This is an optimization exercise on Yosys and OpenROAD, whose aim is small area, a short achievable clock period and few clock cycles per item, not a production implementation. RTL that was checked went through simulation tests only; none was proved equivalent to the original. Some runs may be left out. An edit can pass the tests and still lose a function that they never use. No functional check of the RTL was part of runs 2 to 5. Treat power and IR drop as tool artefacts here; the default activity estimate runs too high for this design.

File: config.mk
export PLATFORM = sky130hd
export DESIGN_NAME = sigmoid_unit
export DESIGN_NICKNAME = sigmoid_unit
export VERILOG_FILES = /design/flow/design.v
export SDC_FILE = /design/flow/constraint.sdc
export NUM_CORES = 4
export LEC_CHECK = 0
export ABC_AREA = 1
export CAP_MARGIN = 20
export CORE_MARGIN = 2
export CORE_UTILIZATION = 40
export SLEW_MARGIN = 20
File: constraint.sdc
create_clock -name core_clock -period 62.0 [get_ports {clk}]
set_input_delay 12.4000 -clock core_clock [delete_from_list [all_inputs] [get_ports {clk}]]
set_output_delay 12.4000 -clock core_clock [all_outputs]
set_load 0.01 [all_outputs]
File: design.v
module sigmoid_unit (
    input  wire               clk,
    input  wire               rst,
    input  wire               in_valid,
    input  wire signed [15:0] net_in,
    output wire               out_valid,
    output wire signed [31:0] f_net,
    output wire signed [31:0] x,
    output wire signed [31:0] y,
    output wire signed [31:0] z
);
reg [15:0] net_q;
reg        v0;
always @(posedge clk) begin
    net_q <= net_in;
    v0    <= in_valid & ~rst;
end
wire        s0 = net_q[15];
wire [15:0] d0 = (net_q ^ {16{s0}}) + {15'd0, s0} + 16'd1000;
wire [10:0] tk9 = 11'd1953;
wire        ge9 = ~|d0[15:11] & (tk9 >= d0[10:0]);
wire [10:0] df9 = tk9 - d0[10:0];
wire [10:0] tr9 = ge9 ? df9[10:0] : tk9[10:0];
wire [11:0] tk8 = {tr9, 1'b0};
wire        ge8 = ~|d0[15:12] & (tk8 >= d0[11:0]);
wire [11:0] df8 = tk8 - d0[11:0];
wire [11:0] tr8 = ge8 ? df8[11:0] : tk8[11:0];
wire [12:0] tk7 = {tr8, 1'b0};
wire        ge7 = ~|d0[15:13] & (tk7 >= d0[12:0]);
wire [12:0] df7 = tk7 - d0[12:0];
wire [12:0] tr7 = ge7 ? df7[12:0] : tk7[12:0];
wire [13:0] tk6 = {tr7, 1'b0};
wire        ge6 = ~|d0[15:14] & (tk6 >= d0[13:0]);
wire [13:0] df6 = tk6 - d0[13:0];
wire [13:0] tr6 = ge6 ? df6[13:0] : tk6[13:0];
reg [15:0] d1;
reg        s1;
reg        v1;
reg [13:0] t1;
reg        q9_1;
reg        q8_1;
reg        q7_1;
reg        q6_1;
always @(posedge clk) begin
    d1 <= d0;
    s1 <= s0;
    v1 <= v0 & ~rst;
    t1 <= tr6;
    q9_1 <= ge9;
    q8_1 <= ge8;
    q7_1 <= ge7;
    q6_1 <= ge6;
end
wire [14:0] tk5 = {t1, 1'b1};
wire        ge5 = ~|d1[15:15] & (tk5 >= d1[14:0]);
wire [14:0] df5 = tk5 - d1[14:0];
wire [14:0] tr5 = ge5 ? df5[14:0] : tk5[14:0];
wire [15:0] tk4 = {tr5, 1'b1};
wire        ge4 = ({1'd0, tk4} >= {1'b0, d1});
wire [16:0] df4 = {1'd0, tk4} - {1'b0, d1};
wire [15:0] tr4 = ge4 ? df4[15:0] : tk4[15:0];
wire [16:0] tk3 = {tr4, 1'b1};
wire        ge3 = (tk3 >= {1'b0, d1});
wire [16:0] df3 = tk3 - {1'b0, d1};
wire [15:0] tr3 = ge3 ? df3[15:0] : tk3[15:0];
wire [16:0] tk2 = {tr3, 1'b1};
wire        ge2 = (tk2 >= {1'b0, d1});
wire [16:0] df2 = tk2 - {1'b0, d1};
wire [15:0] tr2 = ge2 ? df2[15:0] : tk2[15:0];
reg [15:0] d2;
reg        s2;
reg        v2;
reg [15:0] t2;
reg        q9_2;
reg        q8_2;
reg        q7_2;
reg        q6_2;
reg        q5_2;
reg        q4_2;
reg        q3_2;
reg        q2_2;
always @(posedge clk) begin
    d2 <= d1;
    s2 <= s1;
    v2 <= v1 & ~rst;
    t2 <= tr2;
    q9_2 <= q9_1;
    q8_2 <= q8_1;
    q7_2 <= q7_1;
    q6_2 <= q6_1;
    q5_2 <= ge5;
    q4_2 <= ge4;
    q3_2 <= ge3;
    q2_2 <= ge2;
end
wire [16:0] tk1 = {t2, 1'b1};
wire        ge1 = (tk1 >= {1'b0, d2});
wire [16:0] df1 = tk1 - {1'b0, d2};
wire [15:0] tr1 = ge1 ? df1[15:0] : tk1[15:0];
wire [16:0] tk0 = {tr1, 1'b1};
wire        ge0 = (tk0 >= {1'b0, d2});
wire [16:0] df0 = tk0 - {1'b0, d2};
wire [8:0]  qh = {q9_2, q8_2, q7_2, q6_2, q5_2, q4_2, q3_2, q2_2, ge1};
wire        q0 = ge0;
wire [8:0]  v   = 9'd499 - qh;
wire [9:0]  nv  = 10'd0 - {1'b0, v};
wire [9:0]  zp  = 10'd999 - {1'b0, qh};
wire [9:0]  qh1 = {1'b0, qh} + 10'd1;
wire [9:0]  yv  = s2 ? (q0 ? {nv[8:0], 1'b0} : {~v, 1'b1}) : {v, ~q0};
wire [9:0]  zv  = s2 ? (q0 ? qh1 : {1'b0, qh}) : zp;
wire        yneg0 = s2 & (d2 >= 16'd1002);
wire        yneg1 = s2 & (d2 != 16'd1001);
wire        yneg2 = s2 & ((|d2[15:10]) | (d2[9:0] >= 10'd1002));
wire        yneg3 = s2 & (d2[15:1] != 15'd500);
wire [15:0] nn   = s2 ? 16'd1000 - d2 : d2 - 16'd1000;
wire [21:0] n22  = {{6{s2}}, nn};
wire [21:0] xx   = {n22[14:0], 7'd0} - {n22[19:0], 2'd0} + n22;
reg        vo;
reg [2:0] xs;
reg [3:0] ys;
reg [21:0] xr;
reg [9:0]  yr;
reg [9:0]  zr;
always @(posedge clk) begin
    vo <= v2 & ~rst;
    xs[0] <= s2;
    xs[1] <= s2 & (d2 != 16'd1000);
    xs[2] <= nn[15];
    ys[0] <= yneg0;
    ys[1] <= yneg1;
    ys[2] <= yneg2;
    ys[3] <= yneg3;
    xr <= xx;
    yr <= yv;
    zr <= zv;
end
assign out_valid = vo;
assign x     = {xs[0], xs[0], xs[0], xs[1], xs[1], xs[2], xs[2], xr, 3'b000};
assign y     = {ys[0], ys[0], ys[0], ys[0], ys[0], ys[0], ys[1], ys[1], ys[1], ys[1], ys[1], ys[2], ys[2], ys[2], ys[2], ys[2], ys[2], ys[3], ys[3], ys[3], ys[3], ys[3], yr};
assign z     = {21'd0, zr, yr[0]};
assign f_net = {22'd0, zr};
endmodule
File: flow/run.sh
#!/bin/bash
set -euo pipefail
export BUFFER_PORTS_ARGS="-buffer_cell sky130_fd_sc_hd__buf_2"
bash standard.sh > standard.log 2>&1
File: standard.sh
#!/bin/bash
# synth_recipe.tcl (not shown) runs the flow's synth.tcl, then flattens the netlist and writes it again
# the make line also repeats each setting of config.mk as NAME=value (left out here)
make -C /OpenROAD-flow-scripts/flow DESIGN_CONFIG=/design/flow/config.mk WORK_HOME=/design/flow/orfs CLKGATE_MAP_FILE= SYNTH_SCRIPT=/design/flow/synth_recipe.tcl "${@:-finish}"
### Layout detail, run 1

Scale bar: 5 um. Window x 129 to 149, y 36 to 56 um. Cells in gray, sequential cells in the stronger gray; small squares are vias.
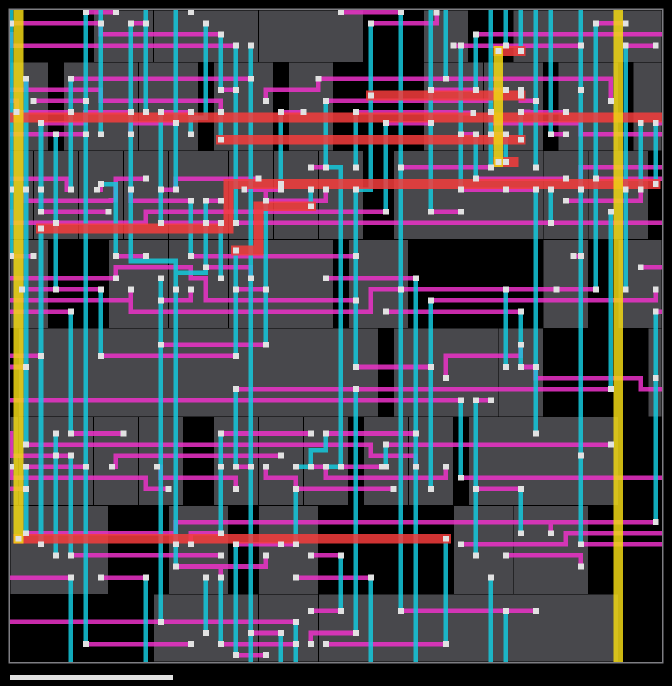
| layer | color |
|---|---|
| met1 | magenta |
| met4 | yellow |
| met2 | cyan |
| met3 | red |
most frequent: inv_1 (10), nand2_1 (7), o21ai_0 (7)
sequential cells in the window: 0
cells with their middle in the window: 50

### Static IR drop, run 1

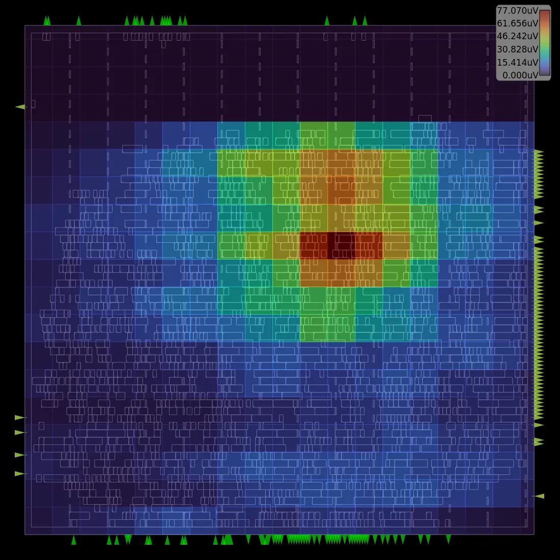

### Cells colored by class, run 1

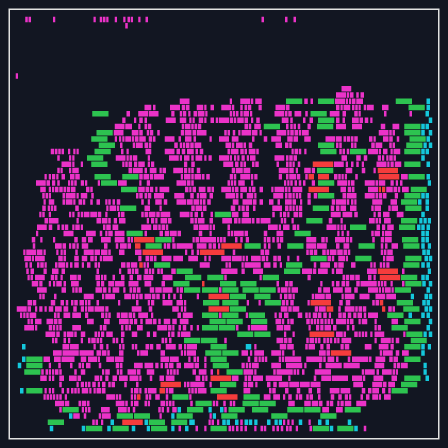
| class | color | cells | share of their area |
|---|---|---|---|
| other buffers and delay cells | cyan | 103 | 3.8% |
| flops | green | 143 | 21% |
| clock drivers and dummy loads | red | 32 | 4.2% |
| all other logic | magenta | 1617 | 71% |

[run 1: sequential cells by signal (all words and copies together), names as in the netlist, 3 cells and up]
| signal | flops |
|---|---|
| net_q | 16 |
| zr | 10 |
| xr | 22 |
| d1 | 16 |
| ys | 4 |
| t1 | 14 |
| t2 | 16 |
| yr | 8 |
| d2 | 16 |
| xs | 3 |
[run 1: per-stage QoR]
stage | hold slack (ns) | util (%) | cell area [um^2] | cells
floorplan | 0.310 | - | 13300 | 1870
global placement | 0.314 | 41.9 | 13600 | 2305
detailed placement | 0.314 | 41.9 | 13600 | 2305
CTS | 0.327 | 43.7 | 14100 | 2337
global route | 0.333 | 43.7 | 14100 | 2337
finish | 0.326 | 43.7 | 14100 | 2337
[run 1: kinds of logic after synthesis]
group / after synthesis / share of synthesized area (%)
adder cells (fa/ha/maj): 176 / 17.7
AND/OR/NAND/NOR: 688 / 24.2
AO/OA/AOI/OAI: 315 / 13.3
other: 1 / 0.0286
buffers and inverters: 356 / 13.0
flip-flops: 143 / 21.9
XOR/XNOR: 146 / 9.82
==> flow_summary.toml, run 1 <==
[cells_and_area]
multi_input_area_um2 = 8700
fill_cells = 3361
drive_gt1_share_pct = 11.6
register_area_um2 = 2860
buffers_excl_clock = 103
multi_input_area_share_pct = 61.6
multi_input_cells = 1371
clock_buffers = 21

[clocking]
cts_buffers = 17
htreeDepth = 4
post_cts_buffers = 0
hold_buffers = 0
cts_tree = "done"

[critical_path]
path_max_fanout = 6
cp-startpoint = "ys[2]"
worstPathCellList = "buf_2"
crit_path_top_delay_cell = "dfxtp_1"
worstReg2RegEnd = "t2[1]"
path_delay_family = "flip-flops"
crit_end = "y[17]"
ff2ff_path_depth = 68
path_depth = 1
reg2reg_setup_slack_ns = 49.36

[run_status]
outcome = "finished clean"

[yosys]
synth_commonest_cells = "384 x nand2_1, 237 x inv_1, 160 x ha_1, 143 x dfxtp_1, 133 x o21ai_0"
ys_types = 61
syn_inst = 1825
synth_top_area_share_pct = 21.9
async_flop_share_pct = 0
synth_seq_cells = 143
yosysSeqAreaShare_pct = 21.9
synth_area_leaders = "dfxtp_1 22%, ha_1 15%, nand2_1 11%"

[detailed_routing]
vias_per_cell = 4.86
wl_met1_mm = 14.2
top_layer = "met4"
detail-route-antenna-nets = 0
dr.pass1.iters = 5
drt_iter0_drc = 730

[min_path]
min_to = "s2"
holdCritPathClass = "flip-flop to flip-flop"
hold_path_startpoint = "s1"

[global_route]
grtUsageMet2_pct = 31.1
antenna_found_initial = 0
grt_max_degree = 36
grt_pass1_vias = 10500
met1_usage_pct = 23.1

[sta]
fin_skew_ns = 0.00723
fin_ws_ns = 48.64
tightest_slew_ns = 0.823
timing.final.crit_share_pct = 21.5
setup_violations = 0

[placement]
port_buffers = 101
dp_hpwl_mm = 25.4

[floorplan]
initial_core_util_pct = 40.5
row_count = 66
core_area_um2 = 32400
die_y_um = 185
Testbench counts for the RTL of run 1, summed over its fixed seeds: cycles 16,032, items 16,000.
### Clock network drawn from the DEF, run 1

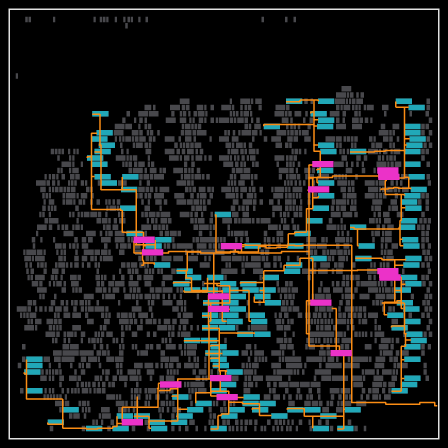

==> run 2, diff against run 1 <==
--- a/design.v
+++ b/design.v
@@ -100,43 +100,26 @@
 wire [16:0] tk0 = {tr1, 1'b1};
 wire        ge0 = (tk0 >= {1'b0, d2});
 wire [16:0] df0 = tk0 - {1'b0, d2};
-wire [8:0]  qh = {q9_2, q8_2, q7_2, q6_2, q5_2, q4_2, q3_2, q2_2, ge1};
-wire        q0 = ge0;
-wire [8:0]  v   = 9'd499 - qh;
-wire [9:0]  nv  = 10'd0 - {1'b0, v};
-wire [9:0]  zp  = 10'd999 - {1'b0, qh};
-wire [9:0]  qh1 = {1'b0, qh} + 10'd1;
-wire [9:0]  yv  = s2 ? (q0 ? {nv[8:0], 1'b0} : {~v, 1'b1}) : {v, ~q0};
-wire [9:0]  zv  = s2 ? (q0 ? qh1 : {1'b0, qh}) : zp;
-wire        yneg0 = s2 & (d2 >= 16'd1002);
-wire        yneg1 = s2 & (d2 != 16'd1001);
-wire        yneg2 = s2 & ((|d2[15:10]) | (d2[9:0] >= 10'd1002));
-wire        yneg3 = s2 & (d2[15:1] != 15'd500);
-wire [15:0] nn   = s2 ? 16'd1000 - d2 : d2 - 16'd1000;
-wire [21:0] n22  = {{6{s2}}, nn};
-wire [21:0] xx   = {n22[14:0], 7'd0} - {n22[19:0], 2'd0} + n22;
+wire [9:0]  q  = {q9_2, q8_2, q7_2, q6_2, q5_2, q4_2, q3_2, q2_2, ge1, ge0};
+wire [10:0] zz = s2 ? {1'b0, q} + 11'd1 : 11'd1999 - {1'b0, q};
+wire [10:0] yy = s2 ? {1'b0, q} - 11'd999 : 11'd999 - {1'b0, q};
+wire [21:0] p125 = {d2, 7'd0} - {d2, 2'd0} + d2 - 22'd125000;
+wire [21:0] xx = s2 ? 22'd0 - p125 : p125;
 reg        vo;
-reg [2:0] xs;
-reg [3:0] ys;
+reg        xs;
 reg [21:0] xr;
-reg [9:0]  yr;
-reg [9:0]  zr;
+reg [10:0] yr;
+reg [10:1] zr;
 always @(posedge clk) begin
     vo <= v2 & ~rst;
-    xs[0] <= s2;
-    xs[1] <= s2 & (d2 != 16'd1000);
-    xs[2] <= nn[15];
-    ys[0] <= yneg0;
-    ys[1] <= yneg1;
-    ys[2] <= yneg2;
-    ys[3] <= yneg3;
+    xs <= s2;
     xr <= xx;
-    yr <= yv;
-    zr <= zv;
+    yr <= yy;
+    zr <= zz[10:1];
 end
 assign out_valid = vo;
-assign x     = {xs[0], xs[0], xs[0], xs[1], xs[1], xs[2], xs[2], xr, 3'b000};
-assign y     = {ys[0], ys[0], ys[0], ys[0], ys[0], ys[0], ys[1], ys[1], ys[1], ys[1], ys[1], ys[2], ys[2], ys[2], ys[2], ys[2], ys[2], ys[3], ys[3], ys[3], ys[3], ys[3], yr};
+assign x     = {{7{xs}}, xr, 3'b000};
+assign y     = {{21{yr[10]}}, yr};
 assign z     = {21'd0, zr, yr[0]};
 assign f_net = {22'd0, zr};
 endmodule
==> run.sh (new file) <==
#!/bin/bash
# synth_recipe.tcl (not shown) runs the flow's synth.tcl, then flattens the netlist and writes it again
# the make line also repeats each setting of config.mk as NAME=value (left out here)
make -C /OpenROAD-flow-scripts/flow DESIGN_CONFIG=/design/flow/config.mk WORK_HOME=/design/flow/orfs CLKGATE_MAP_FILE= SYNTH_SCRIPT=/design/flow/synth_recipe.tcl finish
--- a/config.mk
+++ b/config.mk
@@ -5,7 +5,6 @@
 export SDC_FILE = /design/flow/constraint.sdc
 export NUM_CORES = 4
 export LEC_CHECK = 0
-export ABC_AREA = 1
 export CAP_MARGIN = 20
 export CORE_MARGIN = 2
 export CORE_UTILIZATION = 40
removed: flow/run.sh
removed: standard.sh
### Clock network drawn from the DEF, run 2

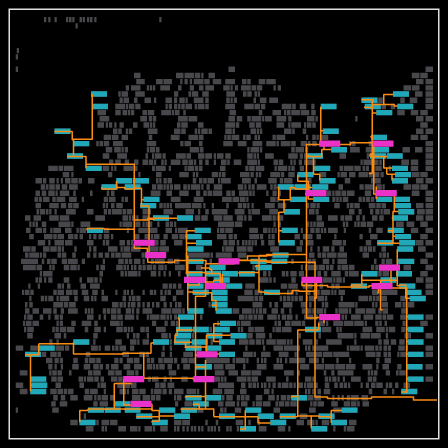
[flip-flops] cyan | count: 138
[clock wires] orange | length: 1860 um
[cells driving clock nets] magenta | count: 17
routed clock nets: 18
final setup skew: 0.0138 ns
clock latency (worst-skew pair): 0.43 ns

### Static IR drop, run 2

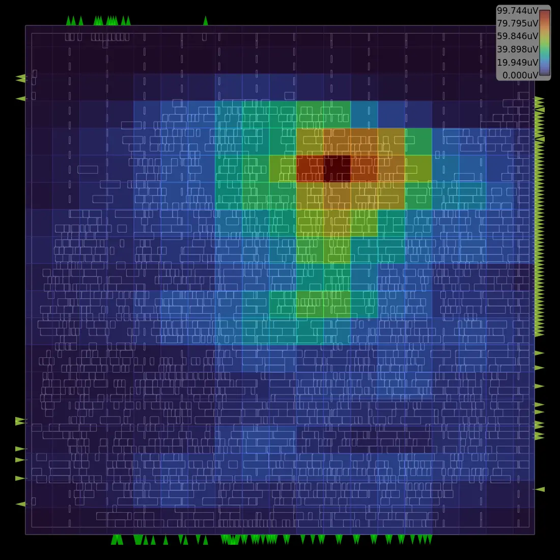

==> run 2 against run 1 <==
Net effect: global-route usage rose by 0.36 points; die area rose by 3.1%; flip-flop and latch count fell by 5; worst setup slack got worse by 0.80 ns; cell count fell by 5.5%; critical path depth did not move; clock skew rose by 0.0066 ns; design area rose by 6.6%; via count rose by 2.1%; maximum frequency fell by 5.7%; critical path type unchanged.
==> flow_summary.toml, run 2 <==
[run_status]
outcome = "finished clean"

[cells_and_area]
buffers_excl_clock = 108
multi_input_area_um2 = 9460
top_register = "xr"
multi_input_area_share_pct = 62.8
nNonClkInverters = 166
fill_cells = 3294
largest_reg_flops = 22
drive_gt1_share_pct = 6.19
multi_input_cells = 1317
final_cells = 2209
register_area_um2 = 2760
clock_buffers = 18

[critical_path]
path_max_fanout = 22
crit_path_top_delay_cell = "dfxtp_1"
cp-startpoint = "yr[10]"
path_depth = 1
worstPathCellList = "clkdlybuf4s50_1"
path_delay_family = "flip-flops"
crit_end = "y[24]"
ff2ff_path_depth = 56
reg2reg_from = "d1[1]"
worstPathArrival_ns = 1.76
worstReg2RegEnd = "t2[13]"
slowest_delay_ns = 0.68
startpoint_type = "flip-flop"
reg2reg_setup_slack_ns = 48.34

[global_route]
met1_usage_pct = 24.1
grt_max_degree = 51
grt.met3_usage_pct = 2.55
antenna_found_initial = 0
grtUsageMet2_pct = 31.9
grt_pass1_vias = 10900

[placement]
dpl.cell_count = 2177
place.gp.congestion = 0.863
dp_hpwl_mm = 26.4
port_buffers = 101

[yosys]
synth_top_area_share_pct = 20.4
syn_inst = 1707
synth_commonest_cells = "176 x ha_1, 162 x inv_1, 140 x nand2_1, 138 x dfxtp_1, 124 x nor2_1"
synth_area_leaders = "dfxtp_1 20%, ha_1 16%, xnor2_1 6.0%"
ys_warn_count = 1
synth_seq_cells = 138
ys_types = 91
post-synth-top-count-cell = "ha_1"
yosysSeqAreaShare_pct = 20.4
yosysTopAreaCell = "dfxtp_1"
async_flop_share_pct = 0

[detailed_routing]
drc = 0
vias_per_cell = 5.25
drt_iter0_drc = 622
top_layer = "met4"
detail-route-antenna-nets = 0
dr.pass1.iters = 5
wl_met1_mm = 15.4
dr_wl_met2_mm = 15.2
vias = 11600

[floorplan]
row_count = 67
io_pins = 148
initial_core_util_pct = 40.4
core_area_um2 = 33400
die_y_um = 188

[sta]
tightest_slew_ns = 0.917
hold_slack_ns = 0.326
timing.final.crit_share_pct = 22.8
min_period_ns = 14.16
slew_headroom_pct = 38.7
setup_violations = 0

[clocking]
cts_buffers = 17
post_cts_buffers = 0
htreeDepth = 4
hold_buffers = 0
cts_tree = "done"

[flow_run]
cap_viol_max_count = 0

[min_path]
holdCritPathClass = "flip-flop to flip-flop"
### Layout detail, run 2

Scale bar: 5 um. Window x 131 to 151, y 37 to 57 um. Cells in gray, sequential cells in the stronger gray; small squares are vias.
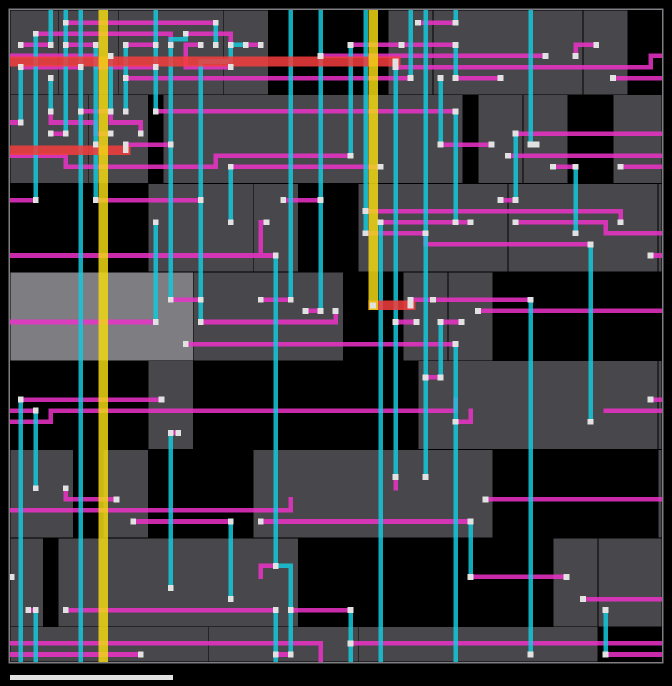
| layer | color |
|---|---|
| met1 | magenta |
| met2 | cyan |
| met4 | yellow |
| met3 | red |
cells with their middle in the window: 26
sequential cells in the window: 1
most frequent: inv_1 (11), ha_1 (5), fa_1 (3)
netlist names of flops here include: `d2` (1)

## run 2: changes by cell type after synthesis, moves of 28 or more
cell / change
nand2_1: -244
inv_1: -75
nand3_1: -68
xor2_1: -67
xnor2_1: +50
mux2_2: +37
nor2_1: +32
nand2_2: -28
## run 2: metrics by stage
stage                     utilization [%]  instance area, um^2  setup WS, ns
after floorplan                         -                13700         48.71
after global placement               43.3                14500         48.32
after detailed placement             43.3                14500         48.25
after CTS                            45.1                15100         47.79
after global routing                 45.1                15100         47.21
final                                45.1                15100         47.84
## run 2: logic make-up after synthesis
group                    share of synthesized area [%]
XOR/XNOR                                          8.46
other                                           0.0277
multiplexers                                      4.33
AND/OR/NAND/NOR                                   17.4
AO/OA/AOI/OAI                                     19.9
adder cells (fa/ha/maj)                           18.7
flip-flops                                        20.4
buffers and inverters                             10.8
## run 2: worst min path at each step
stage	slack, ns	to	start
after floorplan	0.31	q6_2	q6_1
after global placement	0.31	s2	s1
after detailed placement	0.31	s2	s1
after CTS	0.33	s2	s1
after global routing	0.33	s2	s1
final	0.33	s2	s1
### Metal 1, run 2

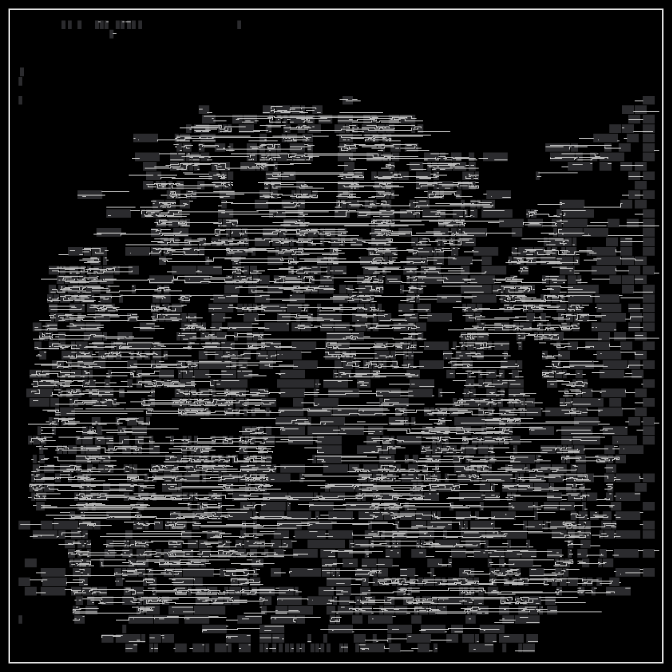

## Run 3: files that changed since run 2, shown whole
removed: run.sh
==> design.v <==
module sigmoid_unit (
    input  wire               clk,
    input  wire               rst,
    input  wire               in_valid,
    input  wire signed [15:0] net_in,
    output wire               out_valid,
    output wire signed [31:0] f_net,
    output wire signed [31:0] x,
    output wire signed [31:0] y,
    output wire signed [31:0] z
);
reg [15:0] net_q;
reg        v0;
always @(posedge clk) begin
    net_q <= net_in;
    v0    <= in_valid & ~rst;
end
wire        s0 = net_q[15];
wire [15:0] d0;
wire [16:0] d0_p, d0_g;
assign d0_g[0] = s0; assign d0_p[0] = 1'b0;
assign d0_p[1] = (net_q[0] ^ s0) ^ (1'b0); assign d0_g[1] = (net_q[0] ^ s0) & (1'b0);
assign d0_p[2] = (net_q[1] ^ s0) ^ (1'b0); assign d0_g[2] = (net_q[1] ^ s0) & (1'b0);
assign d0_p[3] = (net_q[2] ^ s0) ^ (1'b0); assign d0_g[3] = (net_q[2] ^ s0) & (1'b0);
assign d0_p[4] = (net_q[3] ^ s0) ^ (1'b1); assign d0_g[4] = (net_q[3] ^ s0) & (1'b1);
assign d0_p[5] = (net_q[4] ^ s0) ^ (1'b0); assign d0_g[5] = (net_q[4] ^ s0) & (1'b0);
assign d0_p[6] = (net_q[5] ^ s0) ^ (1'b1); assign d0_g[6] = (net_q[5] ^ s0) & (1'b1);
assign d0_p[7] = (net_q[6] ^ s0) ^ (1'b1); assign d0_g[7] = (net_q[6] ^ s0) & (1'b1);
assign d0_p[8] = (net_q[7] ^ s0) ^ (1'b1); assign d0_g[8] = (net_q[7] ^ s0) & (1'b1);
assign d0_p[9] = (net_q[8] ^ s0) ^ (1'b1); assign d0_g[9] = (net_q[8] ^ s0) & (1'b1);
assign d0_p[10] = (net_q[9] ^ s0) ^ (1'b1); assign d0_g[10] = (net_q[9] ^ s0) & (1'b1);
assign d0_p[11] = (net_q[10] ^ s0) ^ (1'b0); assign d0_g[11] = (net_q[10] ^ s0) & (1'b0);
assign d0_p[12] = (net_q[11] ^ s0) ^ (1'b0); assign d0_g[12] = (net_q[11] ^ s0) & (1'b0);
assign d0_p[13] = (net_q[12] ^ s0) ^ (1'b0); assign d0_g[13] = (net_q[12] ^ s0) & (1'b0);
assign d0_p[14] = (net_q[13] ^ s0) ^ (1'b0); assign d0_g[14] = (net_q[13] ^ s0) & (1'b0);
assign d0_p[15] = (net_q[14] ^ s0) ^ (1'b0); assign d0_g[15] = (net_q[14] ^ s0) & (1'b0);
assign d0_p[16] = (net_q[15] ^ s0) ^ (1'b0); assign d0_g[16] = (net_q[15] ^ s0) & (1'b0);
wire d0_g0_1 = d0_g[1] | (d0_p[1] & d0_g[0]);
wire d0_p0_1 = d0_p[1] & d0_p[0];
wire d0_g0_4 = d0_g[4] | (d0_p[4] & d0_g[3]);
wire d0_p0_4 = d0_p[4] & d0_p[3];
wire d0_g0_7 = d0_g[7] | (d0_p[7] & d0_g[6]);
wire d0_p0_7 = d0_p[7] & d0_p[6];
wire d0_g0_10 = d0_g[10] | (d0_p[10] & d0_g[9]);
wire d0_p0_10 = d0_p[10] & d0_p[9];
wire d0_g0_13 = d0_g[13] | (d0_p[13] & d0_g[12]);
wire d0_p0_13 = d0_p[13] & d0_p[12];
wire d0_g0_16 = d0_g[16] | (d0_p[16] & d0_g[15]);
wire d0_p0_16 = d0_p[16] & d0_p[15];
wire d0_g1_2 = d0_g[2] | (d0_p[2] & d0_g0_1);
wire d0_p1_2 = d0_p[2] & d0_p0_1;
wire d0_g1_5 = d0_g[5] | (d0_p[5] & d0_g0_4);
wire d0_p1_5 = d0_p[5] & d0_p0_4;
wire d0_g1_8 = d0_g[8] | (d0_p[8] & d0_g0_7);
wire d0_p1_8 = d0_p[8] & d0_p0_7;
wire d0_g1_11 = d0_g[11] | (d0_p[11] & d0_g0_10);
wire d0_p1_11 = d0_p[11] & d0_p0_10;
wire d0_g1_14 = d0_g[14] | (d0_p[14] & d0_g0_13);
wire d0_p1_14 = d0_p[14] & d0_p0_13;
wire d0_g2_5 = d0_g1_5 | (d0_p1_5 & d0_g1_2);
wire d0_p2_5 = d0_p1_5 & d0_p1_2;
wire d0_g2_11 = d0_g1_11 | (d0_p1_11 & d0_g1_8);
wire d0_p2_11 = d0_p1_11 & d0_p1_8;
wire d0_g3_8 = d0_g1_8 | (d0_p1_8 & d0_g2_5);
wire d0_p3_8 = d0_p1_8 & d0_p2_5;
wire d0_g3_11 = d0_g2_11 | (d0_p2_11 & d0_g2_5);
wire d0_p3_11 = d0_p2_11 & d0_p2_5;
wire d0_g4_14 = d0_g1_14 | (d0_p1_14 & d0_g3_11);
wire d0_p4_14 = d0_p1_14 & d0_p3_11;
wire d0_g5_3 = d0_g[3] | (d0_p[3] & d0_g1_2);
wire d0_p5_3 = d0_p[3] & d0_p1_2;
wire d0_g5_4 = d0_g0_4 | (d0_p0_4 & d0_g1_2);
wire d0_p5_4 = d0_p0_4 & d0_p1_2;
wire d0_g5_6 = d0_g[6] | (d0_p[6] & d0_g2_5);
wire d0_p5_6 = d0_p[6] & d0_p2_5;
wire d0_g5_7 = d0_g0_7 | (d0_p0_7 & d0_g2_5);
wire d0_p5_7 = d0_p0_7 & d0_p2_5;
wire d0_g5_9 = d0_g[9] | (d0_p[9] & d0_g3_8);
wire d0_p5_9 = d0_p[9] & d0_p3_8;
wire d0_g5_10 = d0_g0_10 | (d0_p0_10 & d0_g3_8);
wire d0_p5_10 = d0_p0_10 & d0_p3_8;
wire d0_g5_12 = d0_g[12] | (d0_p[12] & d0_g3_11);
wire d0_p5_12 = d0_p[12] & d0_p3_11;
wire d0_g5_13 = d0_g0_13 | (d0_p0_13 & d0_g3_11);
wire d0_p5_13 = d0_p0_13 & d0_p3_11;
wire d0_g5_15 = d0_g[15] | (d0_p[15] & d0_g4_14);
wire d0_p5_15 = d0_p[15] & d0_p4_14;
wire d0_g5_16 = d0_g0_16 | (d0_p0_16 & d0_g4_14);
wire d0_p5_16 = d0_p0_16 & d0_p4_14;
assign d0[0] = d0_p[1] ^ d0_g[0];
assign d0[1] = d0_p[2] ^ d0_g0_1;
assign d0[2] = d0_p[3] ^ d0_g1_2;
assign d0[3] = d0_p[4] ^ d0_g5_3;
assign d0[4] = d0_p[5] ^ d0_g5_4;
assign d0[5] = d0_p[6] ^ d0_g2_5;
assign d0[6] = d0_p[7] ^ d0_g5_6;
assign d0[7] = d0_p[8] ^ d0_g5_7;
assign d0[8] = d0_p[9] ^ d0_g3_8;
assign d0[9] = d0_p[10] ^ d0_g5_9;
assign d0[10] = d0_p[11] ^ d0_g5_10;
assign d0[11] = d0_p[12] ^ d0_g3_11;
assign d0[12] = d0_p[13] ^ d0_g5_12;
assign d0[13] = d0_p[14] ^ d0_g5_13;
assign d0[14] = d0_p[15] ^ d0_g4_14;
assign d0[15] = d0_p[16] ^ d0_g5_15;
wire [10:0] tk9 = 11'd1953;
wire [10:0] df9;
wire        ge9;
pfx_row_h3_11_11 row9 (.t(tk9), .d(d0[10:0]), .hz(~|d0[15:11]), .ge(ge9), .r(df9));
wire [10:0] tr9 = df9;
wire [11:0] tk8 = {tr9, 1'b0};
wire [11:0] df8;
wire        ge8;
pfx_row_h3_12_12 row8 (.t(tk8), .d(d0[11:0]), .hz(~|d0[15:12]), .ge(ge8), .r(df8));
wire [11:0] tr8 = df8;
wire [12:0] tk7 = {tr8, 1'b0};
wire [12:0] df7;
wire        ge7;
pfx_row_h3_13_13 row7 (.t(tk7), .d(d0[12:0]), .hz(~|d0[15:13]), .ge(ge7), .r(df7));
wire [12:0] tr7 = df7;
wire [13:0] tk6 = {tr7, 1'b0};
wire [13:0] df6;
wire        ge6;
pfx_row_h3_14_14 row6 (.t(tk6), .d(d0[13:0]), .hz(~|d0[15:14]), .ge(ge6), .r(df6));
wire [13:0] tr6 = df6;
wire [14:0] tk5 = {tr6, 1'b1};
wire [14:0] df5;
wire        ge5;
pfx_row_h3_15_15 row5 (.t(tk5), .d(d0[14:0]), .hz(~|d0[15:15]), .ge(ge5), .r(df5));
wire [14:0] tr5 = df5;
reg [15:0] d1;
reg        s1;
reg        v1;
reg [14:0] t1;
reg        q9_1;
reg        q8_1;
reg        q7_1;
reg        q6_1;
reg        q5_1;
always @(posedge clk) begin
    d1 <= d0;
    s1 <= s0;
    v1 <= v0 & ~rst;
    t1 <= tr5;
    q9_1 <= ge9;
    q8_1 <= ge8;
    q7_1 <= ge7;
    q6_1 <= ge6;
    q5_1 <= ge5;
end
wire [15:0] tk4 = {t1, 1'b1};
wire [15:0] df4;
wire        ge4;
pfx_row_bk_16_16 row4 (.t(tk4), .d(d1[15:0]), .hz(1'b1), .ge(ge4), .r(df4));
wire [15:0] tr4 = df4;
wire [16:0] tk3 = {tr4, 1'b1};
wire [15:0] df3;
wire        ge3;
pfx_row_bk_17_16 row3 (.t(tk3), .d(d1[15:0]), .hz(1'b1), .ge(ge3), .r(df3));
wire [15:0] tr3 = df3;
wire [16:0] tk2 = {tr3, 1'b1};
wire [15:0] df2;
wire        ge2;
pfx_row_bk_17_16 row2 (.t(tk2), .d(d1[15:0]), .hz(1'b1), .ge(ge2), .r(df2));
wire [15:0] tr2 = df2;
wire [16:0] tk1 = {tr2, 1'b1};
wire [15:0] df1;
wire        ge1;
pfx_row_bk_17_16 row1 (.t(tk1), .d(d1[15:0]), .hz(1'b1), .ge(ge1), .r(df1));
wire [15:0] tr1 = df1;
wire [16:0] tk0 = {tr1, 1'b1};
wire [15:0] df0;
wire        ge0;
pfx_row_bk_17_16 row0 (.t(tk0), .d(d1[15:0]), .hz(1'b1), .ge(ge0), .r(df0));
wire [8:0]  qh = {q9_1, q8_1, q7_1, q6_1, q5_1, ge4, ge3, ge2, ge1};
wire        q0 = ge0;
wire [8:0]  v   = 9'd499 - qh;
wire [9:0]  nv  = 10'd0 - {1'b0, v};
wire [9:0]  zp  = 10'd999 - {1'b0, qh};
wire [9:0]  qh1 = {1'b0, qh} + 10'd1;
wire [9:0]  yv  = s1 ? (q0 ? {nv[8:0], 1'b0} : {~v, 1'b1}) : {v, ~q0};
wire [9:0]  zv  = s1 ? (q0 ? qh1 : {1'b0, qh}) : zp;
wire        yneg0 = s1 & (d1 >= 16'd1002);
wire        yneg1 = s1 & (d1 != 16'd1001);
wire        yneg2 = s1 & ((|d1[15:10]) | (d1[9:0] >= 10'd1002));
wire        yneg3 = s1 & (d1[15:1] != 15'd500);
wire [15:0] nn;
wire [16:0] nn_p, nn_g;
assign nn_g[0] = 1'b0; assign nn_p[0] = 1'b0;
assign nn_p[1] = (d1[0] ^ s1) ^ (s1); assign nn_g[1] = (d1[0] ^ s1) & (s1);
assign nn_p[2] = (d1[1] ^ s1) ^ (1'b0); assign nn_g[2] = (d1[1] ^ s1) & (1'b0);
assign nn_p[3] = (d1[2] ^ s1) ^ (1'b0); assign nn_g[3] = (d1[2] ^ s1) & (1'b0);
assign nn_p[4] = (d1[3] ^ s1) ^ (1'b1); assign nn_g[4] = (d1[3] ^ s1) & (1'b1);
assign nn_p[5] = (d1[4] ^ s1) ^ (~s1); assign nn_g[5] = (d1[4] ^ s1) & (~s1);
assign nn_p[6] = (d1[5] ^ s1) ^ (s1); assign nn_g[6] = (d1[5] ^ s1) & (s1);
assign nn_p[7] = (d1[6] ^ s1) ^ (s1); assign nn_g[7] = (d1[6] ^ s1) & (s1);
assign nn_p[8] = (d1[7] ^ s1) ^ (s1); assign nn_g[8] = (d1[7] ^ s1) & (s1);
assign nn_p[9] = (d1[8] ^ s1) ^ (s1); assign nn_g[9] = (d1[8] ^ s1) & (s1);
assign nn_p[10] = (d1[9] ^ s1) ^ (s1); assign nn_g[10] = (d1[9] ^ s1) & (s1);
assign nn_p[11] = (d1[10] ^ s1) ^ (~s1); assign nn_g[11] = (d1[10] ^ s1) & (~s1);
assign nn_p[12] = (d1[11] ^ s1) ^ (~s1); assign nn_g[12] = (d1[11] ^ s1) & (~s1);
assign nn_p[13] = (d1[12] ^ s1) ^ (~s1); assign nn_g[13] = (d1[12] ^ s1) & (~s1);
assign nn_p[14] = (d1[13] ^ s1) ^ (~s1); assign nn_g[14] = (d1[13] ^ s1) & (~s1);
assign nn_p[15] = (d1[14] ^ s1) ^ (~s1); assign nn_g[15] = (d1[14] ^ s1) & (~s1);
assign nn_p[16] = (d1[15] ^ s1) ^ (~s1); assign nn_g[16] = (d1[15] ^ s1) & (~s1);
wire nn_g0_1 = nn_g[1] | (nn_p[1] & nn_g[0]);
wire nn_p0_1 = nn_p[1] & nn_p[0];
wire nn_g1_2 = nn_g[2] | (nn_p[2] & nn_g0_1);
wire nn_p1_2 = nn_p[2] & nn_p0_1;
wire nn_g2_3 = nn_g[3] | (nn_p[3] & nn_g1_2);
wire nn_p2_3 = nn_p[3] & nn_p1_2;
wire nn_g3_4 = nn_g[4] | (nn_p[4] & nn_g2_3);
wire nn_p3_4 = nn_p[4] & nn_p2_3;
wire nn_g4_5 = nn_g[5] | (nn_p[5] & nn_g3_4);
wire nn_p4_5 = nn_p[5] & nn_p3_4;
wire nn_g5_6 = nn_g[6] | (nn_p[6] & nn_g4_5);
wire nn_p5_6 = nn_p[6] & nn_p4_5;
wire nn_g6_7 = nn_g[7] | (nn_p[7] & nn_g5_6);
wire nn_p6_7 = nn_p[7] & nn_p5_6;
wire nn_g7_8 = nn_g[8] | (nn_p[8] & nn_g6_7);
wire nn_p7_8 = nn_p[8] & nn_p6_7;
wire nn_g8_9 = nn_g[9] | (nn_p[9] & nn_g7_8);
wire nn_p8_9 = nn_p[9] & nn_p7_8;
wire nn_g9_10 = nn_g[10] | (nn_p[10] & nn_g8_9);
wire nn_p9_10 = nn_p[10] & nn_p8_9;
wire nn_g10_11 = nn_g[11] | (nn_p[11] & nn_g9_10);
wire nn_p10_11 = nn_p[11] & nn_p9_10;
wire nn_g11_12 = nn_g[12] | (nn_p[12] & nn_g10_11);
wire nn_p11_12 = nn_p[12] & nn_p10_11;
wire nn_g12_13 = nn_g[13] | (nn_p[13] & nn_g11_12);
wire nn_p12_13 = nn_p[13] & nn_p11_12;
wire nn_g13_14 = nn_g[14] | (nn_p[14] & nn_g12_13);
wire nn_p13_14 = nn_p[14] & nn_p12_13;
wire nn_g14_15 = nn_g[15] | (nn_p[15] & nn_g13_14);
wire nn_p14_15 = nn_p[15] & nn_p13_14;
wire nn_g15_16 = nn_g[16] | (nn_p[16] & nn_g14_15);
wire nn_p15_16 = nn_p[16] & nn_p14_15;
assign nn[0] = nn_p[1] ^ nn_g[0];
assign nn[1] = nn_p[2] ^ nn_g0_1;
assign nn[2] = nn_p[3] ^ nn_g1_2;
assign nn[3] = nn_p[4] ^ nn_g2_3;
assign nn[4] = nn_p[5] ^ nn_g3_4;
assign nn[5] = nn_p[6] ^ nn_g4_5;
assign nn[6] = nn_p[7] ^ nn_g5_6;
assign nn[7] = nn_p[8] ^ nn_g6_7;
assign nn[8] = nn_p[9] ^ nn_g7_8;
assign nn[9] = nn_p[10] ^ nn_g8_9;
assign nn[10] = nn_p[11] ^ nn_g9_10;
assign nn[11] = nn_p[12] ^ nn_g10_11;
assign nn[12] = nn_p[13] ^ nn_g11_12;
assign nn[13] = nn_p[14] ^ nn_g12_13;
assign nn[14] = nn_p[15] ^ nn_g13_14;
assign nn[15] = nn_p[16] ^ nn_g14_15;
wire [21:0] n22  = {{6{s1}}, nn};
wire [21:0] x1;
wire [22:0] x1_p, x1_g;
assign x1_g[0] = 1'b0; assign x1_p[0] = 1'b0;
assign x1_p[1] = (n22[0]) ^ (1'b0); assign x1_g[1] = (n22[0]) & (1'b0);
assign x1_p[2] = (n22[1]) ^ (1'b0); assign x1_g[2] = (n22[1]) & (1'b0);
assign x1_p[3] = (n22[2]) ^ (1'b0); assign x1_g[3] = (n22[2]) & (1'b0);
assign x1_p[4] = (n22[3]) ^ (1'b0); assign x1_g[4] = (n22[3]) & (1'b0);
assign x1_p[5] = (n22[4]) ^ (1'b0); assign x1_g[5] = (n22[4]) & (1'b0);
assign x1_p[6] = (n22[5]) ^ (1'b0); assign x1_g[6] = (n22[5]) & (1'b0);
assign x1_p[7] = (n22[6]) ^ (1'b0); assign x1_g[7] = (n22[6]) & (1'b0);
assign x1_p[8] = (n22[7]) ^ (n22[0]); assign x1_g[8] = (n22[7]) & (n22[0]);
assign x1_p[9] = (n22[8]) ^ (n22[1]); assign x1_g[9] = (n22[8]) & (n22[1]);
assign x1_p[10] = (n22[9]) ^ (n22[2]); assign x1_g[10] = (n22[9]) & (n22[2]);
assign x1_p[11] = (n22[10]) ^ (n22[3]); assign x1_g[11] = (n22[10]) & (n22[3]);
assign x1_p[12] = (n22[11]) ^ (n22[4]); assign x1_g[12] = (n22[11]) & (n22[4]);
assign x1_p[13] = (n22[12]) ^ (n22[5]); assign x1_g[13] = (n22[12]) & (n22[5]);
assign x1_p[14] = (n22[13]) ^ (n22[6]); assign x1_g[14] = (n22[13]) & (n22[6]);
assign x1_p[15] = (n22[14]) ^ (n22[7]); assign x1_g[15] = (n22[14]) & (n22[7]);
assign x1_p[16] = (n22[15]) ^ (n22[8]); assign x1_g[16] = (n22[15]) & (n22[8]);
assign x1_p[17] = (n22[16]) ^ (n22[9]); assign x1_g[17] = (n22[16]) & (n22[9]);
assign x1_p[18] = (n22[17]) ^ (n22[10]); assign x1_g[18] = (n22[17]) & (n22[10]);
assign x1_p[19] = (n22[18]) ^ (n22[11]); assign x1_g[19] = (n22[18]) & (n22[11]);
assign x1_p[20] = (n22[19]) ^ (n22[12]); assign x1_g[20] = (n22[19]) & (n22[12]);
assign x1_p[21] = (n22[20]) ^ (n22[13]); assign x1_g[21] = (n22[20]) & (n22[13]);
assign x1_p[22] = (n22[21]) ^ (n22[14]); assign x1_g[22] = (n22[21]) & (n22[14]);
wire x1_g0_1 = x1_g[1] | (x1_p[1] & x1_g[0]);
wire x1_p0_1 = x1_p[1] & x1_p[0];
wire x1_g1_2 = x1_g[2] | (x1_p[2] & x1_g0_1);
wire x1_p1_2 = x1_p[2] & x1_p0_1;
wire x1_g2_3 = x1_g[3] | (x1_p[3] & x1_g1_2);
wire x1_p2_3 = x1_p[3] & x1_p1_2;
wire x1_g3_4 = x1_g[4] | (x1_p[4] & x1_g2_3);
wire x1_p3_4 = x1_p[4] & x1_p2_3;
wire x1_g4_5 = x1_g[5] | (x1_p[5] & x1_g3_4);
wire x1_p4_5 = x1_p[5] & x1_p3_4;
wire x1_g5_6 = x1_g[6] | (x1_p[6] & x1_g4_5);
wire x1_p5_6 = x1_p[6] & x1_p4_5;
wire x1_g6_7 = x1_g[7] | (x1_p[7] & x1_g5_6);
wire x1_p6_7 = x1_p[7] & x1_p5_6;
wire x1_g7_8 = x1_g[8] | (x1_p[8] & x1_g6_7);
wire x1_p7_8 = x1_p[8] & x1_p6_7;
wire x1_g8_9 = x1_g[9] | (x1_p[9] & x1_g7_8);
wire x1_p8_9 = x1_p[9] & x1_p7_8;
wire x1_g9_10 = x1_g[10] | (x1_p[10] & x1_g8_9);
wire x1_p9_10 = x1_p[10] & x1_p8_9;
wire x1_g10_11 = x1_g[11] | (x1_p[11] & x1_g9_10);
wire x1_p10_11 = x1_p[11] & x1_p9_10;
wire x1_g11_12 = x1_g[12] | (x1_p[12] & x1_g10_11);
wire x1_p11_12 = x1_p[12] & x1_p10_11;
wire x1_g12_13 = x1_g[13] | (x1_p[13] & x1_g11_12);
wire x1_p12_13 = x1_p[13] & x1_p11_12;
wire x1_g13_14 = x1_g[14] | (x1_p[14] & x1_g12_13);
wire x1_p13_14 = x1_p[14] & x1_p12_13;
wire x1_g14_15 = x1_g[15] | (x1_p[15] & x1_g13_14);
wire x1_p14_15 = x1_p[15] & x1_p13_14;
wire x1_g15_16 = x1_g[16] | (x1_p[16] & x1_g14_15);
wire x1_p15_16 = x1_p[16] & x1_p14_15;
wire x1_g16_17 = x1_g[17] | (x1_p[17] & x1_g15_16);
wire x1_p16_17 = x1_p[17] & x1_p15_16;
wire x1_g17_18 = x1_g[18] | (x1_p[18] & x1_g16_17);
wire x1_p17_18 = x1_p[18] & x1_p16_17;
wire x1_g18_19 = x1_g[19] | (x1_p[19] & x1_g17_18);
wire x1_p18_19 = x1_p[19] & x1_p17_18;
wire x1_g19_20 = x1_g[20] | (x1_p[20] & x1_g18_19);
wire x1_p19_20 = x1_p[20] & x1_p18_19;
wire x1_g20_21 = x1_g[21] | (x1_p[21] & x1_g19_20);
wire x1_p20_21 = x1_p[21] & x1_p19_20;
wire x1_g21_22 = x1_g[22] | (x1_p[22] & x1_g20_21);
wire x1_p21_22 = x1_p[22] & x1_p20_21;
assign x1[0] = x1_p[1] ^ x1_g[0];
assign x1[1] = x1_p[2] ^ x1_g0_1;
assign x1[2] = x1_p[3] ^ x1_g1_2;
assign x1[3] = x1_p[4] ^ x1_g2_3;
assign x1[4] = x1_p[5] ^ x1_g3_4;
assign x1[5] = x1_p[6] ^ x1_g4_5;
assign x1[6] = x1_p[7] ^ x1_g5_6;
assign x1[7] = x1_p[8] ^ x1_g6_7;
assign x1[8] = x1_p[9] ^ x1_g7_8;
assign x1[9] = x1_p[10] ^ x1_g8_9;
assign x1[10] = x1_p[11] ^ x1_g9_10;
assign x1[11] = x1_p[12] ^ x1_g10_11;
assign x1[12] = x1_p[13] ^ x1_g11_12;
assign x1[13] = x1_p[14] ^ x1_g12_13;
assign x1[14] = x1_p[15] ^ x1_g13_14;
assign x1[15] = x1_p[16] ^ x1_g14_15;
assign x1[16] = x1_p[17] ^ x1_g15_16;
assign x1[17] = x1_p[18] ^ x1_g16_17;
assign x1[18] = x1_p[19] ^ x1_g17_18;
assign x1[19] = x1_p[20] ^ x1_g18_19;
assign x1[20] = x1_p[21] ^ x1_g19_20;
assign x1[21] = x1_p[22] ^ x1_g20_21;
wire [21:0] xx;
wire [22:0] xx_p, xx_g;
assign xx_g[0] = 1'b1; assign xx_p[0] = 1'b0;
assign xx_p[1] = (x1[0]) ^ (1'b1); assign xx_g[1] = (x1[0]) & (1'b1);
assign xx_p[2] = (x1[1]) ^ (1'b1); assign xx_g[2] = (x1[1]) & (1'b1);
assign xx_p[3] = (x1[2]) ^ (~n22[0]); assign xx_g[3] = (x1[2]) & (~n22[0]);
assign xx_p[4] = (x1[3]) ^ (~n22[1]); assign xx_g[4] = (x1[3]) & (~n22[1]);
assign xx_p[5] = (x1[4]) ^ (~n22[2]); assign xx_g[5] = (x1[4]) & (~n22[2]);
assign xx_p[6] = (x1[5]) ^ (~n22[3]); assign xx_g[6] = (x1[5]) & (~n22[3]);
assign xx_p[7] = (x1[6]) ^ (~n22[4]); assign xx_g[7] = (x1[6]) & (~n22[4]);
assign xx_p[8] = (x1[7]) ^ (~n22[5]); assign xx_g[8] = (x1[7]) & (~n22[5]);
assign xx_p[9] = (x1[8]) ^ (~n22[6]); assign xx_g[9] = (x1[8]) & (~n22[6]);
assign xx_p[10] = (x1[9]) ^ (~n22[7]); assign xx_g[10] = (x1[9]) & (~n22[7]);
assign xx_p[11] = (x1[10]) ^ (~n22[8]); assign xx_g[11] = (x1[10]) & (~n22[8]);
assign xx_p[12] = (x1[11]) ^ (~n22[9]); assign xx_g[12] = (x1[11]) & (~n22[9]);
assign xx_p[13] = (x1[12]) ^ (~n22[10]); assign xx_g[13] = (x1[12]) & (~n22[10]);
assign xx_p[14] = (x1[13]) ^ (~n22[11]); assign xx_g[14] = (x1[13]) & (~n22[11]);
assign xx_p[15] = (x1[14]) ^ (~n22[12]); assign xx_g[15] = (x1[14]) & (~n22[12]);
assign xx_p[16] = (x1[15]) ^ (~n22[13]); assign xx_g[16] = (x1[15]) & (~n22[13]);
assign xx_p[17] = (x1[16]) ^ (~n22[14]); assign xx_g[17] = (x1[16]) & (~n22[14]);
assign xx_p[18] = (x1[17]) ^ (~n22[15]); assign xx_g[18] = (x1[17]) & (~n22[15]);
assign xx_p[19] = (x1[18]) ^ (~n22[16]); assign xx_g[19] = (x1[18]) & (~n22[16]);
assign xx_p[20] = (x1[19]) ^ (~n22[17]); assign xx_g[20] = (x1[19]) & (~n22[17]);
assign xx_p[21] = (x1[20]) ^ (~n22[18]); assign xx_g[21] = (x1[20]) & (~n22[18]);
assign xx_p[22] = (x1[21]) ^ (~n22[19]); assign xx_g[22] = (x1[21]) & (~n22[19]);
wire xx_g0_1 = xx_g[1] | (xx_p[1] & xx_g[0]);
wire xx_p0_1 = xx_p[1] & xx_p[0];
wire xx_g1_2 = xx_g[2] | (xx_p[2] & xx_g0_1);
wire xx_p1_2 = xx_p[2] & xx_p0_1;
wire xx_g2_3 = xx_g[3] | (xx_p[3] & xx_g1_2);
wire xx_p2_3 = xx_p[3] & xx_p1_2;
wire xx_g3_4 = xx_g[4] | (xx_p[4] & xx_g2_3);
wire xx_p3_4 = xx_p[4] & xx_p2_3;
wire xx_g4_5 = xx_g[5] | (xx_p[5] & xx_g3_4);
wire xx_p4_5 = xx_p[5] & xx_p3_4;
wire xx_g5_6 = xx_g[6] | (xx_p[6] & xx_g4_5);
wire xx_p5_6 = xx_p[6] & xx_p4_5;
wire xx_g6_7 = xx_g[7] | (xx_p[7] & xx_g5_6);
wire xx_p6_7 = xx_p[7] & xx_p5_6;
wire xx_g7_8 = xx_g[8] | (xx_p[8] & xx_g6_7);
wire xx_p7_8 = xx_p[8] & xx_p6_7;
wire xx_g8_9 = xx_g[9] | (xx_p[9] & xx_g7_8);
wire xx_p8_9 = xx_p[9] & xx_p7_8;
wire xx_g9_10 = xx_g[10] | (xx_p[10] & xx_g8_9);
wire xx_p9_10 = xx_p[10] & xx_p8_9;
wire xx_g10_11 = xx_g[11] | (xx_p[11] & xx_g9_10);
wire xx_p10_11 = xx_p[11] & xx_p9_10;
wire xx_g11_12 = xx_g[12] | (xx_p[12] & xx_g10_11);
wire xx_p11_12 = xx_p[12] & xx_p10_11;
wire xx_g12_13 = xx_g[13] | (xx_p[13] & xx_g11_12);
wire xx_p12_13 = xx_p[13] & xx_p11_12;
wire xx_g13_14 = xx_g[14] | (xx_p[14] & xx_g12_13);
wire xx_p13_14 = xx_p[14] & xx_p12_13;
wire xx_g14_15 = xx_g[15] | (xx_p[15] & xx_g13_14);
wire xx_p14_15 = xx_p[15] & xx_p13_14;
wire xx_g15_16 = xx_g[16] | (xx_p[16] & xx_g14_15);
wire xx_p15_16 = xx_p[16] & xx_p14_15;
wire xx_g16_17 = xx_g[17] | (xx_p[17] & xx_g15_16);
wire xx_p16_17 = xx_p[17] & xx_p15_16;
wire xx_g17_18 = xx_g[18] | (xx_p[18] & xx_g16_17);
wire xx_p17_18 = xx_p[18] & xx_p16_17;
wire xx_g18_19 = xx_g[19] | (xx_p[19] & xx_g17_18);
wire xx_p18_19 = xx_p[19] & xx_p17_18;
wire xx_g19_20 = xx_g[20] | (xx_p[20] & xx_g18_19);
wire xx_p19_20 = xx_p[20] & xx_p18_19;
wire xx_g20_21 = xx_g[21] | (xx_p[21] & xx_g19_20);
wire xx_p20_21 = xx_p[21] & xx_p19_20;
wire xx_g21_22 = xx_g[22] | (xx_p[22] & xx_g20_21);
wire xx_p21_22 = xx_p[22] & xx_p20_21;
assign xx[0] = xx_p[1] ^ xx_g[0];
assign xx[1] = xx_p[2] ^ xx_g0_1;
assign xx[2] = xx_p[3] ^ xx_g1_2;
assign xx[3] = xx_p[4] ^ xx_g2_3;
assign xx[4] = xx_p[5] ^ xx_g3_4;
assign xx[5] = xx_p[6] ^ xx_g4_5;
assign xx[6] = xx_p[7] ^ xx_g5_6;
assign xx[7] = xx_p[8] ^ xx_g6_7;
assign xx[8] = xx_p[9] ^ xx_g7_8;
assign xx[9] = xx_p[10] ^ xx_g8_9;
assign xx[10] = xx_p[11] ^ xx_g9_10;
assign xx[11] = xx_p[12] ^ xx_g10_11;
assign xx[12] = xx_p[13] ^ xx_g11_12;
assign xx[13] = xx_p[14] ^ xx_g12_13;
assign xx[14] = xx_p[15] ^ xx_g13_14;
assign xx[15] = xx_p[16] ^ xx_g14_15;
assign xx[16] = xx_p[17] ^ xx_g15_16;
assign xx[17] = xx_p[18] ^ xx_g16_17;
assign xx[18] = xx_p[19] ^ xx_g17_18;
assign xx[19] = xx_p[20] ^ xx_g18_19;
assign xx[20] = xx_p[21] ^ xx_g19_20;
assign xx[21] = xx_p[22] ^ xx_g20_21;
reg        vo;
reg [2:0] xs;
reg [3:0] ys;
reg [21:0] xr;
reg [9:0]  yr;
reg [9:0]  zr;
always @(posedge clk) begin
    vo <= v1 & ~rst;
    xs[0] <= s1;
    xs[1] <= s1 & (d1 != 16'd1000);
    xs[2] <= nn[15];
    ys[0] <= yneg0;
    ys[1] <= yneg1;
    ys[2] <= yneg2;
    ys[3] <= yneg3;
    xr <= xx;
    yr <= yv;
    zr <= zv;
end
assign out_valid = vo;
assign x     = {xs[0], xs[0], xs[0], xs[1], xs[1], xs[2], xs[2], xr, 3'b000};
assign y     = {ys[0], ys[0], ys[0], ys[0], ys[0], ys[0], ys[1], ys[1], ys[1], ys[1], ys[1], ys[2], ys[2], ys[2], ys[2], ys[2], ys[2], ys[3], ys[3], ys[3], ys[3], ys[3], yr};
assign z     = {21'd0, zr, yr[0]};
assign f_net = {22'd0, zr};
endmodule
module pfx_row_h3_11_11 (
    input  wire [10:0] t,
    input  wire [10:0] d,
    input  wire        hz,
    output wire        ge,
    output wire [10:0] r
);
wire [10:0] dd = d;
wire [10:0] p = ~(t ^ dd);    
wire [10:0] g = ~t & dd;      
wire g0_1 = g[1] | (p[1] & g[0]);
wire p0_1 = p[1] & p[0];
wire g0_4 = g[4] | (p[4] & g[3]);
wire p0_4 = p[4] & p[3];
wire g0_7 = g[7] | (p[7] & g[6]);
wire p0_7 = p[7] & p[6];
wire g0_10 = g[10] | (p[10] & g[9]);
wire p0_10 = p[10] & p[9];
wire g1_2 = g[2] | (p[2] & g0_1);
wire p1_2 = p[2] & p0_1;
wire g1_5 = g[5] | (p[5] & g0_4);
wire p1_5 = p[5] & p0_4;
wire g1_8 = g[8] | (p[8] & g0_7);
wire p1_8 = p[8] & p0_7;
wire g2_5 = g1_5 | (p1_5 & g1_2);
wire p2_5 = p1_5 & p1_2;
wire g3_8 = g1_8 | (p1_8 & g2_5);
wire p3_8 = p1_8 & p2_5;
wire g4_3 = g[3] | (p[3] & g1_2);
wire p4_3 = p[3] & p1_2;
wire g4_4 = g0_4 | (p0_4 & g1_2);
wire p4_4 = p0_4 & p1_2;
wire g4_6 = g[6] | (p[6] & g2_5);
wire p4_6 = p[6] & p2_5;
wire g4_7 = g0_7 | (p0_7 & g2_5);
wire p4_7 = p0_7 & p2_5;
wire g4_9 = g[9] | (p[9] & g3_8);
wire p4_9 = p[9] & p3_8;
wire g4_10 = g0_10 | (p0_10 & g3_8);
wire p4_10 = p0_10 & p3_8;
wire [10:0] bi = {g4_9, g3_8, g4_7, g4_6, g2_5, g4_4, g4_3, g1_2, g0_1, g[0], 1'b0};
assign ge = hz & ~g4_10;
wire [10:0] df = t ^ dd ^ bi;
assign r  = ge ? df[10:0] : t[10:0];
endmodule
module pfx_row_h3_12_12 (
    input  wire [11:0] t,
    input  wire [11:0] d,
    input  wire        hz,
    output wire        ge,
    output wire [11:0] r
);
wire [11:0] dd = d;
wire [11:0] p = ~(t ^ dd);    
wire [11:0] g = ~t & dd;      
wire g0_1 = g[1] | (p[1] & g[0]);
wire p0_1 = p[1] & p[0];
wire g0_4 = g[4] | (p[4] & g[3]);
wire p0_4 = p[4] & p[3];
wire g0_7 = g[7] | (p[7] & g[6]);
wire p0_7 = p[7] & p[6];
wire g0_10 = g[10] | (p[10] & g[9]);
wire p0_10 = p[10] & p[9];
wire g1_2 = g[2] | (p[2] & g0_1);
wire p1_2 = p[2] & p0_1;
wire g1_5 = g[5] | (p[5] & g0_4);
wire p1_5 = p[5] & p0_4;
wire g1_8 = g[8] | (p[8] & g0_7);
wire p1_8 = p[8] & p0_7;
wire g1_11 = g[11] | (p[11] & g0_10);
wire p1_11 = p[11] & p0_10;
wire g2_5 = g1_5 | (p1_5 & g1_2);
wire p2_5 = p1_5 & p1_2;
wire g2_11 = g1_11 | (p1_11 & g1_8);
wire p2_11 = p1_11 & p1_8;
wire g3_8 = g1_8 | (p1_8 & g2_5);
wire p3_8 = p1_8 & p2_5;
wire g3_11 = g2_11 | (p2_11 & g2_5);
wire p3_11 = p2_11 & p2_5;
wire g4_3 = g[3] | (p[3] & g1_2);
wire p4_3 = p[3] & p1_2;
wire g4_4 = g0_4 | (p0_4 & g1_2);
wire p4_4 = p0_4 & p1_2;
wire g4_6 = g[6] | (p[6] & g2_5);
wire p4_6 = p[6] & p2_5;
wire g4_7 = g0_7 | (p0_7 & g2_5);
wire p4_7 = p0_7 & p2_5;
wire g4_9 = g[9] | (p[9] & g3_8);
wire p4_9 = p[9] & p3_8;
wire g4_10 = g0_10 | (p0_10 & g3_8);
wire p4_10 = p0_10 & p3_8;
wire [11:0] bi = {g4_10, g4_9, g3_8, g4_7, g4_6, g2_5, g4_4, g4_3, g1_2, g0_1, g[0], 1'b0};
assign ge = hz & ~g3_11;
wire [11:0] df = t ^ dd ^ bi;
assign r  = ge ? df[11:0] : t[11:0];
endmodule
module pfx_row_h3_13_13 (
    input  wire [12:0] t,
    input  wire [12:0] d,
    input  wire        hz,
    output wire        ge,
    output wire [12:0] r
);
wire [12:0] dd = d;
wire [12:0] p = ~(t ^ dd);    
wire [12:0] g = ~t & dd;      
wire g0_1 = g[1] | (p[1] & g[0]);
wire p0_1 = p[1] & p[0];
wire g0_4 = g[4] | (p[4] & g[3]);
wire p0_4 = p[4] & p[3];
wire g0_7 = g[7] | (p[7] & g[6]);
wire p0_7 = p[7] & p[6];
wire g0_10 = g[10] | (p[10] & g[9]);
wire p0_10 = p[10] & p[9];
wire g1_2 = g[2] | (p[2] & g0_1);
wire p1_2 = p[2] & p0_1;
wire g1_5 = g[5] | (p[5] & g0_4);
wire p1_5 = p[5] & p0_4;
wire g1_8 = g[8] | (p[8] & g0_7);
wire p1_8 = p[8] & p0_7;
wire g1_11 = g[11] | (p[11] & g0_10);
wire p1_11 = p[11] & p0_10;
wire g2_5 = g1_5 | (p1_5 & g1_2);
wire p2_5 = p1_5 & p1_2;
wire g2_11 = g1_11 | (p1_11 & g1_8);
wire p2_11 = p1_11 & p1_8;
wire g3_8 = g1_8 | (p1_8 & g2_5);
wire p3_8 = p1_8 & p2_5;
wire g3_11 = g2_11 | (p2_11 & g2_5);
wire p3_11 = p2_11 & p2_5;
wire g4_3 = g[3] | (p[3] & g1_2);
wire p4_3 = p[3] & p1_2;
wire g4_4 = g0_4 | (p0_4 & g1_2);
wire p4_4 = p0_4 & p1_2;
wire g4_6 = g[6] | (p[6] & g2_5);
wire p4_6 = p[6] & p2_5;
wire g4_7 = g0_7 | (p0_7 & g2_5);
wire p4_7 = p0_7 & p2_5;
wire g4_9 = g[9] | (p[9] & g3_8);
wire p4_9 = p[9] & p3_8;
wire g4_10 = g0_10 | (p0_10 & g3_8);
wire p4_10 = p0_10 & p3_8;
wire g4_12 = g[12] | (p[12] & g3_11);
wire p4_12 = p[12] & p3_11;
wire [12:0] bi = {g3_11, g4_10, g4_9, g3_8, g4_7, g4_6, g2_5, g4_4, g4_3, g1_2, g0_1, g[0], 1'b0};
assign ge = hz & ~g4_12;
wire [12:0] df = t ^ dd ^ bi;
assign r  = ge ? df[12:0] : t[12:0];
endmodule
module pfx_row_h3_14_14 (
    input  wire [13:0] t,
    input  wire [13:0] d,
    input  wire        hz,
    output wire        ge,
    output wire [13:0] r
);
wire [13:0] dd = d;
wire [13:0] p = ~(t ^ dd);    
wire [13:0] g = ~t & dd;      
wire g0_1 = g[1] | (p[1] & g[0]);
wire p0_1 = p[1] & p[0];
wire g0_4 = g[4] | (p[4] & g[3]);
wire p0_4 = p[4] & p[3];
wire g0_7 = g[7] | (p[7] & g[6]);
wire p0_7 = p[7] & p[6];
wire g0_10 = g[10] | (p[10] & g[9]);
wire p0_10 = p[10] & p[9];
wire g0_13 = g[13] | (p[13] & g[12]);
wire p0_13 = p[13] & p[12];
wire g1_2 = g[2] | (p[2] & g0_1);
wire p1_2 = p[2] & p0_1;
wire g1_5 = g[5] | (p[5] & g0_4);
wire p1_5 = p[5] & p0_4;
wire g1_8 = g[8] | (p[8] & g0_7);
wire p1_8 = p[8] & p0_7;
wire g1_11 = g[11] | (p[11] & g0_10);
wire p1_11 = p[11] & p0_10;
wire g2_5 = g1_5 | (p1_5 & g1_2);
wire p2_5 = p1_5 & p1_2;
wire g2_11 = g1_11 | (p1_11 & g1_8);
wire p2_11 = p1_11 & p1_8;
wire g3_8 = g1_8 | (p1_8 & g2_5);
wire p3_8 = p1_8 & p2_5;
wire g3_11 = g2_11 | (p2_11 & g2_5);
wire p3_11 = p2_11 & p2_5;
wire g4_3 = g[3] | (p[3] & g1_2);
wire p4_3 = p[3] & p1_2;
wire g4_4 = g0_4 | (p0_4 & g1_2);
wire p4_4 = p0_4 & p1_2;
wire g4_6 = g[6] | (p[6] & g2_5);
wire p4_6 = p[6] & p2_5;
wire g4_7 = g0_7 | (p0_7 & g2_5);
wire p4_7 = p0_7 & p2_5;
wire g4_9 = g[9] | (p[9] & g3_8);
wire p4_9 = p[9] & p3_8;
wire g4_10 = g0_10 | (p0_10 & g3_8);
wire p4_10 = p0_10 & p3_8;
wire g4_12 = g[12] | (p[12] & g3_11);
wire p4_12 = p[12] & p3_11;
wire g4_13 = g0_13 | (p0_13 & g3_11);
wire p4_13 = p0_13 & p3_11;
wire [13:0] bi = {g4_12, g3_11, g4_10, g4_9, g3_8, g4_7, g4_6, g2_5, g4_4, g4_3, g1_2, g0_1, g[0], 1'b0};
assign ge = hz & ~g4_13;
wire [13:0] df = t ^ dd ^ bi;
assign r  = ge ? df[13:0] : t[13:0];
endmodule
module pfx_row_h3_15_15 (
    input  wire [14:0] t,
    input  wire [14:0] d,
    input  wire        hz,
    output wire        ge,
    output wire [14:0] r
);
wire [14:0] dd = d;
wire [14:0] p = ~(t ^ dd);    
wire [14:0] g = ~t & dd;      
wire g0_1 = g[1] | (p[1] & g[0]);
wire p0_1 = p[1] & p[0];
wire g0_4 = g[4] | (p[4] & g[3]);
wire p0_4 = p[4] & p[3];
wire g0_7 = g[7] | (p[7] & g[6]);
wire p0_7 = p[7] & p[6];
wire g0_10 = g[10] | (p[10] & g[9]);
wire p0_10 = p[10] & p[9];
wire g0_13 = g[13] | (p[13] & g[12]);
wire p0_13 = p[13] & p[12];
wire g1_2 = g[2] | (p[2] & g0_1);
wire p1_2 = p[2] & p0_1;
wire g1_5 = g[5] | (p[5] & g0_4);
wire p1_5 = p[5] & p0_4;
wire g1_8 = g[8] | (p[8] & g0_7);
wire p1_8 = p[8] & p0_7;
wire g1_11 = g[11] | (p[11] & g0_10);
wire p1_11 = p[11] & p0_10;
wire g1_14 = g[14] | (p[14] & g0_13);
wire p1_14 = p[14] & p0_13;
wire g2_5 = g1_5 | (p1_5 & g1_2);
wire p2_5 = p1_5 & p1_2;
wire g2_11 = g1_11 | (p1_11 & g1_8);
wire p2_11 = p1_11 & p1_8;
wire g3_8 = g1_8 | (p1_8 & g2_5);
wire p3_8 = p1_8 & p2_5;
wire g3_11 = g2_11 | (p2_11 & g2_5);
wire p3_11 = p2_11 & p2_5;
wire g4_14 = g1_14 | (p1_14 & g3_11);
wire p4_14 = p1_14 & p3_11;
wire g5_3 = g[3] | (p[3] & g1_2);
wire p5_3 = p[3] & p1_2;
wire g5_4 = g0_4 | (p0_4 & g1_2);
wire p5_4 = p0_4 & p1_2;
wire g5_6 = g[6] | (p[6] & g2_5);
wire p5_6 = p[6] & p2_5;
wire g5_7 = g0_7 | (p0_7 & g2_5);
wire p5_7 = p0_7 & p2_5;
wire g5_9 = g[9] | (p[9] & g3_8);
wire p5_9 = p[9] & p3_8;
wire g5_10 = g0_10 | (p0_10 & g3_8);
wire p5_10 = p0_10 & p3_8;
wire g5_12 = g[12] | (p[12] & g3_11);
wire p5_12 = p[12] & p3_11;
wire g5_13 = g0_13 | (p0_13 & g3_11);
wire p5_13 = p0_13 & p3_11;
wire [14:0] bi = {g5_13, g5_12, g3_11, g5_10, g5_9, g3_8, g5_7, g5_6, g2_5, g5_4, g5_3, g1_2, g0_1, g[0], 1'b0};
assign ge = hz & ~g4_14;
wire [14:0] df = t ^ dd ^ bi;
assign r  = ge ? df[14:0] : t[14:0];
endmodule
module pfx_row_bk_16_16 (
    input  wire [15:0] t,
    input  wire [15:0] d,
    input  wire        hz,
    output wire        ge,
    output wire [15:0] r
);
wire [15:0] dd = d;
wire [15:0] p = ~(t ^ dd);    
wire [15:0] g = ~t & dd;      
wire g0_1 = g[1] | (p[1] & g[0]);
wire p0_1 = p[1] & p[0];
wire g0_3 = g[3] | (p[3] & g[2]);
wire p0_3 = p[3] & p[2];
wire g0_5 = g[5] | (p[5] & g[4]);
wire p0_5 = p[5] & p[4];
wire g0_7 = g[7] | (p[7] & g[6]);
wire p0_7 = p[7] & p[6];
wire g0_9 = g[9] | (p[9] & g[8]);
wire p0_9 = p[9] & p[8];
wire g0_11 = g[11] | (p[11] & g[10]);
wire p0_11 = p[11] & p[10];
wire g0_13 = g[13] | (p[13] & g[12]);
wire p0_13 = p[13] & p[12];
wire g0_15 = g[15] | (p[15] & g[14]);
wire p0_15 = p[15] & p[14];
wire g1_3 = g0_3 | (p0_3 & g0_1);
wire p1_3 = p0_3 & p0_1;
wire g1_7 = g0_7 | (p0_7 & g0_5);
wire p1_7 = p0_7 & p0_5;
wire g1_11 = g0_11 | (p0_11 & g0_9);
wire p1_11 = p0_11 & p0_9;
wire g1_15 = g0_15 | (p0_15 & g0_13);
wire p1_15 = p0_15 & p0_13;
wire g2_7 = g1_7 | (p1_7 & g1_3);
wire p2_7 = p1_7 & p1_3;
wire g2_15 = g1_15 | (p1_15 & g1_11);
wire p2_15 = p1_15 & p1_11;
wire g3_15 = g2_15 | (p2_15 & g2_7);
wire p3_15 = p2_15 & p2_7;
wire g4_11 = g1_11 | (p1_11 & g2_7);
wire p4_11 = p1_11 & p2_7;
wire g5_5 = g0_5 | (p0_5 & g1_3);
wire p5_5 = p0_5 & p1_3;
wire g5_9 = g0_9 | (p0_9 & g2_7);
wire p5_9 = p0_9 & p2_7;
wire g5_13 = g0_13 | (p0_13 & g4_11);
wire p5_13 = p0_13 & p4_11;
wire g6_2 = g[2] | (p[2] & g0_1);
wire p6_2 = p[2] & p0_1;
wire g6_4 = g[4] | (p[4] & g1_3);
wire p6_4 = p[4] & p1_3;
wire g6_6 = g[6] | (p[6] & g5_5);
wire p6_6 = p[6] & p5_5;
wire g6_8 = g[8] | (p[8] & g2_7);
wire p6_8 = p[8] & p2_7;
wire g6_10 = g[10] | (p[10] & g5_9);
wire p6_10 = p[10] & p5_9;
wire g6_12 = g[12] | (p[12] & g4_11);
wire p6_12 = p[12] & p4_11;
wire g6_14 = g[14] | (p[14] & g5_13);
wire p6_14 = p[14] & p5_13;
wire [15:0] bi = {g6_14, g5_13, g6_12, g4_11, g6_10, g5_9, g6_8, g2_7, g6_6, g5_5, g6_4, g1_3, g6_2, g0_1, g[0], 1'b0};
assign ge = hz & ~g3_15;
wire [15:0] df = t ^ dd ^ bi;
assign r  = ge ? df[15:0] : t[15:0];
endmodule
module pfx_row_bk_17_16 (
    input  wire [16:0] t,
    input  wire [15:0] d,
    input  wire        hz,
    output wire        ge,
    output wire [15:0] r
);
wire [16:0] dd = {1'd0, d};
wire [16:0] p = ~(t ^ dd);    
wire [16:0] g = ~t & dd;      
wire g0_1 = g[1] | (p[1] & g[0]);
wire p0_1 = p[1] & p[0];
wire g0_3 = g[3] | (p[3] & g[2]);
wire p0_3 = p[3] & p[2];
wire g0_5 = g[5] | (p[5] & g[4]);
wire p0_5 = p[5] & p[4];
wire g0_7 = g[7] | (p[7] & g[6]);
wire p0_7 = p[7] & p[6];
wire g0_9 = g[9] | (p[9] & g[8]);
wire p0_9 = p[9] & p[8];
wire g0_11 = g[11] | (p[11] & g[10]);
wire p0_11 = p[11] & p[10];
wire g0_13 = g[13] | (p[13] & g[12]);
wire p0_13 = p[13] & p[12];
wire g0_15 = g[15] | (p[15] & g[14]);
wire p0_15 = p[15] & p[14];
wire g1_3 = g0_3 | (p0_3 & g0_1);
wire p1_3 = p0_3 & p0_1;
wire g1_7 = g0_7 | (p0_7 & g0_5);
wire p1_7 = p0_7 & p0_5;
wire g1_11 = g0_11 | (p0_11 & g0_9);
wire p1_11 = p0_11 & p0_9;
wire g1_15 = g0_15 | (p0_15 & g0_13);
wire p1_15 = p0_15 & p0_13;
wire g2_7 = g1_7 | (p1_7 & g1_3);
wire p2_7 = p1_7 & p1_3;
wire g2_15 = g1_15 | (p1_15 & g1_11);
wire p2_15 = p1_15 & p1_11;
wire g3_15 = g2_15 | (p2_15 & g2_7);
wire p3_15 = p2_15 & p2_7;
wire g4_11 = g1_11 | (p1_11 & g2_7);
wire p4_11 = p1_11 & p2_7;
wire g5_5 = g0_5 | (p0_5 & g1_3);
wire p5_5 = p0_5 & p1_3;
wire g5_9 = g0_9 | (p0_9 & g2_7);
wire p5_9 = p0_9 & p2_7;
wire g5_13 = g0_13 | (p0_13 & g4_11);
wire p5_13 = p0_13 & p4_11;
wire g6_2 = g[2] | (p[2] & g0_1);
wire p6_2 = p[2] & p0_1;
wire g6_4 = g[4] | (p[4] & g1_3);
wire p6_4 = p[4] & p1_3;
wire g6_6 = g[6] | (p[6] & g5_5);
wire p6_6 = p[6] & p5_5;
wire g6_8 = g[8] | (p[8] & g2_7);
wire p6_8 = p[8] & p2_7;
wire g6_10 = g[10] | (p[10] & g5_9);
wire p6_10 = p[10] & p5_9;
wire g6_12 = g[12] | (p[12] & g4_11);
wire p6_12 = p[12] & p4_11;
wire g6_14 = g[14] | (p[14] & g5_13);
wire p6_14 = p[14] & p5_13;
wire g6_16 = g[16] | (p[16] & g3_15);
wire p6_16 = p[16] & p3_15;
wire [16:0] bi = {g3_15, g6_14, g5_13, g6_12, g4_11, g6_10, g5_9, g6_8, g2_7, g6_6, g5_5, g6_4, g1_3, g6_2, g0_1, g[0], 1'b0};
assign ge = hz & ~g6_16;
wire [16:0] df = t ^ dd ^ bi;
assign r  = ge ? df[15:0] : t[15:0];
endmodule
==> flow/run.sh <==
#!/bin/bash
set -euo pipefail
export BUFFER_PORTS_ARGS="-buffer_cell sky130_fd_sc_hd__buf_2"
bash standard.sh > standard.log 2>&1
==> standard.sh <==
#!/bin/bash
# synth_recipe.tcl (not shown) runs the flow's synth.tcl, then flattens the netlist and writes it again
# the make line also repeats each setting of config.mk as NAME=value (left out here)
make -C /OpenROAD-flow-scripts/flow DESIGN_CONFIG=/design/flow/config.mk WORK_HOME=/design/flow/orfs CLKGATE_MAP_FILE= SYNTH_SCRIPT=/design/flow/synth_recipe.tcl "${@:-finish}"
==> config.mk <==
export PLATFORM = sky130hd
export DESIGN_NAME = sigmoid_unit
export DESIGN_NICKNAME = sigmoid_unit
export VERILOG_FILES = /design/flow/design.v
export SDC_FILE = /design/flow/constraint.sdc
export NUM_CORES = 4
export LEC_CHECK = 0
export ABC_AREA = 1
export CAP_MARGIN = 20
export CORE_MARGIN = 2
export CORE_UTILIZATION = 40
export SLEW_MARGIN = 20
### Metal 1, run 3

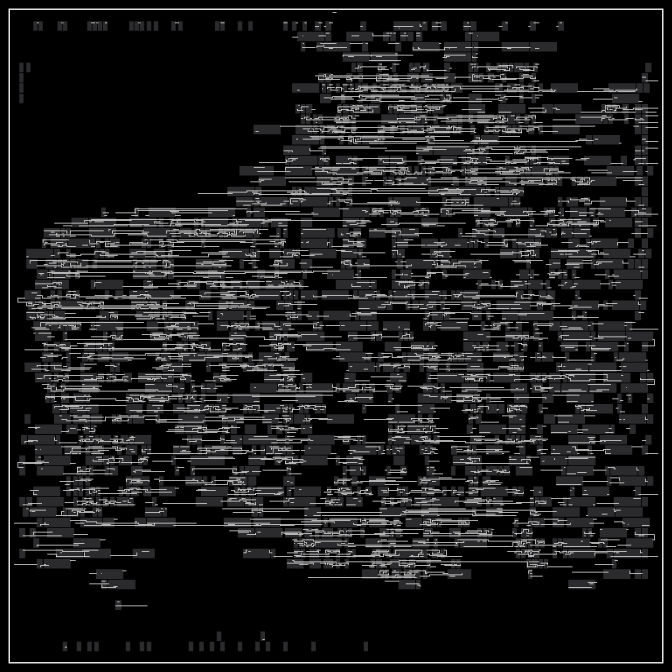
longest straight run: 42.3 um
share of all routed wire: 46%
nets with wire on the layer: 1561
main direction: horizontal
wire length on this layer: 11000 um
via count: 8888
M1 GR Usage: 21.5%

### Layout detail, run 3

Scale bar: 5 um. Window x 119 to 139, y 33 to 53 um. Cells in gray, sequential cells in the stronger gray; small squares are vias.
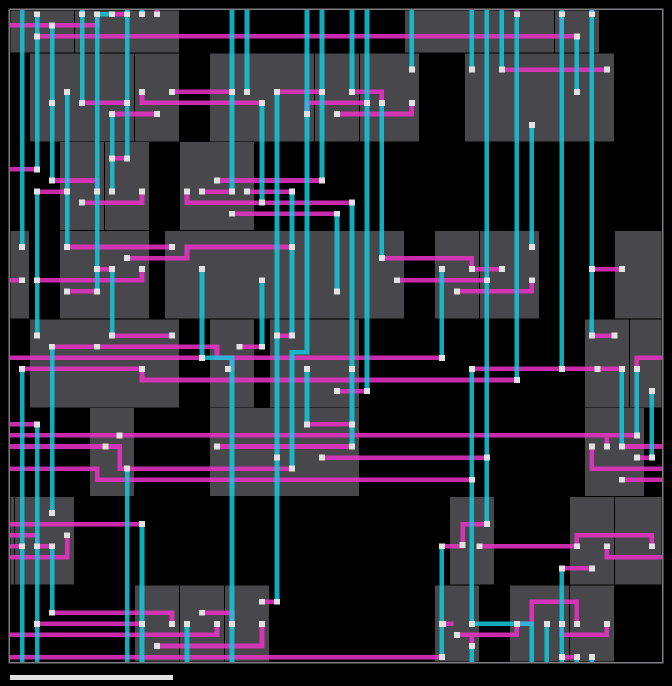
| layer | color |
|---|---|
| met2 | cyan |
| met1 | magenta |
sequential cells in the window: 0
most frequent: nand2_1 (11), inv_1 (4)
cells with their middle in the window: 31

==> run 3 against run 2 <==
Net effect: still clean on timing, DRC and antenna; routed wire length shrank 27%; first-iteration DRC count is 44% lower; worst setup slack improved by 0.86 ns; die area down 17%; critical path depth stayed put; design area fell by 21%; non-clock buffer count decreased by 5; maximum frequency up 6.4%; clock-buffer cell count fell by 8; synthesized cell count fell by 15%; critical endpoint is now y[26].
==> flow_summary.toml, run 3 <==
[yosys]
synthSimpleGateAreaFrac_pct = 20.3
ys_types = 53
synth_xor_area_share_pct = 7.55
syn_inst = 1448
synth_top_area_share_pct = 18.4
synth_mux_area_share_pct = 0.0892
synth_seq_cells = 103
post-synth-top-count-cell = "nand2_1"
async_flop_share_pct = 0
synth_top_family_by_area = "adder cells"
synth_fa_ha_area_share_pct = 30.0
synth_area_leaders = "dfxtp_1 18%, ha_1 16%, fa_1 14%"
ys_warn_count = 1
yosysTopAreaCell = "dfxtp_1"

[cells_and_area]
top_register = "xr"
largest_reg_flops = 22
multi_input_area_um2 = 7810
final_cells = 1880
design_area_um2 = 11900
fill_cells = 2910

[detailed_routing]
dr_wl_met2_mm = 11.6
drt_iter0_drc = 349
wl_met1_mm = 11.0
detail-route-antenna-nets = 0
dr.pass1.iters = 5
drc = 0
top_layer = "met4"

[critical_path]
crit_path_top_delay_cell = "dfxtp_1"
startpoint_type = "flip-flop"
ff2ff_path_depth = 66
path_max_fanout = 6
slowest_delay_ns = 0.38
crit_end = "y[26]"
worstReg2RegEnd = "t1[12]"
worstPathCellList = "buf_2"
path_depth = 1
worstPathArrival_ns = 0.90
reg2reg_setup_slack_ns = 49.28
reg2reg_from = "net_q[15]"

[global_route]
grt.met3_usage_pct = 2.25
antenna_found_initial = 0
grtUsageMet2_pct = 29.6
grt_pass1_vias = 8406

[floorplan]
io_pins = 148
die_y_um = 172
initial_core_util_pct = 40.5
core_area_um2 = 27700

[sta]
timing.final.crit_share_pct = 21.5
slew_headroom_pct = 35.0
setup_violations = 0
tightest_slew_ns = 0.976

[clocking]
post_cts_buffers = 0
hold_buffers = 0
cts_tree = "done"
cts_buffers = 9
clk_latency_ns = 0.36
htreeDepth = 3

[placement]
port_buffers = 101
placed_area_um2 = 11600
dpl.cell_count = 1864
dp_hpwl_mm = 19.9

[run_status]
outcome = "finished clean"

[flow_run]
cap_viol_max_count = 0
### Cells colored by class, run 3

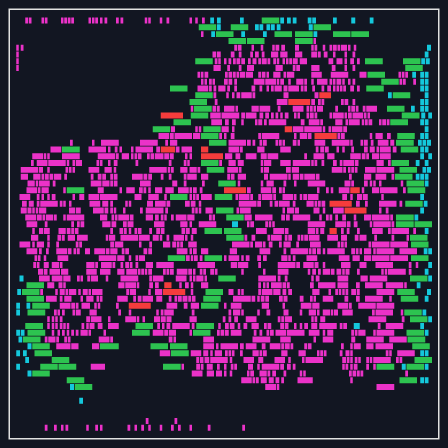
| class | color | cells | share of their area |
|---|---|---|---|
| clock drivers and dummy loads | red | 16 | 2.6% |
| all other logic | magenta | 1280 | 75% |
| flops | green | 103 | 18% |
| other buffers and delay cells | cyan | 103 | 4.6% |
post-layout util: 43.0%
register share of the cell area: 17.3%

-- run 3: worst min path at each step --
stage,slack [ns],cells after the start,start,to
final,0.41,2,v0,v1
after global routing,0.44,2,v0,v1
after CTS,0.41,2,v0,v1
after detailed placement,0.40,2,v1,vo
after global placement,0.39,2,v1,vo
after floorplan,0.37,0,net_q[15],s1
-- run 3: area by class of cell --
type	count	share of cell area (%)
well taps	378	3.97
flip-flops and latches	103	17.3
inverters	196	6.22
clock inverters	6	0.525
clock buffers	10	2.01
repair buffers	103	4.37
multi-input cells	1084	65.6
-- run 3: per-stage QoR --
step	setup slack (ns)	utilization, %	hold slack (ns)
detailed placement	49.07	41.9	0.399
global route	47.96	43.0	0.442
global placement	49.10	41.9	0.390
floorplan	49.03	-	0.367
CTS	48.67	43.0	0.413
finish	48.70	43.0	0.411
### Clock network drawn from the DEF, run 3

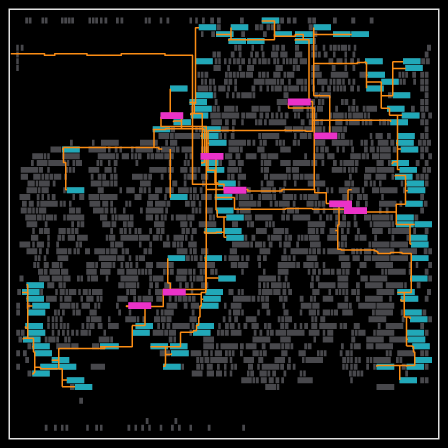

==> run 4, diff against run 3 <==
--- a/design.v
+++ b/design.v
@@ -16,117 +16,31 @@
     v0    <= in_valid & ~rst;
 end
 wire        s0 = net_q[15];
-wire [15:0] d0;
-wire [16:0] d0_p, d0_g;
-assign d0_g[0] = s0; assign d0_p[0] = 1'b0;
-assign d0_p[1] = (net_q[0] ^ s0) ^ (1'b0); assign d0_g[1] = (net_q[0] ^ s0) & (1'b0);
-assign d0_p[2] = (net_q[1] ^ s0) ^ (1'b0); assign d0_g[2] = (net_q[1] ^ s0) & (1'b0);
-assign d0_p[3] = (net_q[2] ^ s0) ^ (1'b0); assign d0_g[3] = (net_q[2] ^ s0) & (1'b0);
-assign d0_p[4] = (net_q[3] ^ s0) ^ (1'b1); assign d0_g[4] = (net_q[3] ^ s0) & (1'b1);
-assign d0_p[5] = (net_q[4] ^ s0) ^ (1'b0); assign d0_g[5] = (net_q[4] ^ s0) & (1'b0);
-assign d0_p[6] = (net_q[5] ^ s0) ^ (1'b1); assign d0_g[6] = (net_q[5] ^ s0) & (1'b1);
-assign d0_p[7] = (net_q[6] ^ s0) ^ (1'b1); assign d0_g[7] = (net_q[6] ^ s0) & (1'b1);
-assign d0_p[8] = (net_q[7] ^ s0) ^ (1'b1); assign d0_g[8] = (net_q[7] ^ s0) & (1'b1);
-assign d0_p[9] = (net_q[8] ^ s0) ^ (1'b1); assign d0_g[9] = (net_q[8] ^ s0) & (1'b1);
-assign d0_p[10] = (net_q[9] ^ s0) ^ (1'b1); assign d0_g[10] = (net_q[9] ^ s0) & (1'b1);
-assign d0_p[11] = (net_q[10] ^ s0) ^ (1'b0); assign d0_g[11] = (net_q[10] ^ s0) & (1'b0);
-assign d0_p[12] = (net_q[11] ^ s0) ^ (1'b0); assign d0_g[12] = (net_q[11] ^ s0) & (1'b0);
-assign d0_p[13] = (net_q[12] ^ s0) ^ (1'b0); assign d0_g[13] = (net_q[12] ^ s0) & (1'b0);
-assign d0_p[14] = (net_q[13] ^ s0) ^ (1'b0); assign d0_g[14] = (net_q[13] ^ s0) & (1'b0);
-assign d0_p[15] = (net_q[14] ^ s0) ^ (1'b0); assign d0_g[15] = (net_q[14] ^ s0) & (1'b0);
-assign d0_p[16] = (net_q[15] ^ s0) ^ (1'b0); assign d0_g[16] = (net_q[15] ^ s0) & (1'b0);
-wire d0_g0_1 = d0_g[1] | (d0_p[1] & d0_g[0]);
-wire d0_p0_1 = d0_p[1] & d0_p[0];
-wire d0_g0_4 = d0_g[4] | (d0_p[4] & d0_g[3]);
-wire d0_p0_4 = d0_p[4] & d0_p[3];
-wire d0_g0_7 = d0_g[7] | (d0_p[7] & d0_g[6]);
-wire d0_p0_7 = d0_p[7] & d0_p[6];
-wire d0_g0_10 = d0_g[10] | (d0_p[10] & d0_g[9]);
-wire d0_p0_10 = d0_p[10] & d0_p[9];
-wire d0_g0_13 = d0_g[13] | (d0_p[13] & d0_g[12]);
-wire d0_p0_13 = d0_p[13] & d0_p[12];
-wire d0_g0_16 = d0_g[16] | (d0_p[16] & d0_g[15]);
-wire d0_p0_16 = d0_p[16] & d0_p[15];
-wire d0_g1_2 = d0_g[2] | (d0_p[2] & d0_g0_1);
-wire d0_p1_2 = d0_p[2] & d0_p0_1;
-wire d0_g1_5 = d0_g[5] | (d0_p[5] & d0_g0_4);
-wire d0_p1_5 = d0_p[5] & d0_p0_4;
-wire d0_g1_8 = d0_g[8] | (d0_p[8] & d0_g0_7);
-wire d0_p1_8 = d0_p[8] & d0_p0_7;
-wire d0_g1_11 = d0_g[11] | (d0_p[11] & d0_g0_10);
-wire d0_p1_11 = d0_p[11] & d0_p0_10;
-wire d0_g1_14 = d0_g[14] | (d0_p[14] & d0_g0_13);
-wire d0_p1_14 = d0_p[14] & d0_p0_13;
-wire d0_g2_5 = d0_g1_5 | (d0_p1_5 & d0_g1_2);
-wire d0_p2_5 = d0_p1_5 & d0_p1_2;
-wire d0_g2_11 = d0_g1_11 | (d0_p1_11 & d0_g1_8);
-wire d0_p2_11 = d0_p1_11 & d0_p1_8;
-wire d0_g3_8 = d0_g1_8 | (d0_p1_8 & d0_g2_5);
-wire d0_p3_8 = d0_p1_8 & d0_p2_5;
-wire d0_g3_11 = d0_g2_11 | (d0_p2_11 & d0_g2_5);
-wire d0_p3_11 = d0_p2_11 & d0_p2_5;
-wire d0_g4_14 = d0_g1_14 | (d0_p1_14 & d0_g3_11);
-wire d0_p4_14 = d0_p1_14 & d0_p3_11;
-wire d0_g5_3 = d0_g[3] | (d0_p[3] & d0_g1_2);
-wire d0_p5_3 = d0_p[3] & d0_p1_2;
-wire d0_g5_4 = d0_g0_4 | (d0_p0_4 & d0_g1_2);
-wire d0_p5_4 = d0_p0_4 & d0_p1_2;
-wire d0_g5_6 = d0_g[6] | (d0_p[6] & d0_g2_5);
-wire d0_p5_6 = d0_p[6] & d0_p2_5;
-wire d0_g5_7 = d0_g0_7 | (d0_p0_7 & d0_g2_5);
-wire d0_p5_7 = d0_p0_7 & d0_p2_5;
-wire d0_g5_9 = d0_g[9] | (d0_p[9] & d0_g3_8);
-wire d0_p5_9 = d0_p[9] & d0_p3_8;
-wire d0_g5_10 = d0_g0_10 | (d0_p0_10 & d0_g3_8);
-wire d0_p5_10 = d0_p0_10 & d0_p3_8;
-wire d0_g5_12 = d0_g[12] | (d0_p[12] & d0_g3_11);
-wire d0_p5_12 = d0_p[12] & d0_p3_11;
-wire d0_g5_13 = d0_g0_13 | (d0_p0_13 & d0_g3_11);
-wire d0_p5_13 = d0_p0_13 & d0_p3_11;
-wire d0_g5_15 = d0_g[15] | (d0_p[15] & d0_g4_14);
-wire d0_p5_15 = d0_p[15] & d0_p4_14;
-wire d0_g5_16 = d0_g0_16 | (d0_p0_16 & d0_g4_14);
-wire d0_p5_16 = d0_p0_16 & d0_p4_14;
-assign d0[0] = d0_p[1] ^ d0_g[0];
-assign d0[1] = d0_p[2] ^ d0_g0_1;
-assign d0[2] = d0_p[3] ^ d0_g1_2;
-assign d0[3] = d0_p[4] ^ d0_g5_3;
-assign d0[4] = d0_p[5] ^ d0_g5_4;
-assign d0[5] = d0_p[6] ^ d0_g2_5;
-assign d0[6] = d0_p[7] ^ d0_g5_6;
-assign d0[7] = d0_p[8] ^ d0_g5_7;
-assign d0[8] = d0_p[9] ^ d0_g3_8;
-assign d0[9] = d0_p[10] ^ d0_g5_9;
-assign d0[10] = d0_p[11] ^ d0_g5_10;
-assign d0[11] = d0_p[12] ^ d0_g3_11;
-assign d0[12] = d0_p[13] ^ d0_g5_12;
-assign d0[13] = d0_p[14] ^ d0_g5_13;
-assign d0[14] = d0_p[15] ^ d0_g4_14;
-assign d0[15] = d0_p[16] ^ d0_g5_15;
+wire [15:0] d0 = ((net_q ^ {16{s0}}) + {15'd0, s0} + 16'd1000);
 wire [10:0] tk9 = 11'd1953;
 wire [10:0] df9;
 wire        ge9;
-pfx_row_h3_11_11 row9 (.t(tk9), .d(d0[10:0]), .hz(~|d0[15:11]), .ge(ge9), .r(df9));
+pfx_row_h3_r11_11_11 row9 (.t(tk9), .d(d0[10:0]), .hz(~|d0[15:11]), .ge(ge9), .r(df9));
 wire [10:0] tr9 = df9;
 wire [11:0] tk8 = {tr9, 1'b0};
 wire [11:0] df8;
 wire        ge8;
-pfx_row_h3_12_12 row8 (.t(tk8), .d(d0[11:0]), .hz(~|d0[15:12]), .ge(ge8), .r(df8));
+pfx_row_h3_r12_12_12 row8 (.t(tk8), .d(d0[11:0]), .hz(~|d0[15:12]), .ge(ge8), .r(df8));
 wire [11:0] tr8 = df8;
 wire [12:0] tk7 = {tr8, 1'b0};
 wire [12:0] df7;
 wire        ge7;
-pfx_row_h3_13_13 row7 (.t(tk7), .d(d0[12:0]), .hz(~|d0[15:13]), .ge(ge7), .r(df7));
+pfx_row_h3_r13_13_13 row7 (.t(tk7), .d(d0[12:0]), .hz(~|d0[15:13]), .ge(ge7), .r(df7));
 wire [12:0] tr7 = df7;
 wire [13:0] tk6 = {tr7, 1'b0};
 wire [13:0] df6;
 wire        ge6;
-pfx_row_h3_14_14 row6 (.t(tk6), .d(d0[13:0]), .hz(~|d0[15:14]), .ge(ge6), .r(df6));
+pfx_row_h3_r14_14_14 row6 (.t(tk6), .d(d0[13:0]), .hz(~|d0[15:14]), .ge(ge6), .r(df6));
 wire [13:0] tr6 = df6;
 wire [14:0] tk5 = {tr6, 1'b1};
 wire [14:0] df5;
 wire        ge5;
-pfx_row_h3_15_15 row5 (.t(tk5), .d(d0[14:0]), .hz(~|d0[15:15]), .ge(ge5), .r(df5));
+pfx_row_h3_r15_15_15 row5 (.t(tk5), .d(d0[14:0]), .hz(~|d0[15:15]), .ge(ge5), .r(df5));
 wire [14:0] tr5 = df5;
 reg [15:0] d1;
 reg        s1;
@@ -149,29 +63,29 @@
     q5_1 <= ge5;
 end
 wire [15:0] tk4 = {t1, 1'b1};
-wire [15:0] df4;
+wire [14:0] df4;
 wire        ge4;
-pfx_row_bk_16_16 row4 (.t(tk4), .d(d1[15:0]), .hz(1'b1), .ge(ge4), .r(df4));
-wire [15:0] tr4 = df4;
-wire [16:0] tk3 = {tr4, 1'b1};
-wire [15:0] df3;
+pfx_row_bk_r15_16_16 row4 (.t(tk4), .d(d1[15:0]), .hz(1'b1), .ge(ge4), .r(df4));
+wire [14:0] tr4 = df4;
+wire [15:0] tk3 = {tr4, 1'b1};
+wire [14:0] df3;
 wire        ge3;
-pfx_row_bk_17_16 row3 (.t(tk3), .d(d1[15:0]), .hz(1'b1), .ge(ge3), .r(df3));
-wire [15:0] tr3 = df3;
-wire [16:0] tk2 = {tr3, 1'b1};
-wire [15:0] df2;
+pfx_row_bk_r15_16_16 row3 (.t(tk3), .d(d1[15:0]), .hz(1'b1), .ge(ge3), .r(df3));
+wire [14:0] tr3 = df3;
+wire [15:0] tk2 = {tr3, 1'b1};
+wire [14:0] df2;
 wire        ge2;
-pfx_row_bk_17_16 row2 (.t(tk2), .d(d1[15:0]), .hz(1'b1), .ge(ge2), .r(df2));
-wire [15:0] tr2 = df2;
-wire [16:0] tk1 = {tr2, 1'b1};
+pfx_row_bk_r15_16_16 row2 (.t(tk2), .d(d1[15:0]), .hz(1'b1), .ge(ge2), .r(df2));
+wire [14:0] tr2 = df2;
+wire [15:0] tk1 = {tr2, 1'b1};
 wire [15:0] df1;
 wire        ge1;
-pfx_row_bk_17_16 row1 (.t(tk1), .d(d1[15:0]), .hz(1'b1), .ge(ge1), .r(df1));
+pfx_row_bk_r16_16_16 row1 (.t(tk1), .d(d1[15:0]), .hz(1'b1), .ge(ge1), .r(df1));
 wire [15:0] tr1 = df1;
 wire [16:0] tk0 = {tr1, 1'b1};
 wire [15:0] df0;
 wire        ge0;
-pfx_row_bk_17_16 row0 (.t(tk0), .d(d1[15:0]), .hz(1'b1), .ge(ge0), .r(df0));
+pfx_row_bk_r16_17_16 row0 (.t(tk0), .d(d1[15:0]), .hz(1'b1), .ge(ge0), .r(df0));
 wire [8:0]  qh = {q9_1, q8_1, q7_1, q6_1, q5_1, ge4, ge3, ge2, ge1};
 wire        q0 = ge0;
 wire [8:0]  v   = 9'd499 - qh;
@@ -459,7 +373,7 @@
 assign z     = {21'd0, zr, yr[0]};
 assign f_net = {22'd0, zr};
 endmodule
-module pfx_row_h3_11_11 (
+module pfx_row_h3_r11_11_11 (
     input  wire [10:0] t,
     input  wire [10:0] d,
     input  wire        hz,
@@ -504,7 +418,7 @@
 wire [10:0] df = t ^ dd ^ bi;
 assign r  = ge ? df[10:0] : t[10:0];
 endmodule
-module pfx_row_h3_12_12 (
+module pfx_row_h3_r12_12_12 (
     input  wire [11:0] t,
     input  wire [11:0] d,
     input  wire        hz,
@@ -555,7 +469,7 @@
 wire [11:0] df = t ^ dd ^ bi;
 assign r  = ge ? df[11:0] : t[11:0];
 endmodule
-module pfx_row_h3_13_13 (
+module pfx_row_h3_r13_13_13 (
     input  wire [12:0] t,
     input  wire [12:0] d,
     input  wire        hz,
@@ -608,7 +522,7 @@
 wire [12:0] df = t ^ dd ^ bi;
 assign r  = ge ? df[12:0] : t[12:0];
 endmodule
-module pfx_row_h3_14_14 (
+module pfx_row_h3_r14_14_14 (
     input  wire [13:0] t,
     input  wire [13:0] d,
     input  wire        hz,
@@ -665,7 +579,7 @@
 wire [13:0] df = t ^ dd ^ bi;
 assign r  = ge ? df[13:0] : t[13:0];
 endmodule
-module pfx_row_h3_15_15 (
+module pfx_row_h3_r15_15_15 (
     input  wire [14:0] t,
     input  wire [14:0] d,
     input  wire        hz,
@@ -726,7 +640,74 @@
 wire [14:0] df = t ^ dd ^ bi;
 assign r  = ge ? df[14:0] : t[14:0];
 endmodule
-module pfx_row_bk_16_16 (
+module pfx_row_bk_r15_16_16 (
+    input  wire [15:0] t,
+    input  wire [15:0] d,
+    input  wire        hz,
+    output wire        ge,
+    output wire [14:0] r
+);
+wire [15:0] dd = d;
+wire [15:0] p = ~(t ^ dd);    
+wire [15:0] g = ~t & dd;      
+wire g0_1 = g[1] | (p[1] & g[0]);
+wire p0_1 = p[1] & p[0];
+wire g0_3 = g[3] | (p[3] & g[2]);
+wire p0_3 = p[3] & p[2];
+wire g0_5 = g[5] | (p[5] & g[4]);
+wire p0_5 = p[5] & p[4];
+wire g0_7 = g[7] | (p[7] & g[6]);
+wire p0_7 = p[7] & p[6];
+wire g0_9 = g[9] | (p[9] & g[8]);
+wire p0_9 = p[9] & p[8];
+wire g0_11 = g[11] | (p[11] & g[10]);
+wire p0_11 = p[11] & p[10];
+wire g0_13 = g[13] | (p[13] & g[12]);
+wire p0_13 = p[13] & p[12];
+wire g0_15 = g[15] | (p[15] & g[14]);
+wire p0_15 = p[15] & p[14];
+wire g1_3 = g0_3 | (p0_3 & g0_1);
+wire p1_3 = p0_3 & p0_1;
+wire g1_7 = g0_7 | (p0_7 & g0_5);
+wire p1_7 = p0_7 & p0_5;
+wire g1_11 = g0_11 | (p0_11 & g0_9);
+wire p1_11 = p0_11 & p0_9;
+wire g1_15 = g0_15 | (p0_15 & g0_13);
+wire p1_15 = p0_15 & p0_13;
+wire g2_7 = g1_7 | (p1_7 & g1_3);
+wire p2_7 = p1_7 & p1_3;
+wire g2_15 = g1_15 | (p1_15 & g1_11);
+wire p2_15 = p1_15 & p1_11;
+wire g3_15 = g2_15 | (p2_15 & g2_7);
+wire p3_15 = p2_15 & p2_7;
+wire g4_11 = g1_11 | (p1_11 & g2_7);
+wire p4_11 = p1_11 & p2_7;
+wire g5_5 = g0_5 | (p0_5 & g1_3);
+wire p5_5 = p0_5 & p1_3;
+wire g5_9 = g0_9 | (p0_9 & g2_7);
+wire p5_9 = p0_9 & p2_7;
+wire g5_13 = g0_13 | (p0_13 & g4_11);
+wire p5_13 = p0_13 & p4_11;
+wire g6_2 = g[2] | (p[2] & g0_1);
+wire p6_2 = p[2] & p0_1;
+wire g6_4 = g[4] | (p[4] & g1_3);
+wire p6_4 = p[4] & p1_3;
+wire g6_6 = g[6] | (p[6] & g5_5);
+wire p6_6 = p[6] & p5_5;
+wire g6_8 = g[8] | (p[8] & g2_7);
+wire p6_8 = p[8] & p2_7;
+wire g6_10 = g[10] | (p[10] & g5_9);
+wire p6_10 = p[10] & p5_9;
+wire g6_12 = g[12] | (p[12] & g4_11);
+wire p6_12 = p[12] & p4_11;
+wire g6_14 = g[14] | (p[14] & g5_13);
+wire p6_14 = p[14] & p5_13;
+wire [15:0] bi = {g6_14, g5_13, g6_12, g4_11, g6_10, g5_9, g6_8, g2_7, g6_6, g5_5, g6_4, g1_3, g6_2, g0_1, g[0], 1'b0};
+assign ge = hz & ~g3_15;
+wire [15:0] df = t ^ dd ^ bi;
+assign r  = ge ? df[14:0] : t[14:0];
+endmodule
+module pfx_row_bk_r16_16_16 (
     input  wire [15:0] t,
     input  wire [15:0] d,
     input  wire        hz,
@@ -793,7 +774,7 @@
 wire [15:0] df = t ^ dd ^ bi;
 assign r  = ge ? df[15:0] : t[15:0];
 endmodule
-module pfx_row_bk_17_16 (
+module pfx_row_bk_r16_17_16 (
     input  wire [16:0] t,
     input  wire [15:0] d,
     input  wire        hz,
==> flow/run.sh (replaced) <==
#!/bin/bash
set -euo pipefail
export BUFFER_PORTS_ARGS="-buffer_cell sky130_fd_sc_hd__buf_1"
# one tie cell drives all constant outputs
export SKIP_REPAIR_TIE_FANOUT=1
# stronger flip-flops where one drives several output buffers
export POST_GLOBAL_PLACE_TCL=$PWD/flow/upsize_out_ff.tcl UPSIZE_FF4_MIN=4 UPSIZE_FF2_MIN=2
bash standard.sh > standard.log 2>&1
==> flow/upsize_out_ff.tcl (new file) <==
# Give the flip-flops that drive several output-port buffers (the copies of
# the sign bits, and the z bits that also drive f_net) a stronger drive.
set block [ord::get_db_block]
set n_up 0
foreach inst [$block getInsts] {
  if {[[$inst getMaster] getName] ne "sky130_fd_sc_hd__dfxtp_1"} { continue }
  set q [$inst findITerm Q]
  set net [$q getNet]
  if {$net eq "NULL"} { continue }
  set nout 0
  foreach it [$net getITerms] {
    if {[string match "output*" [[$it getInst] getName]]} { incr nout }
  }
  if {$nout >= $::env(UPSIZE_FF4_MIN)} {
    replace_cell [$inst getName] sky130_fd_sc_hd__dfxtp_4
    incr n_up
  } elseif {$nout >= $::env(UPSIZE_FF2_MIN)} {
    replace_cell [$inst getName] sky130_fd_sc_hd__dfxtp_2
    incr n_up
  }
}
puts "upsize_out_ff: resized $n_up flip-flops"
--- a/config.mk
+++ b/config.mk
@@ -9,4 +9,5 @@
 export CAP_MARGIN = 20
 export CORE_MARGIN = 2
 export CORE_UTILIZATION = 40
+export CTS_BUF_LIST = sky130_fd_sc_hd__clkbuf_4 sky130_fd_sc_hd__clkbuf_8
 export SLEW_MARGIN = 20
### Clock network drawn from the DEF, run 4

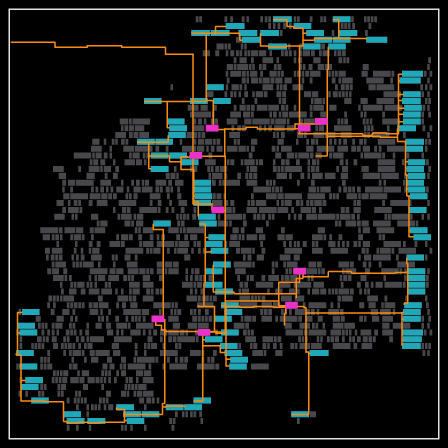
[flip-flops] cyan | count: 103
[clock wires] orange | length: 1520 um
[cells driving clock nets] magenta | count: 9
flops lie: widely spread

### Cells colored by class, run 4

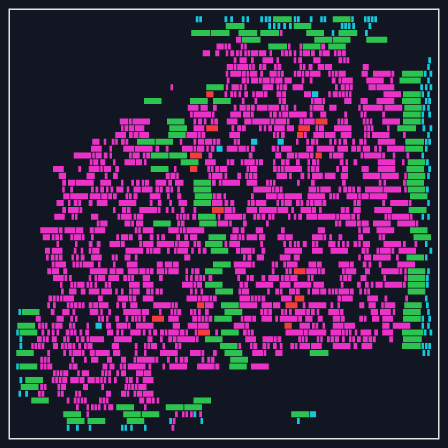
| class | color | cells | share of their area |
|---|---|---|---|
| clock drivers and dummy loads | red | 16 | 1.7% |
| other buffers and delay cells | cyan | 107 | 3.8% |
| flops | green | 103 | 19% |
| all other logic | magenta | 1249 | 76% |

==> run 4 against run 3 <==
Net effect: clock-buffer cell count is the same; critical path depth is the same; routed wire length down 3.7%; cell count decreased by 1.4%; still clean; critical endpoint is now y[28]; non-clock buffer count grew 4.
==> flow_summary.toml, run 4 <==
[sta]
timing.final.crit_share_pct = 21.5
setup_violations = 0
slew_headroom_pct = 37.4
fin_ws_ns = 48.67
hold_slack_ns = 0.410
tightest_slew_ns = 0.938
fin_skew_ns = 0.0243

[critical_path]
crit_path_top_delay_cell = "dfxtp_4"
worstPathArrival_ns = 0.93
worstPathCellList = "buf_1"
slowest_delay_ns = 0.38
path_max_fanout = 6
startpoint_type = "flip-flop"

[cells_and_area]
register_area_um2 = 2100
design_area_um2 = 11500
final_util_pct = 41.7
final_cells = 1853
fill_cells = 2902
biggestRegsByFlops = "xr (22), d1 (16), net_q (16)"

[yosys]
yosysTopAreaCell = "dfxtp_1"
post-synth-top-count-cell = "nand2_1"
async_flop_share_pct = 0
yosysSeqAreaShare_pct = 18.5
synth_mux_area_share_pct = 0.0897
synthSimpleGateAreaFrac_pct = 20.4
synth_xor_area_share_pct = 7.96
synth_fa_ha_area_share_pct = 29.0
ys_warn_count = 1

[floorplan]
core_area_um2 = 27600
row_count = 61
io_pins = 148
initial_core_util_pct = 40.4

[clocking]
cts_buffers = 9
post_cts_buffers = 0
clk_latency_ns = 0.40

[detailed_routing]
vias = 8832
drt_iter0_drc = 346
wl_met1_mm = 10.2
top_layer = "met4"
vias_per_cell = 4.77
dr.pass1.iters = 5
drc = 0

[run_status]
outcome = "finished clean"

[global_route]
grt_pass1_vias = 8534
grt.met3_usage_pct = 2.31
antenna_found_initial = 0
grtUsageMet2_pct = 31.0

[placement]
dpl.cell_count = 1837
placed_area_um2 = 11300
port_buffers = 101

[min_path]
holdCritPathClass = "flip-flop to flip-flop"
### Static IR drop, run 4

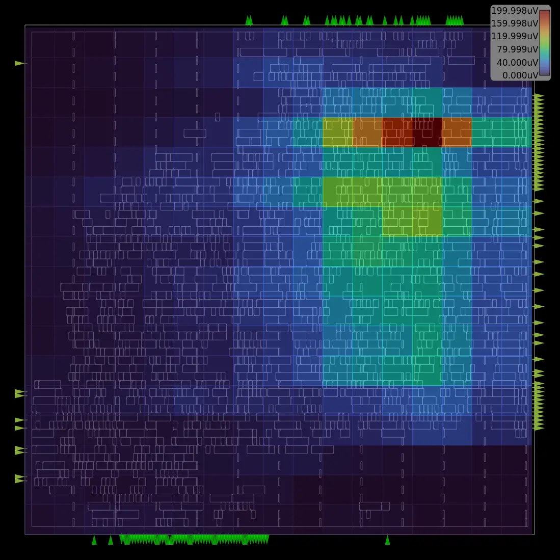

==> run 4: changes by cell type in the layout (fill, tap and decap cells not counted), sizes merged, moves of 4 or more <==
| cell | change |
|---|---|
| a21oi | +11 |
| a221oi | +4 |
| buf | +4 |
| conb | -45 |
| ha | -6 |
| inv | -4 |
| nand2 | +17 |
| nand3 | -18 |
| nand4 | -11 |
| nor2 | +16 |
| nor3 | +4 |
| xnor2 | +7 |
| xor2 | -4 |
==> run 4: final timing paths <==
kind | startpoint | endpoint | slack, ns | depth (start not counted)
worst max-delay path | ys[0] | y[28] | 48.67 | 1
worst min-delay path | v0 | v1 | 0.41 | 2
worst max register to register | net_q[15] | t1[13] | 49.56 | 73
worst min register to register | v0 | v1 | 0.41 | 2
==> run 4: layout make-up <==
cell class	count	share of cell area [%]
Clock buffer	10	1.14
Clock inverter	6	0.467
Inverter	195	6.35
Multi-Input combinational cell	1054	66.1
Sequential cell	103	18.2
Tap cell	378	4.10
Timing Repair Buffer	107	3.68
==> run 4: cells by family after synthesis <==
group                      Yosys count
adders and majority gates          212
buffers and inverters              303
and+or+nand+nor                    527
muxes                                1
AOI/OAI and AO/OA                  214
DFF                                103
other                                1
xor gates and xnor gates            99
### Metal 1, run 4

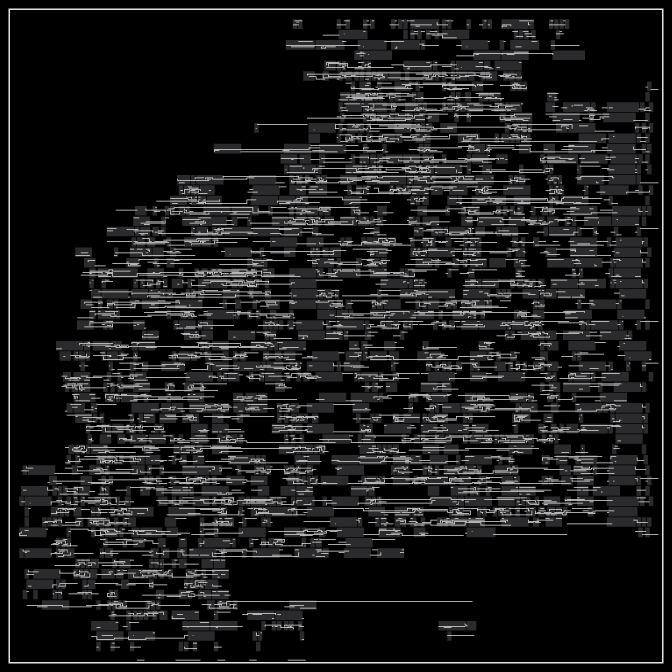

==> run 5: too many edits to list; what changed since run 4 <==
design.v: 845 -> 850 lines; modules unchanged: 0
  sigmoid_unit: edited, 375 -> 380 lines
  pfxi_row_h3_r11_11_11: new, 45 lines
  pfxi_row_h3_r12_12_12: new, 51 lines
  pfxi_row_h3_r13_13_13: new, 53 lines
  pfxi_row_h3_r14_14_14: new, 57 lines
  pfxi_row_h3_r15_15_15: new, 61 lines
  pfxi_row_bk_r15_16_16: new, 67 lines
  pfxi_row_bk_r16_16_16: new, 67 lines
  pfxi_row_bk_r16_17_16: new, 69 lines
  removed: pfx_row_h3_r11_11_11, pfx_row_h3_r12_12_12, pfx_row_h3_r13_13_13, pfx_row_h3_r14_14_14, pfx_row_h3_r15_15_15, pfx_row_bk_r15_16_16, pfx_row_bk_r16_16_16, pfx_row_bk_r16_17_16
==> module pfxi_row_bk_r16_17_16 as of run 5 <==
module pfxi_row_bk_r16_17_16 (
    input  wire [16:0] t,
    input  wire [15:0] d,
    input  wire        hz,
    output wire        ge,
    output wire [15:0] r
);
wire [16:0] dd = {1'd0, d};
wire [16:0] p = t ^ dd;    
wire [16:0] g = t & dd;    
wire g0_1 = g[1] | (p[1] & g[0]);
wire p0_1 = p[1] & p[0];
wire g0_3 = g[3] | (p[3] & g[2]);
wire p0_3 = p[3] & p[2];
wire g0_5 = g[5] | (p[5] & g[4]);
wire p0_5 = p[5] & p[4];
wire g0_7 = g[7] | (p[7] & g[6]);
wire p0_7 = p[7] & p[6];
wire g0_9 = g[9] | (p[9] & g[8]);
wire p0_9 = p[9] & p[8];
wire g0_11 = g[11] | (p[11] & g[10]);
wire p0_11 = p[11] & p[10];
wire g0_13 = g[13] | (p[13] & g[12]);
wire p0_13 = p[13] & p[12];
wire g0_15 = g[15] | (p[15] & g[14]);
wire p0_15 = p[15] & p[14];
wire g1_3 = g0_3 | (p0_3 & g0_1);
wire p1_3 = p0_3 & p0_1;
wire g1_7 = g0_7 | (p0_7 & g0_5);
wire p1_7 = p0_7 & p0_5;
wire g1_11 = g0_11 | (p0_11 & g0_9);
wire p1_11 = p0_11 & p0_9;
wire g1_15 = g0_15 | (p0_15 & g0_13);
wire p1_15 = p0_15 & p0_13;
wire g2_7 = g1_7 | (p1_7 & g1_3);
wire p2_7 = p1_7 & p1_3;
wire g2_15 = g1_15 | (p1_15 & g1_11);
wire p2_15 = p1_15 & p1_11;
wire g3_15 = g2_15 | (p2_15 & g2_7);
wire p3_15 = p2_15 & p2_7;
wire g4_11 = g1_11 | (p1_11 & g2_7);
wire p4_11 = p1_11 & p2_7;
wire g5_5 = g0_5 | (p0_5 & g1_3);
wire p5_5 = p0_5 & p1_3;
wire g5_9 = g0_9 | (p0_9 & g2_7);
wire p5_9 = p0_9 & p2_7;
wire g5_13 = g0_13 | (p0_13 & g4_11);
wire p5_13 = p0_13 & p4_11;
wire g6_2 = g[2] | (p[2] & g0_1);
wire p6_2 = p[2] & p0_1;
wire g6_4 = g[4] | (p[4] & g1_3);
wire p6_4 = p[4] & p1_3;
wire g6_6 = g[6] | (p[6] & g5_5);
wire p6_6 = p[6] & p5_5;
wire g6_8 = g[8] | (p[8] & g2_7);
wire p6_8 = p[8] & p2_7;
wire g6_10 = g[10] | (p[10] & g5_9);
wire p6_10 = p[10] & p5_9;
wire g6_12 = g[12] | (p[12] & g4_11);
wire p6_12 = p[12] & p4_11;
wire g6_14 = g[14] | (p[14] & g5_13);
wire p6_14 = p[14] & p5_13;
wire g6_16 = g[16] | (p[16] & g3_15);
wire p6_16 = p[16] & p3_15;
wire [16:0] bi = {g3_15, g6_14, g5_13, g6_12, g4_11, g6_10, g5_9, g6_8, g2_7, g6_6, g5_5, g6_4, g1_3, g6_2, g0_1, g[0], 1'b0};
assign ge = hz & ~g6_16;
wire [16:0] dn = p ^ bi;    
assign r  = ge ? dn[15:0] : t[15:0];
endmodule
--- a/config.mk
+++ b/config.mk
@@ -10,4 +10,3 @@
 export CORE_MARGIN = 2
 export CORE_UTILIZATION = 40
-export CTS_BUF_LIST = sky130_fd_sc_hd__clkbuf_4 sky130_fd_sc_hd__clkbuf_8
 export SLEW_MARGIN = 20
### Metal 1, run 5

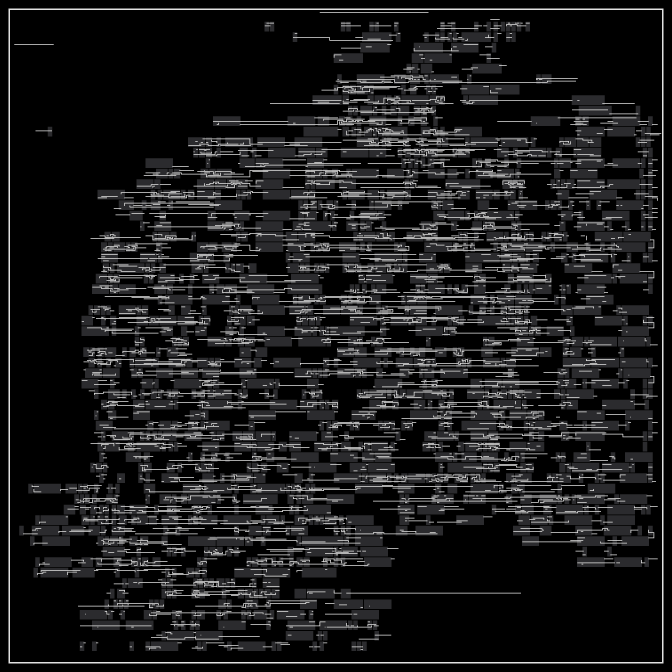
main direction: horizontal
nets with wire on the layer: 1504
share of all routed wire: 43%
wire length on this layer: 9680 um
longest straight run: 45.1 um
WL final: 22.6 mm
M1 GR Usage: 19.3%
via count: 8461

### Static IR drop, run 5

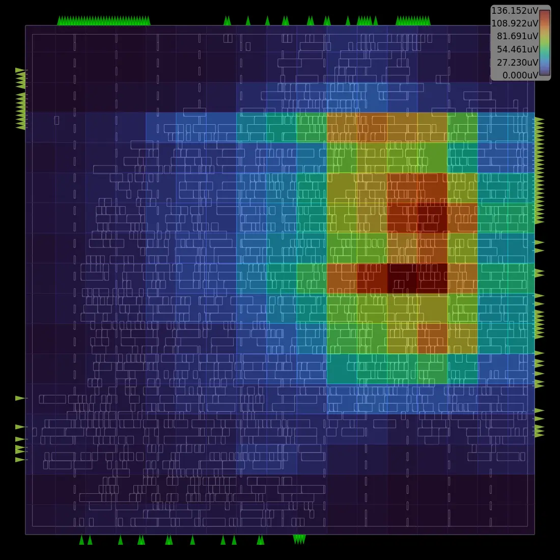

==> run 5 against run 4 <==
Net effect: still clean on timing, DRC and antenna; critical endpoint is now y[27]; global-route usage up 0.77 points; clock-buffer cell count up 1; maximum frequency up 0.31%; highest routed layer unchanged; via count down 4.2%; first-iteration DRC count up 16%; sequential share of layout area up 0.34 points.
==> flow_summary.toml, run 5 <==
[run_status]
outcome = "finished clean"

[cells_and_area]
fill_cells = 2762
design_area_um2 = 11300
top_register = "xr"
register_area_um2 = 2090
drive_gt1_share_pct = 6.78
final_util_pct = 42.2
final_cells = 1743

[placement]
dp_hpwl_mm = 19.2
port_buffers = 101
dpl.cell_count = 1727
placed_area_um2 = 11000

[sta]
slew_headroom_pct = 40.1
setup_violations = 0
timing.final.crit_share_pct = 21.4
min_period_ns = 13.29
fin_ws_ns = 48.71
fin_skew_ns = 0.0148
hold_slack_ns = 0.399

[min_path]
holdCritPathClass = "flip-flop to flip-flop"
holdPathStages = 2
hold_path_startpoint = "v1"
min_to = "vo"

[critical_path]
startpoint_type = "flip-flop"
ff2ff_path_depth = 57
worstPathCellList = "buf_1"
cp-startpoint = "ys[0]"
path_depth = 1
worstReg2RegEnd = "yr[7]"
path_max_fanout = 6
reg2reg_setup_slack_ns = 48.93
reg2reg_from = "d1[9]"

[global_route]
grtUsageMet2_pct = 32.7
grt_max_degree = 47
grt.met3_usage_pct = 2.03
grt_pass1_vias = 8555
antenna_found_initial = 0

[clocking]
hold_buffers = 0
cts_tree = "done"
clk_latency_ns = 0.36
htreeDepth = 3

[yosys]
synth_mux_area_share_pct = 0.0921
synth_seq_cells = 103
ys_warn_count = 1
synth_area_leaders = "dfxtp_1 19%, ha_1 16%, fa_1 14%"
syn_inst = 1384
post-synth-top-count-cell = "nand2_1"
ys_types = 54
async_flop_share_pct = 0
synth_commonest_cells = "305 x nand2_1, 170 x inv_1, 135 x ha_1, 109 x o21ai_0, 103 x dfxtp_1"
synthSimpleGateAreaFrac_pct = 19.8

[detailed_routing]
dr_wl_met2_mm = 11.6
dr.pass1.iters = 5
top_layer = "met4"
vias_per_cell = 4.85
detail-route-antenna-nets = 0
drt_iter0_drc = 403

[floorplan]
initial_core_util_pct = 40.6
core_area_um2 = 26800
die_y_um = 169
io_pins = 148
row_count = 60

[flow_run]
cap_viol_max_count = 0
### Layout detail, run 5

Scale bar: 5 um. Window x 117 to 137, y 32 to 52 um. Cells in gray, sequential cells in the stronger gray; small squares are vias.
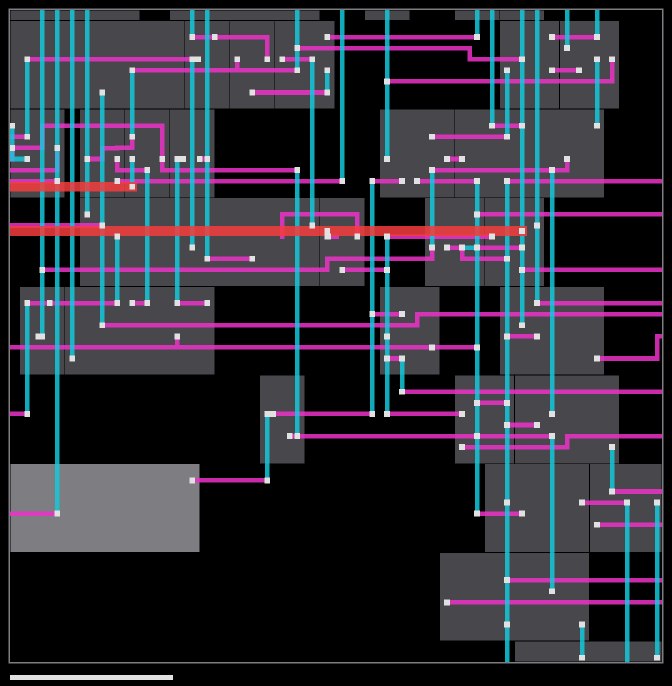
| layer | color |
|---|---|
| met2 | cyan |
| met3 | red |
| met1 | magenta |
most frequent: inv_1 (4), o21ai_0 (4)
netlist names of flops here include: `d1` (1)
sequential cells in the window: 1
cells with their middle in the window: 26

==> run 5: changes by cell type after synthesis, sizes merged, moves of 4 or more <==
cell,change
a21oi,-9
a221oi,-4
buf,-4
inv,-19
nand2,-44
nand3,-5
nor2,+4
nor3,+5
o211ai,+4
o21a,-5
o21ai,+10
xnor2,+5
xor2,-13
==> run 5: cell families after synthesis <==
family / after synthesis
other: 1
buffers and inverters: 279
multiplexers: 1
adder cells (fa/ha/maj): 213
flip-flops: 103
AO/OA/AOI/OAI: 210
XOR/XNOR: 90
AND/OR/NAND/NOR: 487
==> run 5: worst max path at each step <==
stage | to | slack [ns]
after floorplan | y[16] | 49.03
after global placement | y[30] | 49.03
after detailed placement | yr[8] | 48.92
after CTS | y[30] | 48.69
after global routing | yr[7] | 47.32
final | y[27] | 48.71
==> run 5: final cells by class <==
cell class              instances  area share (%)
flip-flops and latches        103            18.5
well taps                     341            3.77
clock buffers                  11            2.15
clock inverters                 5           0.575
inverters                     177            5.92
multi-input cells            1002            65.5
repair buffers                104            3.55

static timing again, ports no longer ideal:
How much do the figures lean on ideal ports? The routed layouts below were timed once more, with nothing changed but the port constraints.
Step 1, drivers: a clkbuf_16 drives clk and a buf_2 each remaining input, both assumed.
Step 2 also shifts input and output timing later by t, the mid clock arrival at the registers, as if the neighbouring blocks saw the same clock.
Slacks: ideal / step 1 / step 2; pairs: ideal / step 1.
run	shift t [ns]	setup slack, ns	clock arrival spread, ns	worst slew at a driven data input, ns
run 1	0.473	48.642 / 48.592 / 49.065	0.008 / 0.008	0.03
run 2	0.477	47.842 / 47.792 / 48.269	0.014 / 0.014	0.04
run 3	0.398	48.699 / 48.655 / 49.053	0.014 / 0.014	0.03
run 4	0.424	48.668 / 48.628 / 49.053	0.024 / 0.025	0.03
run 5	0.405	48.709 / 48.661 / 48.929	0.015 / 0.015	0.03
After both steps setup and hold are still met in every run listed.
